This is an optimization exercise on Yosys and OpenROAD, whose aim is small area, not a production implementation.
Function was checked by simulation only, so behaviour that the tests miss may differ from the original.
Not every run is shown, and edits may drop behaviour that the tests do not exercise.

### The whole layout, all layers, run 1

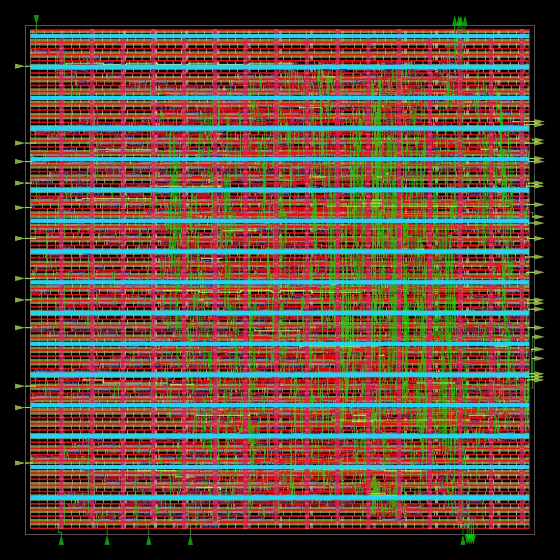
### CTS result over the die, run 1

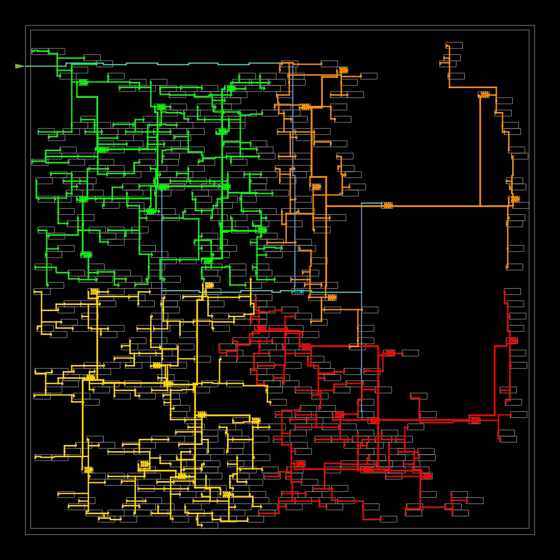
### Pin placement, run 1

Drawn at 2 px/um. Pins as bars across the die edge, other pins in grey.
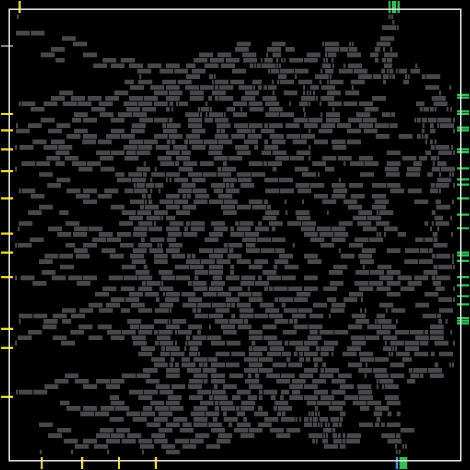
### Clock distribution, run 1

Drawn at 1.5 px/um.
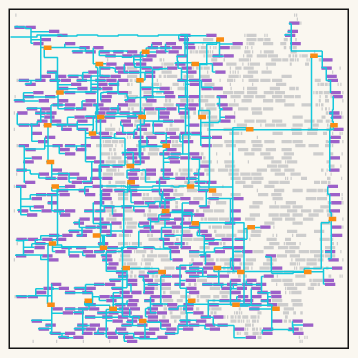
`flow/run.sh`:
```
#!/bin/bash
set -euo pipefail
cd "$(dirname "$0")/.."
export CTS_ARGS="-sink_clustering_enable -repair_clock_nets -dont_use_dummy_load -sink_clustering_size 18 -sink_clustering_max_diameter 70 -buf_list {sky130_fd_sc_hd__clkbuf_8}"
export BUFFER_PORTS_ARGS="-buffer_cell sky130_fd_sc_hd__buf_1"
bash standard.sh > flow_make.log 2>&1
```
`standard.sh`:
```
#!/bin/bash
# synth_recipe.tcl (not shown) runs the flow's synth.tcl, then flattens the netlist and writes it again
# the make line also repeats each setting of config.mk as NAME=value (left out here)
make -C /OpenROAD-flow-scripts/flow DESIGN_CONFIG=/design/flow/config.mk WORK_HOME=/design/flow/orfs CLKGATE_MAP_FILE= SYNTH_SCRIPT=/design/flow/synth_recipe.tcl "${@:-finish}"
```
`config.mk`:
```
export PLATFORM = sky130hd
export DESIGN_NAME = fir
export DESIGN_NICKNAME = fir
export VERILOG_FILES = /design/flow/design.v
export SDC_FILE = /design/flow/constraint.sdc
export NUM_CORES = 4
export LEC_CHECK = 0
export CAP_MARGIN = 20
export CORE_MARGIN = 2
export CORE_UTILIZATION = 40
export SLEW_MARGIN = 20
export SYNTH_HIERARCHICAL = 1
export SYNTH_MINIMUM_KEEP_SIZE = 0
```
`constraint.sdc`:
```
create_clock -name core_clock -period 8.0 [get_ports {clk}]
set_input_delay 1.6000 -clock core_clock [delete_from_list [all_inputs] [get_ports {clk}]]
set_output_delay 1.6000 -clock core_clock [all_outputs]
set_load 0.01 [all_outputs]
```
`design.v`:
```
`timescale 1ns / 1ps
module fir_fa (input a, input b, input c, output s, output co);
  assign s  = a ^ b ^ c;
  assign co = (a & b) | (a & c) | (b & c);
endmodule
module fir_ha (input a, input b, output s, output co);
  assign s  = a ^ b;
  assign co = a & b;
endmodule
`timescale 1ns / 1ps
module fir #(parameter DWIDTH = 16)
(
  input clk,
  input rstn,
  input signed [DWIDTH-1:0] i_data,
  output signed [(2*DWIDTH)-1:0] o_data
);
reg [15:0] d [0:26];
reg [4:0] cnt;       
reg [31:0] acc;
integer m;
always @(posedge clk) begin
  d[0] <= i_data;
  for (m = 1; m < 27; m = m + 1) d[m] <= d[m-1];
end
always @(posedge clk) begin
  if (!rstn)          cnt <= 5'd0;
  else if (cnt != 28) cnt <= cnt + 5'd1;
end
reg v14, v15, v17, v19, v21, v23, v25, v27;
always @(posedge clk) begin
  v14 <= rstn && cnt >= 5'd13;
  v15 <= rstn && cnt >= 5'd14;
  v17 <= rstn && cnt >= 5'd16;
  v19 <= rstn && cnt >= 5'd18;
  v21 <= rstn && cnt >= 5'd20;
  v23 <= rstn && cnt >= 5'd22;
  v25 <= rstn && cnt >= 5'd24;
  v27 <= rstn && cnt >= 5'd26;
end
wire [15:0] u0 = d[12];
wire [15:0] u2 = (d[14] & {16{v15}});
wire [15:0] u4 = (d[16] & {16{v17}});
wire [15:0] u6 = (d[18] & {16{v19}});
wire [15:0] u8 = (d[20] & {16{v21}});
wire [15:0] u10 = (d[22] & {16{v23}});
wire [15:0] u12 = (d[24] & {16{v25}});
wire [15:0] u14 = (d[26] & {16{v27}});
wire a_n1 = ~u0[15];
wire a_n2 = ~u14[15];
wire a_s3, a_c4;
fir_ha u_a_s3 (.a(u0[0]), .b(u14[0]), .s(a_s3), .co(a_c4));
wire a_s5, a_c6;
fir_fa u_a_s5 (.a(u0[1]), .b(u14[1]), .c(a_c4), .s(a_s5), .co(a_c6));
wire a_s7, a_c8;
fir_fa u_a_s7 (.a(u0[2]), .b(u14[2]), .c(a_c6), .s(a_s7), .co(a_c8));
wire a_s9, a_c10;
fir_fa u_a_s9 (.a(u0[3]), .b(u14[3]), .c(a_c8), .s(a_s9), .co(a_c10));
wire a_s11, a_c12;
fir_fa u_a_s11 (.a(u0[4]), .b(u14[4]), .c(a_c10), .s(a_s11), .co(a_c12));
wire a_s13, a_c14;
fir_fa u_a_s13 (.a(u0[5]), .b(u14[5]), .c(a_c12), .s(a_s13), .co(a_c14));
wire a_s15, a_c16;
fir_fa u_a_s15 (.a(u0[6]), .b(u14[6]), .c(a_c14), .s(a_s15), .co(a_c16));
wire a_s17, a_c18;
fir_fa u_a_s17 (.a(u0[7]), .b(u14[7]), .c(a_c16), .s(a_s17), .co(a_c18));
wire a_s19, a_c20;
fir_fa u_a_s19 (.a(u0[8]), .b(u14[8]), .c(a_c18), .s(a_s19), .co(a_c20));
wire a_s21, a_c22;
fir_fa u_a_s21 (.a(u0[9]), .b(u14[9]), .c(a_c20), .s(a_s21), .co(a_c22));
wire a_s23, a_c24;
fir_fa u_a_s23 (.a(u0[10]), .b(u14[10]), .c(a_c22), .s(a_s23), .co(a_c24));
wire a_s25, a_c26;
fir_fa u_a_s25 (.a(u0[11]), .b(u14[11]), .c(a_c24), .s(a_s25), .co(a_c26));
wire a_s27, a_c28;
fir_fa u_a_s27 (.a(u0[12]), .b(u14[12]), .c(a_c26), .s(a_s27), .co(a_c28));
wire a_s29, a_c30;
fir_fa u_a_s29 (.a(u0[13]), .b(u14[13]), .c(a_c28), .s(a_s29), .co(a_c30));
wire a_s31, a_c32;
fir_fa u_a_s31 (.a(u0[14]), .b(u14[14]), .c(a_c30), .s(a_s31), .co(a_c32));
wire a_s33, a_c34;
fir_fa u_a_s33 (.a(a_n1), .b(a_n2), .c(a_c32), .s(a_s33), .co(a_c34));
wire a_n35 = ~a_c34;
wire a_n36 = ~a_s3;
wire a_n37 = ~a_s5;
wire a_n38 = ~a_s7;
wire a_n39 = ~a_s9;
wire a_n40 = ~a_s11;
wire a_n41 = ~a_s13;
wire a_n42 = ~a_s15;
wire a_n43 = ~a_s17;
wire a_n44 = ~a_s19;
wire a_n45 = ~a_s21;
wire a_n46 = ~a_s23;
wire a_n47 = ~a_s25;
wire a_n48 = ~a_s27;
wire a_n49 = ~a_s29;
wire a_n50 = ~a_s31;
wire a_n51 = ~a_s33;
wire a_s52, a_c53;
fir_ha u_a_s52 (.a(a_n36), .b(a_n37), .s(a_s52), .co(a_c53));
wire a_s54, a_c55;
fir_ha u_a_s54 (.a(a_c53), .b(a_n38), .s(a_s54), .co(a_c55));
wire a_s56, a_c57;
fir_fa u_a_s56 (.a(a_s3), .b(a_c55), .c(a_n39), .s(a_s56), .co(a_c57));
wire a_s58, a_c59;
fir_fa u_a_s58 (.a(a_s5), .b(a_n40), .c(a_c57), .s(a_s58), .co(a_c59));
wire a_s60, a_c61;
fir_fa u_a_s60 (.a(a_s7), .b(a_n41), .c(a_c59), .s(a_s60), .co(a_c61));
wire a_s62, a_c63;
fir_fa u_a_s62 (.a(a_s9), .b(a_n42), .c(a_c61), .s(a_s62), .co(a_c63));
wire a_s64, a_c65;
fir_fa u_a_s64 (.a(a_s11), .b(a_c63), .c(a_n43), .s(a_s64), .co(a_c65));
wire a_s66, a_c67;
fir_fa u_a_s66 (.a(a_s13), .b(a_n44), .c(a_c65), .s(a_s66), .co(a_c67));
wire a_s68, a_c69;
fir_fa u_a_s68 (.a(a_s15), .b(a_n45), .c(a_c67), .s(a_s68), .co(a_c69));
wire a_s70, a_c71;
fir_fa u_a_s70 (.a(a_s17), .b(a_n46), .c(a_c69), .s(a_s70), .co(a_c71));
wire a_s72, a_c73;
fir_fa u_a_s72 (.a(a_s19), .b(a_n47), .c(a_c71), .s(a_s72), .co(a_c73));
wire a_s74, a_c75;
fir_fa u_a_s74 (.a(a_s21), .b(a_n48), .c(a_c73), .s(a_s74), .co(a_c75));
wire a_s76, a_c77;
fir_fa u_a_s76 (.a(a_s23), .b(a_n49), .c(a_c75), .s(a_s76), .co(a_c77));
wire a_s78, a_c79;
fir_fa u_a_s78 (.a(a_s25), .b(a_n50), .c(a_c77), .s(a_s78), .co(a_c79));
wire a_s80, a_c81;
fir_fa u_a_s80 (.a(a_s27), .b(a_n51), .c(a_c79), .s(a_s80), .co(a_c81));
wire a_s82 = ~(a_s29 ^ a_n35);
wire a_c83 = a_s29 | a_n35;
wire a_s84 = ~(a_s31 ^ a_c83);
wire a_c85 = a_s31 | a_c83;
wire a_s86 = ~(a_s33 ^ a_c85);
wire a_c87 = a_s33 | a_c85;
wire a_s88, a_c89;
fir_ha u_a_s88 (.a(a_c34), .b(a_c87), .s(a_s88), .co(a_c89));
wire a_n90 = ~u2[15];
wire a_n91 = ~u12[15];
wire a_s92, a_c93;
fir_ha u_a_s92 (.a(u2[0]), .b(u12[0]), .s(a_s92), .co(a_c93));
wire a_s94, a_c95;
fir_fa u_a_s94 (.a(u2[1]), .b(u12[1]), .c(a_c93), .s(a_s94), .co(a_c95));
wire a_s96, a_c97;
fir_fa u_a_s96 (.a(u2[2]), .b(u12[2]), .c(a_c95), .s(a_s96), .co(a_c97));
wire a_s98, a_c99;
fir_fa u_a_s98 (.a(u2[3]), .b(u12[3]), .c(a_c97), .s(a_s98), .co(a_c99));
wire a_s100, a_c101;
fir_fa u_a_s100 (.a(u2[4]), .b(u12[4]), .c(a_c99), .s(a_s100), .co(a_c101));
wire a_s102, a_c103;
fir_fa u_a_s102 (.a(u2[5]), .b(u12[5]), .c(a_c101), .s(a_s102), .co(a_c103));
wire a_s104, a_c105;
fir_fa u_a_s104 (.a(u2[6]), .b(u12[6]), .c(a_c103), .s(a_s104), .co(a_c105));
wire a_s106, a_c107;
fir_fa u_a_s106 (.a(u2[7]), .b(u12[7]), .c(a_c105), .s(a_s106), .co(a_c107));
wire a_s108, a_c109;
fir_fa u_a_s108 (.a(u2[8]), .b(u12[8]), .c(a_c107), .s(a_s108), .co(a_c109));
wire a_s110, a_c111;
fir_fa u_a_s110 (.a(u2[9]), .b(u12[9]), .c(a_c109), .s(a_s110), .co(a_c111));
wire a_s112, a_c113;
fir_fa u_a_s112 (.a(u2[10]), .b(u12[10]), .c(a_c111), .s(a_s112), .co(a_c113));
wire a_s114, a_c115;
fir_fa u_a_s114 (.a(u2[11]), .b(u12[11]), .c(a_c113), .s(a_s114), .co(a_c115));
wire a_s116, a_c117;
fir_fa u_a_s116 (.a(u2[12]), .b(u12[12]), .c(a_c115), .s(a_s116), .co(a_c117));
wire a_s118, a_c119;
fir_fa u_a_s118 (.a(u2[13]), .b(u12[13]), .c(a_c117), .s(a_s118), .co(a_c119));
wire a_s120, a_c121;
fir_fa u_a_s120 (.a(u2[14]), .b(u12[14]), .c(a_c119), .s(a_s120), .co(a_c121));
wire a_s122, a_c123;
fir_fa u_a_s122 (.a(a_n90), .b(a_n91), .c(a_c121), .s(a_s122), .co(a_c123));
wire a_n124 = ~a_c123;
wire a_s125, a_c126;
fir_ha u_a_s125 (.a(a_s92), .b(a_s96), .s(a_s125), .co(a_c126));
wire a_s127, a_c128;
fir_fa u_a_s127 (.a(a_s94), .b(a_c126), .c(a_s98), .s(a_s127), .co(a_c128));
wire a_s129, a_c130;
fir_fa u_a_s129 (.a(a_s96), .b(a_s100), .c(a_c128), .s(a_s129), .co(a_c130));
wire a_s131, a_c132;
fir_fa u_a_s131 (.a(a_s98), .b(a_s102), .c(a_c130), .s(a_s131), .co(a_c132));
wire a_s133, a_c134;
fir_fa u_a_s133 (.a(a_s100), .b(a_s104), .c(a_c132), .s(a_s133), .co(a_c134));
wire a_s135, a_c136;
fir_fa u_a_s135 (.a(a_s102), .b(a_s106), .c(a_c134), .s(a_s135), .co(a_c136));
wire a_s137, a_c138;
fir_fa u_a_s137 (.a(a_s104), .b(a_s108), .c(a_c136), .s(a_s137), .co(a_c138));
wire a_s139, a_c140;
fir_fa u_a_s139 (.a(a_s106), .b(a_s110), .c(a_c138), .s(a_s139), .co(a_c140));
wire a_s141, a_c142;
fir_fa u_a_s141 (.a(a_s108), .b(a_s112), .c(a_c140), .s(a_s141), .co(a_c142));
wire a_s143, a_c144;
fir_fa u_a_s143 (.a(a_s110), .b(a_s114), .c(a_c142), .s(a_s143), .co(a_c144));
wire a_s145, a_c146;
fir_fa u_a_s145 (.a(a_s112), .b(a_s116), .c(a_c144), .s(a_s145), .co(a_c146));
wire a_s147, a_c148;
fir_fa u_a_s147 (.a(a_s114), .b(a_s118), .c(a_c146), .s(a_s147), .co(a_c148));
wire a_s149, a_c150;
fir_fa u_a_s149 (.a(a_s116), .b(a_s120), .c(a_c148), .s(a_s149), .co(a_c150));
wire a_s151, a_c152;
fir_fa u_a_s151 (.a(a_s118), .b(a_s122), .c(a_c150), .s(a_s151), .co(a_c152));
wire a_s153 = ~(a_s120 ^ a_c123);
wire a_c154 = a_s120 | a_c123;
wire a_s155 = ~(a_s122 ^ a_c154);
wire a_c156 = a_s122 | a_c154;
wire a_s157, a_c158;
fir_ha u_a_s157 (.a(a_c123), .b(a_c156), .s(a_s157), .co(a_c158));
wire a_n159 = ~a_c158;
wire a_n160 = ~u4[15];
wire a_n161 = ~u10[15];
wire a_s162, a_c163;
fir_ha u_a_s162 (.a(u4[0]), .b(u10[0]), .s(a_s162), .co(a_c163));
wire a_s164, a_c165;
fir_fa u_a_s164 (.a(u4[1]), .b(u10[1]), .c(a_c163), .s(a_s164), .co(a_c165));
wire a_s166, a_c167;
fir_fa u_a_s166 (.a(u4[2]), .b(u10[2]), .c(a_c165), .s(a_s166), .co(a_c167));
wire a_s168, a_c169;
fir_fa u_a_s168 (.a(u4[3]), .b(u10[3]), .c(a_c167), .s(a_s168), .co(a_c169));
wire a_s170, a_c171;
fir_fa u_a_s170 (.a(u4[4]), .b(u10[4]), .c(a_c169), .s(a_s170), .co(a_c171));
wire a_s172, a_c173;
fir_fa u_a_s172 (.a(u4[5]), .b(u10[5]), .c(a_c171), .s(a_s172), .co(a_c173));
wire a_s174, a_c175;
fir_fa u_a_s174 (.a(u4[6]), .b(u10[6]), .c(a_c173), .s(a_s174), .co(a_c175));
wire a_s176, a_c177;
fir_fa u_a_s176 (.a(u4[7]), .b(u10[7]), .c(a_c175), .s(a_s176), .co(a_c177));
wire a_s178, a_c179;
fir_fa u_a_s178 (.a(u4[8]), .b(u10[8]), .c(a_c177), .s(a_s178), .co(a_c179));
wire a_s180, a_c181;
fir_fa u_a_s180 (.a(u4[9]), .b(u10[9]), .c(a_c179), .s(a_s180), .co(a_c181));
wire a_s182, a_c183;
fir_fa u_a_s182 (.a(u4[10]), .b(u10[10]), .c(a_c181), .s(a_s182), .co(a_c183));
wire a_s184, a_c185;
fir_fa u_a_s184 (.a(u4[11]), .b(u10[11]), .c(a_c183), .s(a_s184), .co(a_c185));
wire a_s186, a_c187;
fir_fa u_a_s186 (.a(u4[12]), .b(u10[12]), .c(a_c185), .s(a_s186), .co(a_c187));
wire a_s188, a_c189;
fir_fa u_a_s188 (.a(u4[13]), .b(u10[13]), .c(a_c187), .s(a_s188), .co(a_c189));
wire a_s190, a_c191;
fir_fa u_a_s190 (.a(u4[14]), .b(u10[14]), .c(a_c189), .s(a_s190), .co(a_c191));
wire a_s192, a_c193;
fir_fa u_a_s192 (.a(a_n160), .b(a_n161), .c(a_c191), .s(a_s192), .co(a_c193));
wire a_n194 = ~a_c193;
wire a_s195, a_c196;
fir_ha u_a_s195 (.a(a_s162), .b(a_s164), .s(a_s195), .co(a_c196));
wire a_s197, a_c198;
fir_fa u_a_s197 (.a(a_s164), .b(a_c196), .c(a_s166), .s(a_s197), .co(a_c198));
wire a_s199, a_c200;
fir_fa u_a_s199 (.a(a_s166), .b(a_s168), .c(a_c198), .s(a_s199), .co(a_c200));
wire a_s201, a_c202;
fir_fa u_a_s201 (.a(a_s168), .b(a_s170), .c(a_c200), .s(a_s201), .co(a_c202));
wire a_s203, a_c204;
fir_fa u_a_s203 (.a(a_s170), .b(a_s172), .c(a_c202), .s(a_s203), .co(a_c204));
wire a_s205, a_c206;
fir_fa u_a_s205 (.a(a_s172), .b(a_s174), .c(a_c204), .s(a_s205), .co(a_c206));
wire a_s207, a_c208;
fir_fa u_a_s207 (.a(a_s174), .b(a_s176), .c(a_c206), .s(a_s207), .co(a_c208));
wire a_s209, a_c210;
fir_fa u_a_s209 (.a(a_s176), .b(a_s178), .c(a_c208), .s(a_s209), .co(a_c210));
wire a_s211, a_c212;
fir_fa u_a_s211 (.a(a_s178), .b(a_s180), .c(a_c210), .s(a_s211), .co(a_c212));
wire a_s213, a_c214;
fir_fa u_a_s213 (.a(a_s180), .b(a_s182), .c(a_c212), .s(a_s213), .co(a_c214));
wire a_s215, a_c216;
fir_fa u_a_s215 (.a(a_s182), .b(a_s184), .c(a_c214), .s(a_s215), .co(a_c216));
wire a_s217, a_c218;
fir_fa u_a_s217 (.a(a_s184), .b(a_s186), .c(a_c216), .s(a_s217), .co(a_c218));
wire a_s219, a_c220;
fir_fa u_a_s219 (.a(a_s186), .b(a_s188), .c(a_c218), .s(a_s219), .co(a_c220));
wire a_s221, a_c222;
fir_fa u_a_s221 (.a(a_s188), .b(a_s190), .c(a_c220), .s(a_s221), .co(a_c222));
wire a_s223, a_c224;
fir_fa u_a_s223 (.a(a_s190), .b(a_s192), .c(a_c222), .s(a_s223), .co(a_c224));
wire a_s225 = ~(a_c193 ^ a_s192);
wire a_c226 = a_c193 | a_s192;
wire a_s227, a_c228;
fir_ha u_a_s227 (.a(a_c193), .b(a_c226), .s(a_s227), .co(a_c228));
wire a_n229 = ~a_c228;
wire a_n230 = ~u6[15];
wire a_n231 = ~u8[15];
wire a_s232, a_c233;
fir_ha u_a_s232 (.a(u6[0]), .b(u8[0]), .s(a_s232), .co(a_c233));
wire a_s234, a_c235;
fir_fa u_a_s234 (.a(u6[1]), .b(u8[1]), .c(a_c233), .s(a_s234), .co(a_c235));
wire a_s236, a_c237;
fir_fa u_a_s236 (.a(u6[2]), .b(u8[2]), .c(a_c235), .s(a_s236), .co(a_c237));
wire a_s238, a_c239;
fir_fa u_a_s238 (.a(u6[3]), .b(u8[3]), .c(a_c237), .s(a_s238), .co(a_c239));
wire a_s240, a_c241;
fir_fa u_a_s240 (.a(u6[4]), .b(u8[4]), .c(a_c239), .s(a_s240), .co(a_c241));
wire a_s242, a_c243;
fir_fa u_a_s242 (.a(u6[5]), .b(u8[5]), .c(a_c241), .s(a_s242), .co(a_c243));
wire a_s244, a_c245;
fir_fa u_a_s244 (.a(u6[6]), .b(u8[6]), .c(a_c243), .s(a_s244), .co(a_c245));
wire a_s246, a_c247;
fir_fa u_a_s246 (.a(u6[7]), .b(u8[7]), .c(a_c245), .s(a_s246), .co(a_c247));
wire a_s248, a_c249;
fir_fa u_a_s248 (.a(u6[8]), .b(u8[8]), .c(a_c247), .s(a_s248), .co(a_c249));
wire a_s250, a_c251;
fir_fa u_a_s250 (.a(u6[9]), .b(u8[9]), .c(a_c249), .s(a_s250), .co(a_c251));
wire a_s252, a_c253;
fir_fa u_a_s252 (.a(u6[10]), .b(u8[10]), .c(a_c251), .s(a_s252), .co(a_c253));
wire a_s254, a_c255;
fir_fa u_a_s254 (.a(u6[11]), .b(u8[11]), .c(a_c253), .s(a_s254), .co(a_c255));
wire a_s256, a_c257;
fir_fa u_a_s256 (.a(u6[12]), .b(u8[12]), .c(a_c255), .s(a_s256), .co(a_c257));
wire a_s258, a_c259;
fir_fa u_a_s258 (.a(u6[13]), .b(u8[13]), .c(a_c257), .s(a_s258), .co(a_c259));
wire a_s260, a_c261;
fir_fa u_a_s260 (.a(u6[14]), .b(u8[14]), .c(a_c259), .s(a_s260), .co(a_c261));
wire a_s262, a_c263;
fir_fa u_a_s262 (.a(a_n230), .b(a_n231), .c(a_c261), .s(a_s262), .co(a_c263));
wire a_n264 = ~a_c263;
wire a_s265, a_c266;
fir_ha u_a_s265 (.a(a_s232), .b(a_s236), .s(a_s265), .co(a_c266));
wire a_s267, a_c268;
fir_fa u_a_s267 (.a(a_s234), .b(a_c266), .c(a_s238), .s(a_s267), .co(a_c268));
wire a_s269, a_c270;
fir_fa u_a_s269 (.a(a_s236), .b(a_s240), .c(a_c268), .s(a_s269), .co(a_c270));
wire a_s271, a_c272;
fir_fa u_a_s271 (.a(a_s238), .b(a_s242), .c(a_c270), .s(a_s271), .co(a_c272));
wire a_s273, a_c274;
fir_fa u_a_s273 (.a(a_s240), .b(a_s244), .c(a_c272), .s(a_s273), .co(a_c274));
wire a_s275, a_c276;
fir_fa u_a_s275 (.a(a_s242), .b(a_s246), .c(a_c274), .s(a_s275), .co(a_c276));
wire a_s277, a_c278;
fir_fa u_a_s277 (.a(a_s244), .b(a_s248), .c(a_c276), .s(a_s277), .co(a_c278));
wire a_s279, a_c280;
fir_fa u_a_s279 (.a(a_s246), .b(a_s250), .c(a_c278), .s(a_s279), .co(a_c280));
wire a_s281, a_c282;
fir_fa u_a_s281 (.a(a_s248), .b(a_s252), .c(a_c280), .s(a_s281), .co(a_c282));
wire a_s283, a_c284;
fir_fa u_a_s283 (.a(a_s250), .b(a_s254), .c(a_c282), .s(a_s283), .co(a_c284));
wire a_s285, a_c286;
fir_fa u_a_s285 (.a(a_s252), .b(a_s256), .c(a_c284), .s(a_s285), .co(a_c286));
wire a_s287, a_c288;
fir_fa u_a_s287 (.a(a_s254), .b(a_s258), .c(a_c286), .s(a_s287), .co(a_c288));
wire a_s289, a_c290;
fir_fa u_a_s289 (.a(a_s256), .b(a_s260), .c(a_c288), .s(a_s289), .co(a_c290));
wire a_s291, a_c292;
fir_fa u_a_s291 (.a(a_s258), .b(a_s262), .c(a_c290), .s(a_s291), .co(a_c292));
wire a_s293 = ~(a_s260 ^ a_c263);
wire a_c294 = a_s260 | a_c263;
wire a_s295 = ~(a_s262 ^ a_c294);
wire a_c296 = a_s262 | a_c294;
wire a_s297, a_c298;
fir_ha u_a_s297 (.a(a_c263), .b(a_c296), .s(a_s297), .co(a_c298));
wire a_n299 = ~a_c298;
reg [20:0] x0;
reg [20:0] x2;
reg [19:0] x4;
reg [20:0] x6;
always @(posedge clk) begin
  x0 <= {a_c81, a_s88, a_s86, a_s84, a_s82, a_s80, a_s78, a_s76, a_s74, a_s72, a_s70, a_s68, a_s66, a_s64, a_s62, a_s60, a_s58, a_s56, a_s54, a_s52, a_s3};
  x2 <= {a_c152, a_n159, a_s157, a_s155, a_s153, a_s151, a_s149, a_s147, a_s145, a_s143, a_s141, a_s139, a_s137, a_s135, a_s133, a_s131, a_s129, a_s127, a_s125, a_s94, a_s92};
  x4 <= {a_c224, a_n229, a_s227, a_s225, a_s223, a_s221, a_s219, a_s217, a_s215, a_s213, a_s211, a_s209, a_s207, a_s205, a_s203, a_s201, a_s199, a_s197, a_s195, a_s162};
  x6 <= {a_c292, a_n299, a_s297, a_s295, a_s293, a_s291, a_s289, a_s287, a_s285, a_s283, a_s281, a_s279, a_s277, a_s275, a_s273, a_s271, a_s269, a_s267, a_s265, a_s234, a_s232};
end
wire [15:0] t7 = d[20] & {16{v21}};
wire b_n1 = ~x0[19];
wire b_n2 = ~x0[0];
wire b_n3 = ~x0[1];
wire b_n4 = ~x0[2];
wire b_n5 = ~x0[3];
wire b_n6 = ~x0[4];
wire b_n7 = ~x0[5];
wire b_n8 = ~x0[6];
wire b_n9 = ~x0[7];
wire b_n10 = ~x0[8];
wire b_n11 = ~x0[9];
wire b_n12 = ~x0[10];
wire b_n13 = ~x0[11];
wire b_n14 = ~x0[12];
wire b_n15 = ~x0[13];
wire b_n16 = ~x0[14];
wire b_n17 = ~x0[15];
wire b_n18 = ~x0[16];
wire b_n19 = ~x0[17];
wire b_n20 = ~x0[18];
wire b_n21 = ~x0[20];
wire b_n22 = ~x2[19];
wire b_n23 = ~x4[18];
wire b_n24 = ~x4[0];
wire b_n25 = ~x4[1];
wire b_n26 = ~x4[2];
wire b_n27 = ~x4[3];
wire b_n28 = ~x4[4];
wire b_n29 = ~x4[5];
wire b_n30 = ~x4[6];
wire b_n31 = ~x4[7];
wire b_n32 = ~x4[8];
wire b_n33 = ~x4[9];
wire b_n34 = ~x4[10];
wire b_n35 = ~x4[11];
wire b_n36 = ~x4[12];
wire b_n37 = ~x4[13];
wire b_n38 = ~x4[14];
wire b_n39 = ~x4[15];
wire b_n40 = ~x4[16];
wire b_n41 = ~x4[17];
wire b_n42 = ~x4[19];
wire b_n43 = ~x6[19];
wire b_n44 = ~t7[15];
wire b_s45, b_c46;
fir_fa u_b_s45 (.a(x0[0]), .b(x2[2]), .c(x4[0]), .s(b_s45), .co(b_c46));
wire b_s47, b_c48;
fir_fa u_b_s47 (.a(x0[1]), .b(x2[3]), .c(x4[1]), .s(b_s47), .co(b_c48));
wire b_s49, b_c50;
fir_fa u_b_s49 (.a(x6[0]), .b(x6[3]), .c(b_c46), .s(b_s49), .co(b_c50));
wire b_s51, b_c52;
fir_fa u_b_s51 (.a(x0[2]), .b(x2[4]), .c(x4[2]), .s(b_s51), .co(b_c52));
wire b_s53, b_c54;
fir_fa u_b_s53 (.a(x6[1]), .b(x6[4]), .c(b_c48), .s(b_s53), .co(b_c54));
wire b_s55, b_c56;
fir_fa u_b_s55 (.a(b_s51), .b(b_c50), .c(b_s53), .s(b_s55), .co(b_c56));
wire b_s57, b_c58;
fir_fa u_b_s57 (.a(x0[3]), .b(x2[0]), .c(x2[5]), .s(b_s57), .co(b_c58));
wire b_s59, b_c60;
fir_fa u_b_s59 (.a(x4[3]), .b(x6[2]), .c(x6[5]), .s(b_s59), .co(b_c60));
wire b_s61, b_c62;
fir_fa u_b_s61 (.a(b_c52), .b(b_s57), .c(b_s59), .s(b_s61), .co(b_c62));
wire b_s63, b_c64;
fir_fa u_b_s63 (.a(b_c54), .b(b_s61), .c(b_c56), .s(b_s63), .co(b_c64));
wire b_s65, b_c66;
fir_fa u_b_s65 (.a(x0[4]), .b(x2[1]), .c(x2[6]), .s(b_s65), .co(b_c66));
wire b_s67, b_c68;
fir_fa u_b_s67 (.a(x4[4]), .b(x6[3]), .c(x6[6]), .s(b_s67), .co(b_c68));
wire b_s69, b_c70;
fir_fa u_b_s69 (.a(b_c58), .b(b_c60), .c(b_s65), .s(b_s69), .co(b_c70));
wire b_s71, b_c72;
fir_fa u_b_s71 (.a(b_s67), .b(b_c62), .c(b_s69), .s(b_s71), .co(b_c72));
wire b_s73 = ~(x0[5] ^ x2[2]);
wire b_c74 = x0[5] | x2[2];
wire b_s75, b_c76;
fir_fa u_b_s75 (.a(x2[7]), .b(x4[5]), .c(x6[4]), .s(b_s75), .co(b_c76));
wire b_s77, b_c78;
fir_fa u_b_s77 (.a(x6[7]), .b(b_n2), .c(b_s73), .s(b_s77), .co(b_c78));
wire b_s79, b_c80;
fir_fa u_b_s79 (.a(b_c66), .b(b_c68), .c(b_s75), .s(b_s79), .co(b_c80));
wire b_s81, b_c82;
fir_fa u_b_s81 (.a(b_s77), .b(b_c70), .c(b_s79), .s(b_s81), .co(b_c82));
wire b_s83, b_c84;
fir_fa u_b_s83 (.a(x0[6]), .b(x2[0]), .c(x2[3]), .s(b_s83), .co(b_c84));
wire b_s85, b_c86;
fir_fa u_b_s85 (.a(x2[8]), .b(x4[6]), .c(x6[5]), .s(b_s85), .co(b_c86));
wire b_s87, b_c88;
fir_fa u_b_s87 (.a(x6[8]), .b(b_n3), .c(b_c74), .s(b_s87), .co(b_c88));
wire b_s89, b_c90;
fir_fa u_b_s89 (.a(b_c76), .b(b_s83), .c(b_s85), .s(b_s89), .co(b_c90));
wire b_s91, b_c92;
fir_fa u_b_s91 (.a(b_c78), .b(b_s87), .c(b_c80), .s(b_s91), .co(b_c92));
wire b_s93, b_c94;
fir_fa u_b_s93 (.a(b_s89), .b(b_c82), .c(b_s91), .s(b_s93), .co(b_c94));
wire b_s95, b_c96;
fir_fa u_b_s95 (.a(x0[7]), .b(x2[1]), .c(x2[4]), .s(b_s95), .co(b_c96));
wire b_s97, b_c98;
fir_fa u_b_s97 (.a(x2[9]), .b(x4[7]), .c(x6[6]), .s(b_s97), .co(b_c98));
wire b_s99, b_c100;
fir_fa u_b_s99 (.a(x6[9]), .b(b_n4), .c(b_c84), .s(b_s99), .co(b_c100));
wire b_s101, b_c102;
fir_fa u_b_s101 (.a(b_c86), .b(b_s95), .c(b_s97), .s(b_s101), .co(b_c102));
wire b_s103, b_c104;
fir_fa u_b_s103 (.a(b_c88), .b(b_c90), .c(b_s99), .s(b_s103), .co(b_c104));
wire b_s105, b_c106;
fir_fa u_b_s105 (.a(b_s101), .b(b_c92), .c(b_s103), .s(b_s105), .co(b_c106));
wire b_s107 = ~(x0[8] ^ x2[2]);
wire b_c108 = x0[8] | x2[2];
wire b_s109, b_c110;
fir_fa u_b_s109 (.a(x2[5]), .b(x2[10]), .c(x4[8]), .s(b_s109), .co(b_c110));
wire b_s111, b_c112;
fir_fa u_b_s111 (.a(x6[7]), .b(x6[10]), .c(b_n5), .s(b_s111), .co(b_c112));
wire b_s113, b_c114;
fir_fa u_b_s113 (.a(b_n24), .b(b_s107), .c(b_c96), .s(b_s113), .co(b_c114));
wire b_s115, b_c116;
fir_fa u_b_s115 (.a(b_c98), .b(b_s109), .c(b_s111), .s(b_s115), .co(b_c116));
wire b_s117, b_c118;
fir_fa u_b_s117 (.a(b_c100), .b(b_c102), .c(b_s113), .s(b_s117), .co(b_c118));
wire b_s119, b_c120;
fir_fa u_b_s119 (.a(b_s115), .b(b_c104), .c(b_s117), .s(b_s119), .co(b_c120));
wire b_s121, b_c122;
fir_fa u_b_s121 (.a(x0[9]), .b(x2[3]), .c(x2[6]), .s(b_s121), .co(b_c122));
wire b_s123, b_c124;
fir_fa u_b_s123 (.a(x2[11]), .b(x4[9]), .c(x6[0]), .s(b_s123), .co(b_c124));
wire b_s125, b_c126;
fir_fa u_b_s125 (.a(x6[8]), .b(x6[11]), .c(b_n6), .s(b_s125), .co(b_c126));
wire b_s127, b_c128;
fir_fa u_b_s127 (.a(b_n25), .b(b_c108), .c(b_c110), .s(b_s127), .co(b_c128));
wire b_s129, b_c130;
fir_fa u_b_s129 (.a(b_c112), .b(b_s121), .c(b_s123), .s(b_s129), .co(b_c130));
wire b_s131, b_c132;
fir_fa u_b_s131 (.a(b_s125), .b(b_c114), .c(b_s127), .s(b_s131), .co(b_c132));
wire b_s133, b_c134;
fir_fa u_b_s133 (.a(b_c116), .b(b_s129), .c(b_c118), .s(b_s133), .co(b_c134));
wire b_s135, b_c136;
fir_fa u_b_s135 (.a(b_s131), .b(b_c120), .c(b_s133), .s(b_s135), .co(b_c136));
wire b_s137, b_c138;
fir_fa u_b_s137 (.a(x0[10]), .b(x2[4]), .c(x2[7]), .s(b_s137), .co(b_c138));
wire b_s139, b_c140;
fir_fa u_b_s139 (.a(x2[12]), .b(x4[10]), .c(x6[1]), .s(b_s139), .co(b_c140));
wire b_s141, b_c142;
fir_fa u_b_s141 (.a(x6[9]), .b(x6[12]), .c(b_n7), .s(b_s141), .co(b_c142));
wire b_s143, b_c144;
fir_fa u_b_s143 (.a(b_n26), .b(b_c122), .c(b_c124), .s(b_s143), .co(b_c144));
wire b_s145, b_c146;
fir_fa u_b_s145 (.a(b_c126), .b(b_s137), .c(b_s139), .s(b_s145), .co(b_c146));
wire b_s147, b_c148;
fir_fa u_b_s147 (.a(b_s141), .b(b_c128), .c(b_c130), .s(b_s147), .co(b_c148));
wire b_s149, b_c150;
fir_fa u_b_s149 (.a(b_s143), .b(b_s145), .c(b_c132), .s(b_s149), .co(b_c150));
wire b_s151, b_c152;
fir_fa u_b_s151 (.a(b_s147), .b(b_c134), .c(b_s149), .s(b_s151), .co(b_c152));
wire b_s153, b_c154;
fir_fa u_b_s153 (.a(x0[11]), .b(x2[5]), .c(x2[8]), .s(b_s153), .co(b_c154));
wire b_s155, b_c156;
fir_fa u_b_s155 (.a(x2[13]), .b(x4[11]), .c(x6[2]), .s(b_s155), .co(b_c156));
wire b_s157, b_c158;
fir_fa u_b_s157 (.a(x6[10]), .b(x6[13]), .c(b_n8), .s(b_s157), .co(b_c158));
wire b_s159, b_c160;
fir_fa u_b_s159 (.a(b_n27), .b(b_c138), .c(b_c140), .s(b_s159), .co(b_c160));
wire b_s161, b_c162;
fir_fa u_b_s161 (.a(b_c142), .b(b_s153), .c(b_s155), .s(b_s161), .co(b_c162));
wire b_s163, b_c164;
fir_fa u_b_s163 (.a(b_s157), .b(b_c144), .c(b_c146), .s(b_s163), .co(b_c164));
wire b_s165, b_c166;
fir_fa u_b_s165 (.a(b_s159), .b(b_s161), .c(b_c148), .s(b_s165), .co(b_c166));
wire b_s167, b_c168;
fir_fa u_b_s167 (.a(b_s163), .b(b_c150), .c(b_s165), .s(b_s167), .co(b_c168));
wire b_s169, b_c170;
fir_fa u_b_s169 (.a(x0[12]), .b(x2[6]), .c(x2[9]), .s(b_s169), .co(b_c170));
wire b_s171, b_c172;
fir_fa u_b_s171 (.a(x2[14]), .b(x4[12]), .c(x6[3]), .s(b_s171), .co(b_c172));
wire b_s173, b_c174;
fir_fa u_b_s173 (.a(x6[11]), .b(x6[14]), .c(b_n9), .s(b_s173), .co(b_c174));
wire b_s175, b_c176;
fir_fa u_b_s175 (.a(b_n28), .b(t7[0]), .c(b_c154), .s(b_s175), .co(b_c176));
wire b_s177, b_c178;
fir_fa u_b_s177 (.a(b_c156), .b(b_c158), .c(b_s169), .s(b_s177), .co(b_c178));
wire b_s179, b_c180;
fir_fa u_b_s179 (.a(b_s171), .b(b_s173), .c(b_c160), .s(b_s179), .co(b_c180));
wire b_s181, b_c182;
fir_fa u_b_s181 (.a(b_c162), .b(b_s175), .c(b_s177), .s(b_s181), .co(b_c182));
wire b_s183, b_c184;
fir_fa u_b_s183 (.a(b_c164), .b(b_s179), .c(b_s181), .s(b_s183), .co(b_c184));
wire b_s185, b_c186;
fir_fa u_b_s185 (.a(b_c166), .b(b_s183), .c(b_c168), .s(b_s185), .co(b_c186));
wire b_s187, b_c188;
fir_fa u_b_s187 (.a(x0[13]), .b(x2[7]), .c(x2[10]), .s(b_s187), .co(b_c188));
wire b_s189, b_c190;
fir_fa u_b_s189 (.a(x2[15]), .b(x4[13]), .c(x6[4]), .s(b_s189), .co(b_c190));
wire b_s191, b_c192;
fir_fa u_b_s191 (.a(x6[12]), .b(x6[15]), .c(b_n10), .s(b_s191), .co(b_c192));
wire b_s193, b_c194;
fir_fa u_b_s193 (.a(b_n29), .b(t7[1]), .c(b_c170), .s(b_s193), .co(b_c194));
wire b_s195, b_c196;
fir_fa u_b_s195 (.a(b_c172), .b(b_c174), .c(b_s187), .s(b_s195), .co(b_c196));
wire b_s197, b_c198;
fir_fa u_b_s197 (.a(b_s189), .b(b_s191), .c(b_c176), .s(b_s197), .co(b_c198));
wire b_s199, b_c200;
fir_fa u_b_s199 (.a(b_c178), .b(b_s193), .c(b_s195), .s(b_s199), .co(b_c200));
wire b_s201, b_c202;
fir_fa u_b_s201 (.a(b_c180), .b(b_s197), .c(b_c182), .s(b_s201), .co(b_c202));
wire b_s203, b_c204;
fir_fa u_b_s203 (.a(b_s199), .b(b_c184), .c(b_s201), .s(b_s203), .co(b_c204));
wire b_s205, b_c206;
fir_fa u_b_s205 (.a(x0[14]), .b(x2[8]), .c(x2[11]), .s(b_s205), .co(b_c206));
wire b_s207, b_c208;
fir_fa u_b_s207 (.a(x2[16]), .b(x2[20]), .c(x4[14]), .s(b_s207), .co(b_c208));
wire b_s209, b_c210;
fir_fa u_b_s209 (.a(x6[5]), .b(x6[13]), .c(x6[16]), .s(b_s209), .co(b_c210));
wire b_s211, b_c212;
fir_fa u_b_s211 (.a(x6[20]), .b(b_n11), .c(b_n30), .s(b_s211), .co(b_c212));
wire b_s213, b_c214;
fir_fa u_b_s213 (.a(t7[2]), .b(b_c188), .c(b_c190), .s(b_s213), .co(b_c214));
wire b_s215, b_c216;
fir_fa u_b_s215 (.a(b_c192), .b(b_s205), .c(b_s207), .s(b_s215), .co(b_c216));
wire b_s217, b_c218;
fir_fa u_b_s217 (.a(b_s209), .b(b_s211), .c(b_c194), .s(b_s217), .co(b_c218));
wire b_s219, b_c220;
fir_fa u_b_s219 (.a(b_c196), .b(b_s213), .c(b_s215), .s(b_s219), .co(b_c220));
wire b_s221, b_c222;
fir_fa u_b_s221 (.a(b_c198), .b(b_s217), .c(b_c200), .s(b_s221), .co(b_c222));
wire b_s223, b_c224;
fir_fa u_b_s223 (.a(b_s219), .b(b_c202), .c(b_s221), .s(b_s223), .co(b_c224));
wire b_s225, b_c226;
fir_fa u_b_s225 (.a(x0[15]), .b(x2[9]), .c(x2[12]), .s(b_s225), .co(b_c226));
wire b_s227, b_c228;
fir_fa u_b_s227 (.a(x2[17]), .b(x4[15]), .c(x6[6]), .s(b_s227), .co(b_c228));
wire b_s229, b_c230;
fir_fa u_b_s229 (.a(x6[14]), .b(x6[17]), .c(b_n12), .s(b_s229), .co(b_c230));
wire b_s231, b_c232;
fir_fa u_b_s231 (.a(b_n31), .b(t7[3]), .c(b_c206), .s(b_s231), .co(b_c232));
wire b_s233, b_c234;
fir_fa u_b_s233 (.a(b_c208), .b(b_c210), .c(b_c212), .s(b_s233), .co(b_c234));
wire b_s235, b_c236;
fir_fa u_b_s235 (.a(b_s225), .b(b_s227), .c(b_s229), .s(b_s235), .co(b_c236));
wire b_s237, b_c238;
fir_fa u_b_s237 (.a(b_c214), .b(b_c216), .c(b_s231), .s(b_s237), .co(b_c238));
wire b_s239, b_c240;
fir_fa u_b_s239 (.a(b_s233), .b(b_s235), .c(b_c218), .s(b_s239), .co(b_c240));
wire b_s241, b_c242;
fir_fa u_b_s241 (.a(b_c220), .b(b_s237), .c(b_s239), .s(b_s241), .co(b_c242));
wire b_s243, b_c244;
fir_fa u_b_s243 (.a(b_c222), .b(b_s241), .c(b_c224), .s(b_s243), .co(b_c244));
wire b_s245, b_c246;
fir_fa u_b_s245 (.a(x0[16]), .b(x0[20]), .c(x2[10]), .s(b_s245), .co(b_c246));
wire b_s247, b_c248;
fir_fa u_b_s247 (.a(x2[13]), .b(x2[18]), .c(x4[16]), .s(b_s247), .co(b_c248));
wire b_s249, b_c250;
fir_fa u_b_s249 (.a(x4[19]), .b(x6[7]), .c(x6[15]), .s(b_s249), .co(b_c250));
wire b_s251, b_c252;
fir_fa u_b_s251 (.a(x6[18]), .b(b_n13), .c(b_n32), .s(b_s251), .co(b_c252));
wire b_s253, b_c254;
fir_fa u_b_s253 (.a(t7[4]), .b(b_c226), .c(b_c228), .s(b_s253), .co(b_c254));
wire b_s255, b_c256;
fir_fa u_b_s255 (.a(b_c230), .b(b_s245), .c(b_s247), .s(b_s255), .co(b_c256));
wire b_s257, b_c258;
fir_fa u_b_s257 (.a(b_s249), .b(b_s251), .c(b_c232), .s(b_s257), .co(b_c258));
wire b_s259, b_c260;
fir_fa u_b_s259 (.a(b_c234), .b(b_s253), .c(b_c236), .s(b_s259), .co(b_c260));
wire b_s261, b_c262;
fir_fa u_b_s261 (.a(b_s255), .b(b_c238), .c(b_s257), .s(b_s261), .co(b_c262));
wire b_s263, b_c264;
fir_fa u_b_s263 (.a(b_s259), .b(b_c240), .c(b_s261), .s(b_s263), .co(b_c264));
wire b_s265, b_c266;
fir_fa u_b_s265 (.a(b_c242), .b(b_s263), .c(b_c244), .s(b_s265), .co(b_c266));
wire b_s267, b_c268;
fir_fa u_b_s267 (.a(x0[17]), .b(x2[11]), .c(x2[14]), .s(b_s267), .co(b_c268));
wire b_s269, b_c270;
fir_fa u_b_s269 (.a(x4[17]), .b(x6[8]), .c(x6[16]), .s(b_s269), .co(b_c270));
wire b_s271, b_c272;
fir_fa u_b_s271 (.a(x6[20]), .b(b_n14), .c(b_n22), .s(b_s271), .co(b_c272));
wire b_s273, b_c274;
fir_fa u_b_s273 (.a(b_n33), .b(b_n43), .c(t7[5]), .s(b_s273), .co(b_c274));
wire b_s275, b_c276;
fir_fa u_b_s275 (.a(b_c246), .b(b_c248), .c(b_c250), .s(b_s275), .co(b_c276));
wire b_s277, b_c278;
fir_fa u_b_s277 (.a(b_c252), .b(b_s267), .c(b_s269), .s(b_s277), .co(b_c278));
wire b_s279, b_c280;
fir_fa u_b_s279 (.a(b_s271), .b(b_s273), .c(b_c254), .s(b_s279), .co(b_c280));
wire b_s281, b_c282;
fir_fa u_b_s281 (.a(b_c256), .b(b_s275), .c(b_s277), .s(b_s281), .co(b_c282));
wire b_s283, b_c284;
fir_fa u_b_s283 (.a(b_c258), .b(b_s279), .c(b_c260), .s(b_s283), .co(b_c284));
wire b_s285, b_c286;
fir_fa u_b_s285 (.a(b_s281), .b(b_c262), .c(b_s283), .s(b_s285), .co(b_c286));
wire b_s287, b_c288;
fir_fa u_b_s287 (.a(b_c264), .b(b_s285), .c(b_c266), .s(b_s287), .co(b_c288));
wire b_s289, b_c290;
fir_fa u_b_s289 (.a(x0[18]), .b(x2[12]), .c(x2[15]), .s(b_s289), .co(b_c290));
wire b_s291, b_c292;
fir_fa u_b_s291 (.a(x6[9]), .b(x6[17]), .c(b_n15), .s(b_s291), .co(b_c292));
wire b_s293, b_c294;
fir_fa u_b_s293 (.a(b_n34), .b(b_n23), .c(t7[6]), .s(b_s293), .co(b_c294));
wire b_s295, b_c296;
fir_fa u_b_s295 (.a(b_c268), .b(b_c270), .c(b_c272), .s(b_s295), .co(b_c296));
wire b_s297, b_c298;
fir_fa u_b_s297 (.a(b_s289), .b(b_s291), .c(b_c274), .s(b_s297), .co(b_c298));
wire b_s299, b_c300;
fir_fa u_b_s299 (.a(b_s293), .b(b_c276), .c(b_c278), .s(b_s299), .co(b_c300));
wire b_s301, b_c302;
fir_fa u_b_s301 (.a(b_s295), .b(b_s297), .c(b_c280), .s(b_s301), .co(b_c302));
wire b_s303, b_c304;
fir_fa u_b_s303 (.a(b_c282), .b(b_s299), .c(b_s301), .s(b_s303), .co(b_c304));
wire b_s305, b_c306;
fir_fa u_b_s305 (.a(b_c284), .b(b_s303), .c(b_c286), .s(b_s305), .co(b_c306));
wire b_s307, b_c308;
fir_fa u_b_s307 (.a(x2[13]), .b(x2[16]), .c(x2[20]), .s(b_s307), .co(b_c308));
wire b_s309, b_c310;
fir_fa u_b_s309 (.a(x6[10]), .b(x6[18]), .c(b_n16), .s(b_s309), .co(b_c310));
wire b_s311, b_c312;
fir_fa u_b_s311 (.a(b_n1), .b(b_n35), .c(t7[7]), .s(b_s311), .co(b_c312));
wire b_s313, b_c314;
fir_fa u_b_s313 (.a(b_c290), .b(b_c292), .c(b_s307), .s(b_s313), .co(b_c314));
wire b_s315, b_c316;
fir_fa u_b_s315 (.a(b_s309), .b(b_c294), .c(b_s311), .s(b_s315), .co(b_c316));
wire b_s317, b_c318;
fir_fa u_b_s317 (.a(b_c296), .b(b_c298), .c(b_s313), .s(b_s317), .co(b_c318));
wire b_s319, b_c320;
fir_fa u_b_s319 (.a(b_s315), .b(b_c300), .c(b_s317), .s(b_s319), .co(b_c320));
wire b_s321, b_c322;
fir_fa u_b_s321 (.a(b_c302), .b(b_s319), .c(b_c304), .s(b_s321), .co(b_c322));
wire b_s323, b_c324;
fir_fa u_b_s323 (.a(x2[14]), .b(x2[17]), .c(x6[11]), .s(b_s323), .co(b_c324));
wire b_s325, b_c326;
fir_fa u_b_s325 (.a(b_n17), .b(b_n36), .c(b_n43), .s(b_s325), .co(b_c326));
wire b_s327, b_c328;
fir_fa u_b_s327 (.a(t7[8]), .b(b_c308), .c(b_c310), .s(b_s327), .co(b_c328));
wire b_s329, b_c330;
fir_fa u_b_s329 (.a(b_s323), .b(b_s325), .c(b_c312), .s(b_s329), .co(b_c330));
wire b_s331, b_c332;
fir_fa u_b_s331 (.a(b_c314), .b(b_s327), .c(b_c316), .s(b_s331), .co(b_c332));
wire b_s333, b_c334;
fir_fa u_b_s333 (.a(b_s329), .b(b_c318), .c(b_s331), .s(b_s333), .co(b_c334));
wire b_s335, b_c336;
fir_fa u_b_s335 (.a(b_c320), .b(b_s333), .c(b_c322), .s(b_s335), .co(b_c336));
wire b_s337, b_c338;
fir_fa u_b_s337 (.a(x2[15]), .b(x2[18]), .c(x6[12]), .s(b_s337), .co(b_c338));
wire b_s339, b_c340;
fir_fa u_b_s339 (.a(b_n18), .b(b_n21), .c(b_n37), .s(b_s339), .co(b_c340));
wire b_s341, b_c342;
fir_fa u_b_s341 (.a(t7[9]), .b(b_c324), .c(b_c326), .s(b_s341), .co(b_c342));
wire b_s343, b_c344;
fir_fa u_b_s343 (.a(b_s337), .b(b_s339), .c(b_c328), .s(b_s343), .co(b_c344));
wire b_s345, b_c346;
fir_fa u_b_s345 (.a(b_s341), .b(b_c330), .c(b_s343), .s(b_s345), .co(b_c346));
wire b_s347, b_c348;
fir_fa u_b_s347 (.a(b_c332), .b(b_s345), .c(b_c334), .s(b_s347), .co(b_c348));
wire b_s349, b_c350;
fir_fa u_b_s349 (.a(x2[16]), .b(x2[20]), .c(x6[13]), .s(b_s349), .co(b_c350));
wire b_s351, b_c352;
fir_fa u_b_s351 (.a(b_n19), .b(b_n22), .c(b_n38), .s(b_s351), .co(b_c352));
wire b_s353, b_c354;
fir_fa u_b_s353 (.a(t7[10]), .b(b_c338), .c(b_c340), .s(b_s353), .co(b_c354));
wire b_s355, b_c356;
fir_fa u_b_s355 (.a(b_s349), .b(b_s351), .c(b_c342), .s(b_s355), .co(b_c356));
wire b_s357, b_c358;
fir_fa u_b_s357 (.a(b_s353), .b(b_c344), .c(b_s355), .s(b_s357), .co(b_c358));
wire b_s359, b_c360;
fir_fa u_b_s359 (.a(b_c346), .b(b_s357), .c(b_c348), .s(b_s359), .co(b_c360));
wire b_s361 = ~(x2[17] ^ x6[14]);
wire b_c362 = x2[17] | x6[14];
wire b_s363, b_c364;
fir_fa u_b_s363 (.a(b_n20), .b(b_n39), .c(t7[11]), .s(b_s363), .co(b_c364));
wire b_s365, b_c366;
fir_fa u_b_s365 (.a(b_s361), .b(b_c350), .c(b_c352), .s(b_s365), .co(b_c366));
wire b_s367, b_c368;
fir_fa u_b_s367 (.a(b_s363), .b(b_c354), .c(b_s365), .s(b_s367), .co(b_c368));
wire b_s369, b_c370;
fir_fa u_b_s369 (.a(b_c356), .b(b_s367), .c(b_c358), .s(b_s369), .co(b_c370));
wire b_s371 = ~(x0[19] ^ x2[18]);
wire b_c372 = x0[19] | x2[18];
wire b_s373, b_c374;
fir_fa u_b_s373 (.a(x6[15]), .b(b_n40), .c(b_n42), .s(b_s373), .co(b_c374));
wire b_s375, b_c376;
fir_fa u_b_s375 (.a(t7[12]), .b(b_c362), .c(b_s371), .s(b_s375), .co(b_c376));
wire b_s377, b_c378;
fir_fa u_b_s377 (.a(b_s373), .b(b_c364), .c(b_s375), .s(b_s377), .co(b_c378));
wire b_s379, b_c380;
fir_fa u_b_s379 (.a(b_c366), .b(b_s377), .c(b_c368), .s(b_s379), .co(b_c380));
wire b_s381 = ~(x6[16] ^ x6[20]);
wire b_c382 = x6[16] | x6[20];
wire b_s383, b_c384;
fir_fa u_b_s383 (.a(b_n22), .b(b_n41), .c(t7[13]), .s(b_s383), .co(b_c384));
wire b_s385, b_c386;
fir_fa u_b_s385 (.a(b_c372), .b(b_s381), .c(b_c374), .s(b_s385), .co(b_c386));
wire b_s387, b_c388;
fir_fa u_b_s387 (.a(b_c376), .b(b_s383), .c(b_s385), .s(b_s387), .co(b_c388));
wire b_s389, b_c390;
fir_fa u_b_s389 (.a(b_c378), .b(b_s387), .c(b_c380), .s(b_s389), .co(b_c390));
wire b_s391 = ~(x4[18] ^ x6[17]);
wire b_c392 = x4[18] | x6[17];
wire b_s393, b_c394;
fir_fa u_b_s393 (.a(t7[14]), .b(b_c382), .c(b_s391), .s(b_s393), .co(b_c394));
wire b_s395, b_c396;
fir_fa u_b_s395 (.a(b_c384), .b(b_s393), .c(b_c386), .s(b_s395), .co(b_c396));
wire b_s397, b_c398;
fir_fa u_b_s397 (.a(b_c388), .b(b_s395), .c(b_c390), .s(b_s397), .co(b_c398));
wire b_s399 = ~(x6[18] ^ b_c392);
wire b_c400 = x6[18] | b_c392;
wire b_s401, b_c402;
fir_fa u_b_s401 (.a(b_n44), .b(b_s399), .c(b_c394), .s(b_s401), .co(b_c402));
wire b_s403, b_c404;
fir_fa u_b_s403 (.a(b_s401), .b(b_c396), .c(b_c398), .s(b_s403), .co(b_c404));
wire b_s405 = ~(b_n43 ^ b_c400);
wire b_c406 = b_n43 | b_c400;
wire b_s407, b_c408;
fir_fa u_b_s407 (.a(b_s405), .b(b_c402), .c(b_c404), .s(b_s407), .co(b_c408));
wire b_s409, b_c410;
fir_ha u_b_s409 (.a(x2[0]), .b(x6[0]), .s(b_s409), .co(b_c410));
wire b_s411, b_c412;
fir_fa u_b_s411 (.a(x2[1]), .b(x6[1]), .c(b_c410), .s(b_s411), .co(b_c412));
wire b_s413, b_c414;
fir_fa u_b_s413 (.a(x6[2]), .b(b_s45), .c(b_c412), .s(b_s413), .co(b_c414));
wire b_s415, b_c416;
fir_fa u_b_s415 (.a(b_s47), .b(b_s49), .c(b_c414), .s(b_s415), .co(b_c416));
wire b_s417, b_c418;
fir_ha u_b_s417 (.a(b_c416), .b(b_s55), .s(b_s417), .co(b_c418));
wire b_s419, b_c420;
fir_ha u_b_s419 (.a(b_c418), .b(b_s63), .s(b_s419), .co(b_c420));
wire b_s421, b_c422;
fir_fa u_b_s421 (.a(b_s71), .b(b_c64), .c(b_c420), .s(b_s421), .co(b_c422));
wire b_s423, b_c424;
fir_fa u_b_s423 (.a(b_c72), .b(b_s81), .c(b_c422), .s(b_s423), .co(b_c424));
wire b_s425, b_c426;
fir_ha u_b_s425 (.a(b_s93), .b(b_c424), .s(b_s425), .co(b_c426));
wire b_s427, b_c428;
fir_fa u_b_s427 (.a(b_c94), .b(b_s105), .c(b_c426), .s(b_s427), .co(b_c428));
wire b_s429, b_c430;
fir_fa u_b_s429 (.a(b_c106), .b(b_s119), .c(b_c428), .s(b_s429), .co(b_c430));
wire b_s431, b_c432;
fir_ha u_b_s431 (.a(b_s135), .b(b_c430), .s(b_s431), .co(b_c432));
wire b_s433, b_c434;
fir_fa u_b_s433 (.a(b_c136), .b(b_s151), .c(b_c432), .s(b_s433), .co(b_c434));
wire b_s435, b_c436;
fir_fa u_b_s435 (.a(b_c152), .b(b_s167), .c(b_c434), .s(b_s435), .co(b_c436));
wire b_s437, b_c438;
fir_ha u_b_s437 (.a(b_c186), .b(b_s203), .s(b_s437), .co(b_c438));
wire b_s439, b_c440;
fir_ha u_b_s439 (.a(b_c204), .b(b_s223), .s(b_s439), .co(b_c440));
wire b_s441, b_c442;
fir_ha u_b_s441 (.a(b_c288), .b(b_s305), .s(b_s441), .co(b_c442));
wire b_s443, b_c444;
fir_ha u_b_s443 (.a(b_c306), .b(b_s321), .s(b_s443), .co(b_c444));
wire b_s445, b_c446;
fir_ha u_b_s445 (.a(b_c336), .b(b_s347), .s(b_s445), .co(b_c446));
wire b_s447, b_c448;
fir_ha u_b_s447 (.a(b_c360), .b(b_s369), .s(b_s447), .co(b_c448));
wire b_s449, b_c450;
fir_ha u_b_s449 (.a(b_c370), .b(b_s379), .s(b_s449), .co(b_c450));
wire b_s451, b_c452;
fir_ha u_b_s451 (.a(b_c406), .b(b_c408), .s(b_s451), .co(b_c452));
wire b_g453 = 1'b0 | (b_s185 & b_c436);
wire b_g454 = b_c438 | (b_s437 & b_g453);
wire b_p455 = b_s437 & b_s185;
wire b_g456 = 1'b0 | (b_s243 & b_c440);
wire b_p457 = b_s243 & b_s439;
wire b_g458 = 1'b0 | (b_s287 & 1'b0);
wire b_p459 = b_s287 & b_s265;
wire b_g460 = b_c444 | (b_s443 & b_c442);
wire b_p461 = b_s443 & b_s441;
wire b_g462 = b_c446 | (b_s445 & 1'b0);
wire b_p463 = b_s445 & b_s335;
wire b_g464 = b_c448 | (b_s447 & 1'b0);
wire b_p465 = b_s447 & b_s359;
wire b_g466 = 1'b0 | (b_s389 & b_c450);
wire b_p467 = b_s389 & b_s449;
wire b_g468 = 1'b0 | (b_s403 & 1'b0);
wire b_p469 = b_s403 & b_s397;
wire b_g470 = b_c452 | (b_s451 & 1'b0);
wire b_p471 = b_s451 & b_s407;
wire b_g472 = b_g456 | (b_p457 & b_g454);
wire b_p473 = b_p457 & b_p455;
wire b_g474 = b_g460 | (b_p461 & b_g458);
wire b_p475 = b_p461 & b_p459;
wire b_g476 = b_g464 | (b_p465 & b_g462);
wire b_p477 = b_p465 & b_p463;
wire b_g478 = b_g468 | (b_p469 & b_g466);
wire b_p479 = b_p469 & b_p467;
wire b_g480 = b_g474 | (b_p475 & b_g472);
wire b_p481 = b_p475 & b_p473;
wire b_g482 = b_g478 | (b_p479 & b_g476);
wire b_p483 = b_p479 & b_p477;
wire b_g484 = b_g482 | (b_p483 & b_g480);
wire b_p485 = b_p483 & b_p481;
wire b_g486 = b_g476 | (b_p477 & b_g480);
wire b_p487 = b_p477 & b_p481;
wire b_g488 = b_g458 | (b_p459 & b_g472);
wire b_p489 = b_p459 & b_p473;
wire b_g490 = b_g462 | (b_p463 & b_g480);
wire b_p491 = b_p463 & b_p481;
wire b_g492 = b_g466 | (b_p467 & b_g486);
wire b_p493 = b_p467 & b_p487;
wire b_g494 = b_g470 | (b_p471 & b_g484);
wire b_p495 = b_p471 & b_p485;
wire b_g496 = b_c440 | (b_s439 & b_g454);
wire b_p497 = b_s439 & b_p455;
wire b_g498 = 1'b0 | (b_s265 & b_g472);
wire b_p499 = b_s265 & b_p473;
wire b_g500 = b_c442 | (b_s441 & b_g488);
wire b_p501 = b_s441 & b_p489;
wire b_g502 = 1'b0 | (b_s335 & b_g480);
wire b_p503 = b_s335 & b_p481;
wire b_g504 = 1'b0 | (b_s359 & b_g490);
wire b_p505 = b_s359 & b_p491;
wire b_g506 = b_c450 | (b_s449 & b_g486);
wire b_p507 = b_s449 & b_p487;
wire b_g508 = 1'b0 | (b_s397 & b_g492);
wire b_p509 = b_s397 & b_p493;
wire b_g510 = 1'b0 | (b_s407 & b_g484);
wire b_p511 = b_s407 & b_p485;
wire b_z512 = b_s185 ^ b_c436;
wire b_z513 = b_s437 ^ b_g453;
wire b_z514 = b_s439 ^ b_g454;
wire b_z515 = b_s243 ^ b_g496;
wire b_z516 = b_s265 ^ b_g472;
wire b_z517 = b_s287 ^ b_g498;
wire b_z518 = b_s441 ^ b_g488;
wire b_z519 = b_s443 ^ b_g500;
wire b_z520 = b_s335 ^ b_g480;
wire b_z521 = b_s445 ^ b_g502;
wire b_z522 = b_s359 ^ b_g490;
wire b_z523 = b_s447 ^ b_g504;
wire b_z524 = b_s449 ^ b_g486;
wire b_z525 = b_s389 ^ b_g506;
wire b_z526 = b_s397 ^ b_g492;
wire b_z527 = b_s403 ^ b_g508;
wire b_z528 = b_s407 ^ b_g484;
wire b_z529 = b_s451 ^ b_g510;
wire [31:0] sum = {b_z529, b_z528, b_z527, b_z526, b_z525, b_z524, b_z523, b_z522, b_z521, b_z520, b_z519, b_z518, b_z517, b_z516, b_z515, b_z514, b_z513, b_z512, b_s435, b_s433, b_s431, b_s429, b_s427, b_s425, b_s423, b_s421, b_s419, b_s417, b_s415, b_s413, b_s411, b_s409};
always @(posedge clk) acc <= sum & {32{rstn && v14}};
assign o_data = acc;
endmodule
```
==> run notes, run 1 <==
Core Area: 48550 sq um
Initial DRC count: 313
Fmax: 130.9 MHz
Number of top-level pins: 50
CP max stage delay: 0.41 ns
Worst flop-to-flop path startpoint: v27
Critical Path AT: 8.15 ns
Clk buf depth: 3
Vias/cell: 4.275
Post-synthesis sequential area ratio: 57.35%
Max-slew violation count: 0
Hold_sp: d[20][14]
Fin Clk Skew: 0.09053 ns
HPWL after DPL: 27950 um
Worst-path maximum fanout: 16
Crit path required time: 8.51 ns
Unrepaired setup endpoints after global routing: no
R2R Setup Slk: 0.36 ns
Hold WC Path Type: flop to flop
CP Cell Sequence: and2_1, ha_1, fa_1, fa_1, fa_1, fa_1, fa_1, fa_1, fa_1, fa_1, fa_1, fa_1, fa_1, fa_1, fa_1, fa_1, fa_1, ha_1, ha_1, ha_1, inv_1, ha_1
Critical Path End Type: flop
WS Path Type: flop to flop
Crit share post-route: 95.48%
Adder-Cell Fraction of Synth Area: 33.90%
Post-Syn Area: 19550 sq um
Largest net degree at the start of global routing: 29
Die width: 225.1 um
Synth top area cells: dfxtp_1 (57%), fa_1 (30%), ha_1 (3.6%), and2_1 (3.4%), inv_1 (2.2%)
Post-CTS sizing: 0
Relative slew slack: 72.52%
Cells after Synth: 1244
Commonest cells in the synthesized netlist: dfxtp_1 (560), fa_1 (296), inv_1 (112)
Initial antenna violation count: 0
Final net count: 1700
Synth Register Bits: 560
Multiplexer share of the synthesized area: 0%
Final GP Congestion: 0.8689
Share of flip-flops with an asynchronous set or reset: 0%
Synth Area in Compound Gates: 0.6785%
Most used DFF post-synth: dfxtp_1
Antenna Cells: 0
Worst slew pin tran: 0.4117 ns
Largest family of logic cells by synthesized area: adder cells
CTS tree: yes
Worst Setup SP: v27
CTS hold repair buffers: 0
Post-synth EDFFs: 0
Vias in the first global route: 9691
Dominant cell type by area after synthesis: dfxtp_1
DR vias: 8337
Placed cell count: 1909
Initial Util: 40.27%
Count leader, synth: dfxtp_1
Run status: complete, no violations
WL/cell: 17.56 um
CP bufs+invs: 1
Share of layout cells above drive strength 1: 4.066%
Back to the opening pictures, 'The whole layout, all layers':
die height: 225.1 um
total die area: 50650 sq um
FP Rows: 81
final non-filler cell area: 21080 sq um
Post-Route WL: 34230 um

Back to the opening pictures, 'CTS result over the die':
CTS Buf Count: 41
FF+latch count: 560
Clock Tree Root: clkbuf_8
clock sink count: 560

Back to the opening pictures, 'Pin placement':
o_data: in green, pins 32, direction output, edge 24 right, 4 bottom, 4 top. i_data: in yellow, pins 16, direction input, edge 11 left, 4 bottom, 1 top. rstn: in blue, pins 1, direction input, edge bottom.

Back to the opening pictures, 'Clock distribution':
flip-flops: in purple, count 560. clock-net drivers: in orange, count 41. clock wires: in cyan, length 6020 um.
There are 42 routed clock nets.

run 1: modules after synthesis, one instance, submodules excluded:
module	copies in the design	cell area (sq um)	flops+latches	cells inside
fir	1	13300	560	922
fir_fa	296	20.02	0	1
fir_ha	26	12.51	0	1
run 1: through the flow:
stage	instance area [sq um]	worst slack, ns	hold WS, ns	util, %
finish	21080	0.3619	0.2689	43.42
global route	21080	0.03515	0.2593	43.42
CTS	21080	0.2361	0.2568	43.42
detailed placement	20510	0.2550	0.3121	42.26
global placement	20510	0.3742	0.3103	42.26
floorplan	19550	0.7786	0.3096	-
run 1: flip-flops by register name (all words and copies together) (netlist names), 5 cells and up:
| name | flops |
|---|---|
| acc | 32 |
| cnt | 5 |
| d | 432 |
| x0 | 21 |
| x2 | 21 |
| x4 | 20 |
| x6 | 21 |
run 1: per-layer routing:
metal	wire length, um	global-route usage [%]
met1	16120	19.66
met2	16260	24.54
met3	931	2.216
met4	922	4.956
met5	0	0
run 1: cell families (layout without fill, tap and decap cells):
family,count (synthesis),count (layout)
DFF,560,560
adders and majority gates,352,352
buffers and inverters,126,210
and+or+nand+nor,174,174
AOI/OAI and AO/OA,21,21
xor gates and xnor gates,11,11
run 1: cell usage in the layout, fill, tap and decap left out, types with 3 or more instances in the layout:
cell type / count
buf_1: 49
xor2_1: 4
nand4_1: 3
nand2_1: 14
fa_1: 296
dfxtp_1: 559
ha_1: 56
and3_1: 25
nand3_1: 3
o21ai_0: 3
and2_1: 105
nor2_1: 20
inv_1: 112
xnor2_1: 7
buf_4: 8
a21oi_1: 7
clkbuf_8: 41
run 1: final timing paths:
| check | to | cells past startpoint |
|---|---|---|
| hold / removal | d[21][14] | 0 |
| setup / recovery | x0[19] | 22 |
| setup reg to reg | x0[19] | 22 |
| hold reg to reg | d[21][14] | 0 |
run 1: cell type report:
| class | instances | area [sq um] |
|---|---|---|
| fillers | 4346 | 27470 |
| flip-flops and latches | 560 | 11210 |
| multi-input cells | 558 | 7860 |
| well taps | 622 | 778.2 |
| clock buffers | 41 | 564.3 |
| inverters | 112 | 420.4 |
| repair buffers | 57 | 244.0 |
==> run 2, diff against run 1 <==
==> flow/run.sh (replaced) <==
#!/bin/bash
set -euo pipefail
cd "$(dirname "$0")/.."
export CTS_ARGS="-sink_clustering_enable -repair_clock_nets -dont_use_dummy_load -sink_clustering_size 10 -sink_clustering_max_diameter 50 -buf_list {sky130_fd_sc_hd__clkbuf_4}"
export BUFFER_PORTS_ARGS="-buffer_cell sky130_fd_sc_hd__buf_1"
bash standard.sh > flow_make.log 2>&1
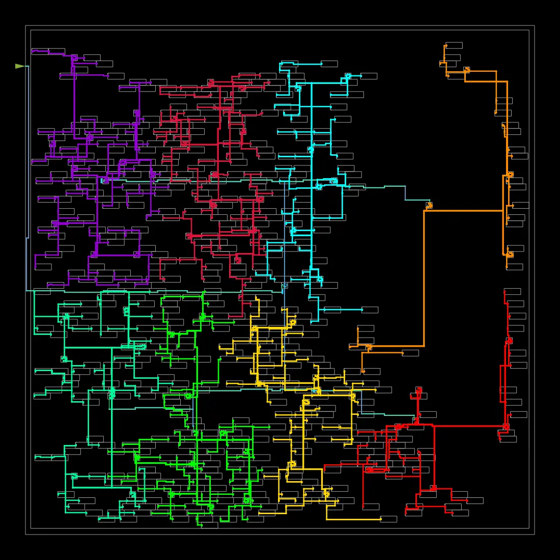
*CTS result over the die, run 2*
Clock Tree Root: clkbuf_4
CTS Buf Count: 70

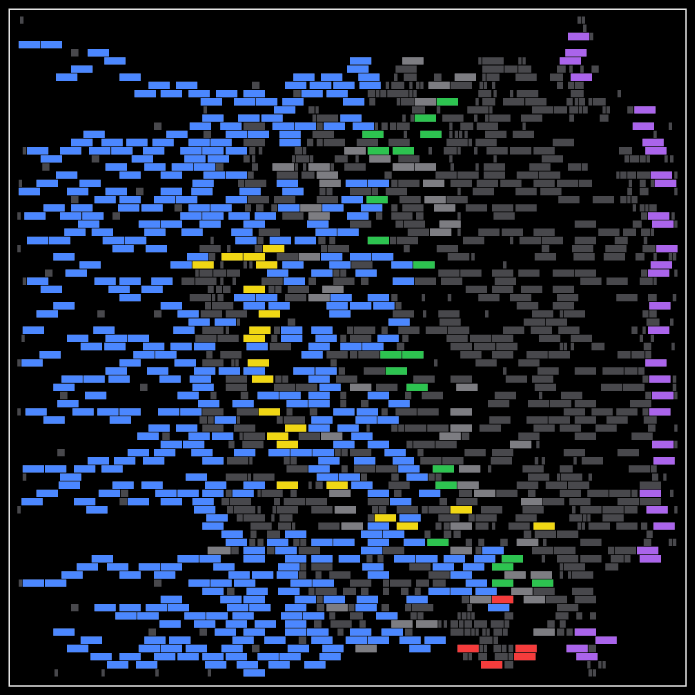
*Sequential cells coloured by netlist name, run 2*
Drawn at 3 px/um. Other sequential cells in the stronger grey, the rest of the logic in the fainter grey.
cnt: in red, placed flops 5, where bottom right. x0: in yellow, placed flops 21. x4: in green, placed flops 20. acc: in purple, placed flops 32, where a column on the right. d: in blue, placed flops 432.
Another 50 sequential cells are not coloured.

==> run notes, run 2 <==
Cells after Synth: 1244 (unchanged)
Dominant cell type by area after synthesis: dfxtp_1
CP max stage delay: 0.41 ns (about the same)
Worst slew pin tran: 0.4234 ns (+0.01171 ns)
WL/cell: 17.45 um (-0.63%)
Largest regs: d (432), acc (32)
Most flops, register: d
Critical Path End Type: flop
Initial Util: 40.27% (unchanged)
Vias in the first global route: 9894 (+2.1%)
CTS tree: yes
Area of the multi-input gates: 7860 sq um (unchanged)
Synth top area cells: dfxtp_1 (57%), fa_1 (30%), ha_1 (3.6%), and2_1 (3.4%), inv_1 (2.2%)
Worst Setup EP: x0[19]
CP bufs+invs: 1 (unchanged)
CP Depth: 22 (unchanged)
FILL cells: 4371 (+0.58%)
FP Rows: 81 (unchanged)
Max reg flops: 432 (unchanged)
Post-Route WL: 34590 um (+1.1%)
Critical Path AT: 8.33 ns (+0.18 ns)
R2R Setup Slk: 0.36 ns (about the same)
Total die area: 50650 sq um (unchanged)
CTS hold repair buffers: 0 (unchanged)
Count leader, synth: dfxtp_1
Most used DFF post-synth: dfxtp_1
Commonest cells in the synthesized netlist: dfxtp_1 (560), fa_1 (296), inv_1 (112)
Final GP Congestion: 0.8689 (unchanged)
Final WS setup: 0.3572 ns (-0.004720 ns)
Max-slew violation count: 0 (unchanged)
DR vias: 8518 (+2.2%)
Area occupied by registers: 11210 sq um (unchanged)
CP startpoint kind: flop
Worst-path maximum fanout: 16 (unchanged)
Worst Setup SP: v27
Pre-CTS worst setup slack: 0.2550 ns (unchanged)
Initial antenna violation count: 2 (+2)
Hold-critical path depth: 0 (unchanged)
Post-Syn Area: 19550 sq um (unchanged)
Fmax: 130.8 MHz (about the same)
Run status: complete, no violations
Commonest non-fill, non-tap cell in the layout: dfxtp_1
Worst reg2reg endpoint: x0[19]
Share of flip-flops with an asynchronous set or reset: 0% (unchanged)
Worst flop-to-flop path startpoint: v27
CP Cell Sequence: and2_1, ha_1, fa_1, fa_1, fa_1, fa_1, fa_1, fa_1, fa_1, fa_1, fa_1, fa_1, fa_1, fa_1, fa_1, fa_1, fa_1, ha_1, ha_1, ha_1, inv_1, ha_1
Clock sink count: 560 (unchanged)
Post-synthesis sequential area ratio: 57.35% (unchanged)
Crit path required time: 8.69 ns (+0.18 ns)
Share of layout cells above drive strength 1: 6.116% (+2.1 points)
Final net count: 1729 (+1.7%)
Unrepaired setup endpoints after global routing: no
Initial DRC count: 304 (-2.9%)
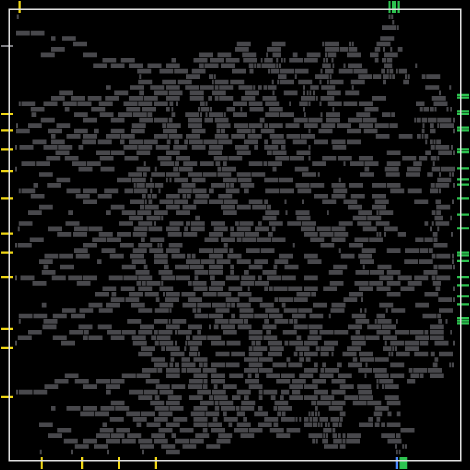
*Pin placement, run 2*
Drawn at 2 px/um. Pins as bars across the die edge, other pins in grey.
Port Buf Inserts: 49
die width: 225.1 um

==> run 2: logic make-up (layout without fill, tap and decap cells) <==
family | after synthesis | in the layout | synth area share, %
other | 0 | 4 | 0
flip-flops | 560 | 560 | 57.35
adder cells (fa/ha/maj) | 352 | 352 | 33.90
AO/OA/AOI/OAI | 21 | 21 | 0.6785
buffers and inverters | 126 | 239 | 2.439
XOR/XNOR | 11 | 11 | 0.4929
AND/OR/NAND/NOR | 174 | 174 | 5.140
==> run 2: worst min-delay path by stage <==
| stage | startpoint | to | slack [ns] |
|---|---|---|---|
| final | d[23][5] | d[24][5] | 0.28 |
| after global routing | d[0][8] | d[1][8] | 0.27 |
| after CTS | d[0][8] | d[1][8] | 0.28 |
| after detailed placement | d[23][2] | d[24][2] | 0.31 |
| after global placement | d[10][6] | d[11][6] | 0.31 |
| after floorplan | d[9][0] | d[10][0] | 0.31 |
==> run 2: metal layers <==
layer  vias up  global-route usage, %  part of all wire [%]
met5         -                      0                     0
met4         0                  5.170                   2.9
met3        69                  3.299                   3.8
met2       147                  24.55                    47
met1      4298                  19.60                    46
li1       4004                      -                     -
==> run 2: timing repair <==
item | 4_1_cts | 5_1_grt
endpoints found under the hold margin | 0 | 0
resized for setup | 0 | 1
buffers inserted | 0 | 0
setup endpoints to repair | 0 | 1
==> run 2: modules after synthesis (local to each module, per instance) <==
module / flip-flops and latches / cell area, sq um
fir_ha: 0 / 12.51
fir: 560 / 13300
fir_fa: 0 / 20.02
==> run 2: final cells by class <==
type,instances,share of cell area [%]
antenna,4,0.04755
clock buffer,70,2.496
inverter,112,1.997
multi-input combinational,558,37.34
sequential,560,53.26
tap,622,3.697
timing repair buffer,57,1.159
==> run 2: metrics by stage <==
stage | instance area (sq um) | hold WS (ns) | instances | utilization, %
after floorplan | 19550 | 0.3096 | 1244 | -
after global placement | 20510 | 0.3103 | 1909 | 42.26
after detailed placement | 20510 | 0.3121 | 1909 | 42.26
after CTS | 21040 | 0.2815 | 1979 | 43.34
after global routing | 21050 | 0.2675 | 1983 | 43.36
final | 21050 | 0.2780 | 1983 | 43.36
==> run 2: worst reg2reg max path: stages (launching register included) <==
cell and delay [ns]:
dfxtp_2 0.40, and2_1 0.17, ha_1 0.19, fa_1 0.38, fa_1 0.39, fa_1 0.39, fa_1 0.40, fa_1 0.40
fa_1 0.40, fa_1 0.40, fa_1 0.40, fa_1 0.40, fa_1 0.40, fa_1 0.39, fa_1 0.39, fa_1 0.40
fa_1 0.40, fa_1 0.41, ha_1 0.21, ha_1 0.18, ha_1 0.18, inv_1 0.05, ha_1 0.21
==> run 3, diff against run 2 <==
--- a/design.v
+++ b/design.v
@@ -21,5 +21,5 @@
 integer m;
 always @(posedge clk) begin
-  d[0] <= i_data;
+  d[0] <= ~i_data;
   for (m = 1; m < 27; m = m + 1) d[m] <= d[m-1];
 end
@@ -28,23 +28,23 @@
   else if (cnt != 28) cnt <= cnt + 5'd1;
 end
-reg v14, v15, v17, v19, v21, v23, v25, v27;
+reg n14, n15, n17, n19, n21, n23, n25, n27;
 always @(posedge clk) begin
-  v14 <= rstn && cnt >= 5'd13;
-  v15 <= rstn && cnt >= 5'd14;
-  v17 <= rstn && cnt >= 5'd16;
-  v19 <= rstn && cnt >= 5'd18;
-  v21 <= rstn && cnt >= 5'd20;
-  v23 <= rstn && cnt >= 5'd22;
-  v25 <= rstn && cnt >= 5'd24;
-  v27 <= rstn && cnt >= 5'd26;
+  n14 <= !(rstn && cnt >= 5'd13);
+  n15 <= !(rstn && cnt >= 5'd14);
+  n17 <= !(rstn && cnt >= 5'd16);
+  n19 <= !(rstn && cnt >= 5'd18);
+  n21 <= !(rstn && cnt >= 5'd20);
+  n23 <= !(rstn && cnt >= 5'd22);
+  n25 <= !(rstn && cnt >= 5'd24);
+  n27 <= !(rstn && cnt >= 5'd26);
 end
-wire [15:0] u0 = d[12];
-wire [15:0] u2 = (d[14] & {16{v15}});
-wire [15:0] u4 = (d[16] & {16{v17}});
-wire [15:0] u6 = (d[18] & {16{v19}});
-wire [15:0] u8 = (d[20] & {16{v21}});
-wire [15:0] u10 = (d[22] & {16{v23}});
-wire [15:0] u12 = (d[24] & {16{v25}});
-wire [15:0] u14 = (d[26] & {16{v27}});
+wire [15:0] u0 = ~d[12];
+wire [15:0] u2 = ~(d[14] | {16{n15}});
+wire [15:0] u4 = ~(d[16] | {16{n17}});
+wire [15:0] u6 = ~(d[18] | {16{n19}});
+wire [15:0] u8 = ~(d[20] | {16{n21}});
+wire [15:0] u10 = ~(d[22] | {16{n23}});
+wire [15:0] u12 = ~(d[24] | {16{n25}});
+wire [15:0] u14 = ~(d[26] | {16{n27}});
 wire a_n1 = ~u0[15];
 wire a_n2 = ~u14[15];
@@ -356,5 +356,5 @@
   x6 <= {a_c292, a_n299, a_s297, a_s295, a_s293, a_s291, a_s289, a_s287, a_s285, a_s283, a_s281, a_s279, a_s277, a_s275, a_s273, a_s271, a_s269, a_s267, a_s265, a_s234, a_s232};
 end
-wire [15:0] t7 = d[20] & {16{v21}};
+wire [15:0] t7 = ~(d[20] | {16{n21}});
 wire b_n1 = ~x0[19];
 wire b_n2 = ~x0[0];
@@ -887,5 +887,5 @@
 wire b_z529 = b_s451 ^ b_g510;
 wire [31:0] sum = {b_z529, b_z528, b_z527, b_z526, b_z525, b_z524, b_z523, b_z522, b_z521, b_z520, b_z519, b_z518, b_z517, b_z516, b_z515, b_z514, b_z513, b_z512, b_s435, b_s433, b_s431, b_s429, b_s427, b_s425, b_s423, b_s421, b_s419, b_s417, b_s415, b_s413, b_s411, b_s409};
-always @(posedge clk) acc <= sum & {32{rstn && v14}};
+always @(posedge clk) acc <= sum & {32{rstn && !n14}};
 assign o_data = acc;
 endmodule
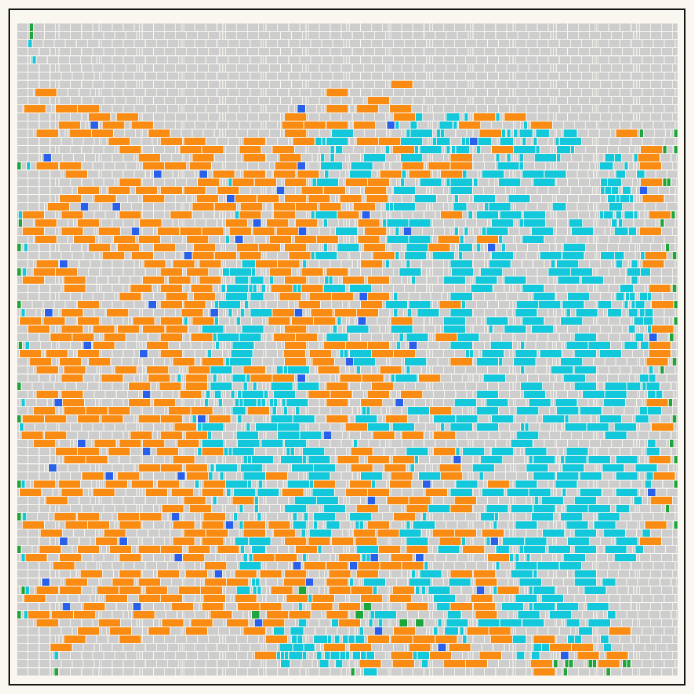
*Placement by cell class, run 3*
Drawn at 3 px/um. Fill, decap, tap and diode cells in grey.
remaining logic cells: in cyan, cells 697. clock-net drivers: in blue, cells 68. registers: in orange, cells 560. remaining buffers and delay cells: in green, cells 55.

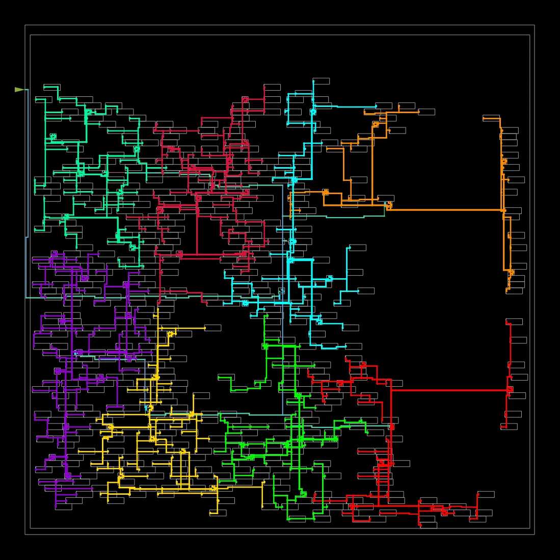
*CTS result over the die, run 3*
CTS H-tree lvls: 3
CTS Buf Count: 68

==> run notes, run 3 <==
Run status: complete, no violations
Max reg flops: 432 (unchanged)
Total die area: 50490 sq um (-0.32%)
DR WL met2: 15780 um (-3.8%)
Worst slew pin tran: 0.5755 ns (+0.1521 ns)
Unrepaired setup endpoints after global routing: no
Commonest cells in the synthesized netlist: dfxtp_1 (560), fa_1 (296), inv_1 (137)
Final GP Congestion: 0.8598 (-1.0%)
Critical Path AT: 8.32 ns (about the same)
Most flops, register: d
FP Rows: 80 (-1.2%)
DR vias: 8652 (+1.6%)
CTS tree: yes
Worst hold margin: 0.2711 ns (-0.006899 ns)
Final net count: 1752 (+1.3%)
Share of flip-flops with an asynchronous set or reset: 0% (unchanged)
Synth top area cells: dfxtp_1 (58%), fa_1 (30%), ha_1 (3.6%), inv_1 (2.6%), nor2_1 (2.4%)
Vias in the first global route: 9596 (-3.0%)
Pre-CTS worst setup slack: 0.3434 ns (+0.08839 ns)
WL/cell: 17.24 um (-1.2%)
Dominant cell type by area after synthesis: dfxtp_1
Port Buf Inserts: 49 (unchanged)
Fmax: 130.0 MHz (-0.65%)
Final WS setup: 0.3075 ns (-0.04977 ns)
Max-slew violation count: 0 (unchanged)
Largest regs: d (432), acc (32)
Met3 wire length: 1626 um (+24%)
CTS hold repair buffers: 0 (unchanged)
Post-CTS sizing: 0 (unchanged)
Critical Path End Type: flop
Hold-critical path depth: 0 (unchanged)
Commonest non-fill, non-tap cell in the layout: dfxtp_1
FILL cells: 4351 (-0.46%)
Most used DFF post-synth: dfxtp_1
Clock sink count: 560 (unchanged)
Post-Syn Area: 19480 sq um (-0.33%)
Placed cell areas: 20410 sq um (-0.51%)
Cells after Synth: 1271 (+2.2%)
Initial DRC count: 367 (+21%)
Post-synthesis sequential area ratio: 57.54% (+0.19 points)
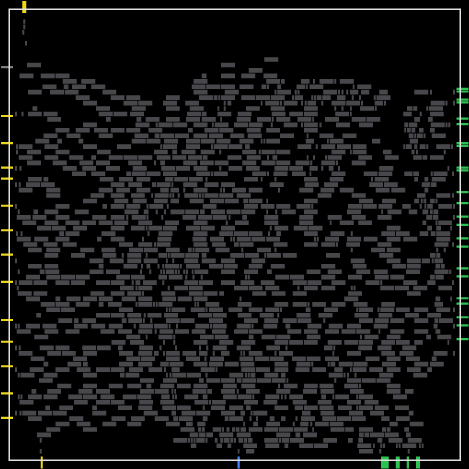
*Pin placement, run 3*
Drawn at 2 px/um. Pins as bars across the die edge, other pins in grey.
die width: 224.7 um
die height: 224.7 um

-- run 3: layout make-up --
class	instances	area, sq um	share of cell area (%)
Sequential cell	560	11210	53.56
Antenna cell	5	12.51	0.05978
Tap cell	615	769.5	3.676
Inverter	138	518.0	2.475
Multi-Input combinational cell	559	7681	36.70
Clock buffer	68	510.5	2.439
Timing Repair Buffer	55	229.0	1.094
-- run 3: kinds of logic (layout without fill, tap and decap cells) --
family | after synthesis | count (layout) | share of synthesized area (%)
flops | 560 | 560 | 57.54
fa+ha+maj | 352 | 352 | 34.01
simple gates | 169 | 169 | 3.962
buf+inv | 152 | 261 | 3.031
compound gates | 26 | 26 | 0.9055
xor+xnor | 11 | 11 | 0.4945
mux | 1 | 1 | 0.05138
other cells | 0 | 5 | 0
-- run 3: path summary, 6_finish.rpt --
check / startpoint / slack, ns / end
max: n15 / 0.31 / x2[18]
min: d[1][2] / 0.27 / d[2][2]
max reg2reg: n15 / 0.31 / x2[18]
min reg2reg: d[1][2] / 0.27 / d[2][2]
-- run 3: modules after synthesis (local to each module, per instance) --
module / flip-flops and latches / copies in the design / cells inside / area (sq um)
fir_fa: 0 / 296 / 1 / 20.02
fir_ha: 0 / 26 / 1 / 12.51
fir: 560 / 1 / 949 / 13230
-- run 3: stage by stage --
stage                     instances  util [%]
after CTS                      1995     43.63
after floorplan                1271         -
after detailed placement       1927     42.57
after global placement         1927     42.57
after global routing           1999     43.65
final                          2000     43.66
-- run 3: layer usage --
metal,global-route usage (%),vias to the layer above
met4,5.319,0
met3,3.697,72
met1,19.73,4354
met2,23.25,181
met5,0,-
li1,-,4045
-- run 3: worst max-delay path, delay by kind of cell (launching register included) --
family / cells / cell delay (ns)
adders and majority gates: 19 / 6.71
DFF: 1 / 0.65
buffers and inverters: 2 / 0.11
and+or+nand+nor: 1 / 0.11
==> run 4, diff against run 3 <==
==> flow/run.sh (replaced) <==
#!/bin/bash
set -euo pipefail
cd "$(dirname "$0")/.."
export CTS_ARGS="-sink_clustering_enable -repair_clock_nets -dont_use_dummy_load -sink_clustering_size 12 -sink_clustering_max_diameter 45 -buf_list {sky130_fd_sc_hd__clkbuf_4}"
export BUFFER_PORTS_ARGS="-buffer_cell sky130_fd_sc_hd__buf_1"
bash standard.sh > flow_make.log 2>&1
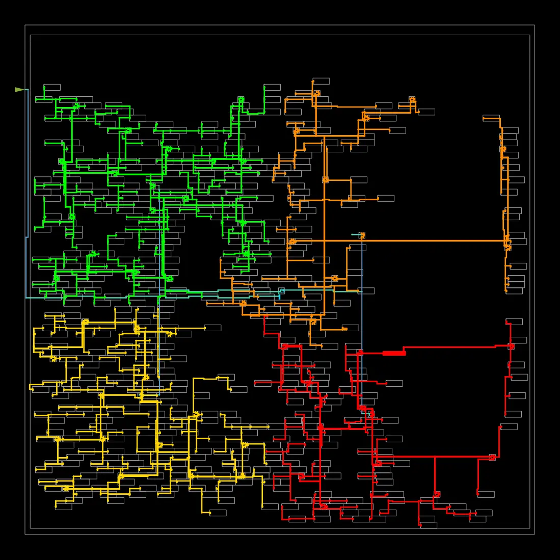
*CTS result over the die, run 4*
CTS H-tree lvls: 2
CTS Buf Count: 59

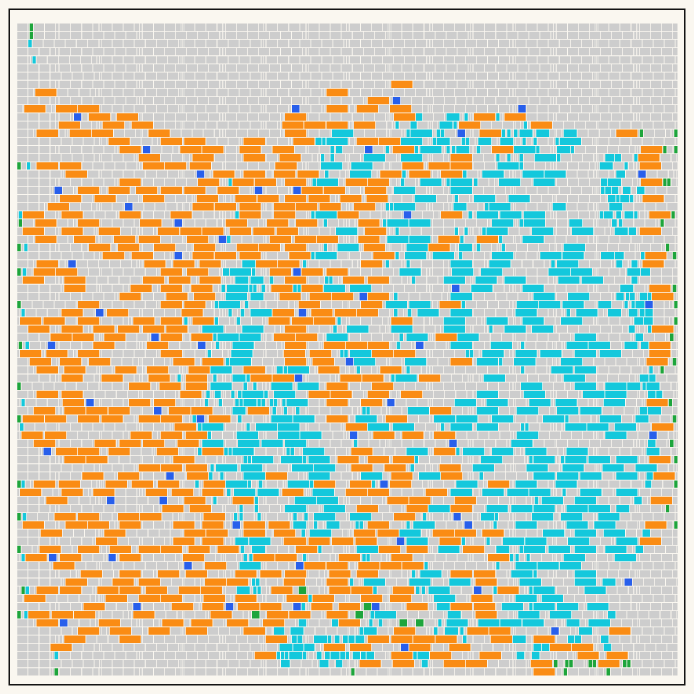
*Placement by cell class, run 4*
Drawn at 3 px/um. Fill, decap, tap and diode cells in grey.
clock-net drivers: in blue, cells 59. registers: in orange, cells 560. remaining logic cells: in cyan, cells 697. remaining buffers and delay cells: in green, cells 55.

==> run notes, run 4 <==
FILL cells: 4372 (+0.48%)
Post-synthesis sequential area ratio: 57.54% (unchanged)
CTS tree: yes
Synth top area cells: dfxtp_1 (58%), fa_1 (30%), ha_1 (3.6%), inv_1 (2.6%), nor2_1 (2.4%)
DR vias: 8565 (-1.0%)
Hold-critical path depth: 0 (unchanged)
Most flops, register: d
Run status: complete, no violations
Max-slew violation count: 0 (unchanged)
Initial DRC count: 336 (-8.4%)
Share of flip-flops with an asynchronous set or reset: 0% (unchanged)
Port Buf Inserts: 49 (unchanged)
Layout Cells excl Fill: 1988 (-0.60%)
Xor-xnor portion of the synthesized cell area: 0.4945% (unchanged)
Met2 GRT Util: 23.31% (+0.060 points)
Final GP Congestion: 0.8598 (unchanged)
Vias in the first global route: 9562 (-0.35%)
Multiplexer share of the synthesized area: 0.05138% (unchanged)
Fmax: 132.2 MHz (+1.7%)
Adder-Cell Fraction of Synth Area: 34.01% (unchanged)
Commonest cells in the synthesized netlist: dfxtp_1 (560), fa_1 (296), inv_1 (137)
Post-Syn Area: 19480 sq um (unchanged)
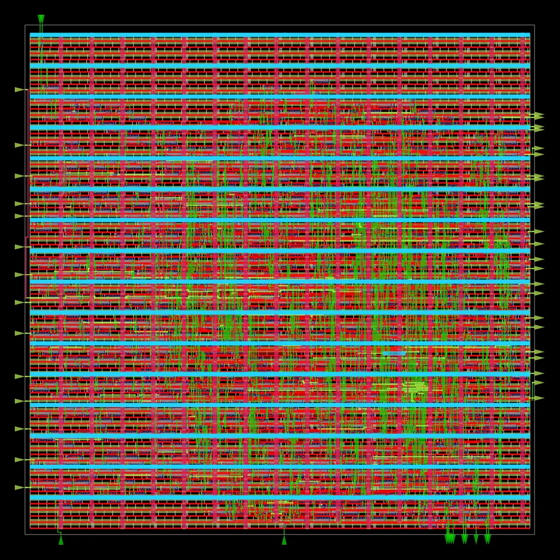
*The whole layout, all layers, run 4*
final core utilization: 43.50%
final non-filler cell area: 20860 sq um
total die area: 50490 sq um
FP Rows: 80
Post-Route WL: 34080 um

run 4: cell types whose count changed in the layout (fill, tap and decap cells not counted), sizes merged:
cell | previous run | this run
diode | 5 | 2
clkbuf | 68 | 59
run 4: worst max-delay path by stage:
stage | to | cells after the start | startpoint | slack (ns)
finish | x4[17] | 21 | n17 | 0.44
global route | x4[17] | 21 | n17 | 0.09
CTS | x2[15] | 18 | n15 | 0.31
detailed placement | x2[18] | 21 | n15 | 0.34
global placement | x4[15] | 18 | n17 | 0.47
floorplan | x0[19] | 22 | n27 | 0.78
run 4: cells by family (layout without fill, tap and decap cells):
logic type,Yosys count,in the layout
other,0,2
xor gates and xnor gates,11,11
buffers and inverters,152,252
DFF,560,560
AOI/OAI and AO/OA,26,26
muxes,1,1
and+or+nand+nor,169,169
adders and majority gates,352,352
run 4: critical path: cells and delay by family (launching register included):
| kind | cells | cell delay [ns] |
|---|---|---|
| fa+ha+maj | 17 | 6.66 |
| flops | 1 | 0.35 |
| buf+inv | 3 | 0.33 |
| simple gates | 1 | 0.09 |
run 4: metal layers:
metal  vias up  wire [um]
met5         -          8
met4         2       1017
met3        67       1496
met2       169      15620
met1      4305      15940
li1       4022          -
run 4: timing repair:
| item | in CTS | in global routing |
|---|---|---|
| setup buffers | 0 | 0 |
| hold endpoints to repair | 0 | 0 |
| resized for setup | 0 | 1 |
| setup endpoints to repair | 0 | 1 |
run 4: metrics by stage:
stage          worst slack [ns]  utilization, %
6_report                 0.4356           43.50
5_1_grt                 0.09109           43.50
4_1_cts                  0.3067           43.49
3_5_place_dp             0.3434           42.57
3_3_place_gp             0.4669           42.57
2_1_floorplan            0.7808               -
run 4: final cells by class:
class / instances / share of cell area [%]
inverters: 138 / 2.484
repair buffers: 55 / 1.098
multi-input cells: 559 / 36.83
well taps: 615 / 3.689
flip-flops and latches: 560 / 53.76
clock buffers: 59 / 2.124
diodes: 2 / 0.02400
run 4: per-module statistics from Yosys, one instance, submodules excluded:
module | times used | cell area (sq um)
fir | 1 | 13230
fir_fa | 296 | 20.02
fir_ha | 26 | 12.51

[afterwards: timing with drivers on the ports]
No port has a modelled driver above. Below, the same layouts with a new extraction and two added sets of constraints.
Step 1: set_driving_cell puts a clkbuf_16 on clk and a buf_2 on each other input, an assumption about the parent block.
Step 2 adds t to the input delays and takes it off the output delays; t is the mean of the earliest and latest rising clock arrival at the registers after step 1. Input paths then give back, and output paths get back, about the clock's delay inside the block.
a / b / c = no drivers / after step 1 / after step 2; a / b = the first two.
| run | t, ns | setup slack, ns | hold WS [ns] | worst slew at a driven data input, ns |
|---|---|---|---|---|
| run 1 | 0.629 | 0.362 / 0.362 / 0.362 | 0.269 / 0.269 / 0.269 | 0.03 |
| run 2 | 0.792 | 0.357 / 0.357 / 0.357 | 0.278 / 0.278 / 0.278 | 0.03 |
| run 3 | 0.792 | 0.307 / 0.307 / 0.307 | 0.271 / 0.271 / 0.271 | 0.03 |
| run 4 | 0.806 | 0.436 / 0.436 / 0.436 | 0.308 / 0.308 / 0.308 | 0.03 |
After both steps every run listed still meets setup and hold.
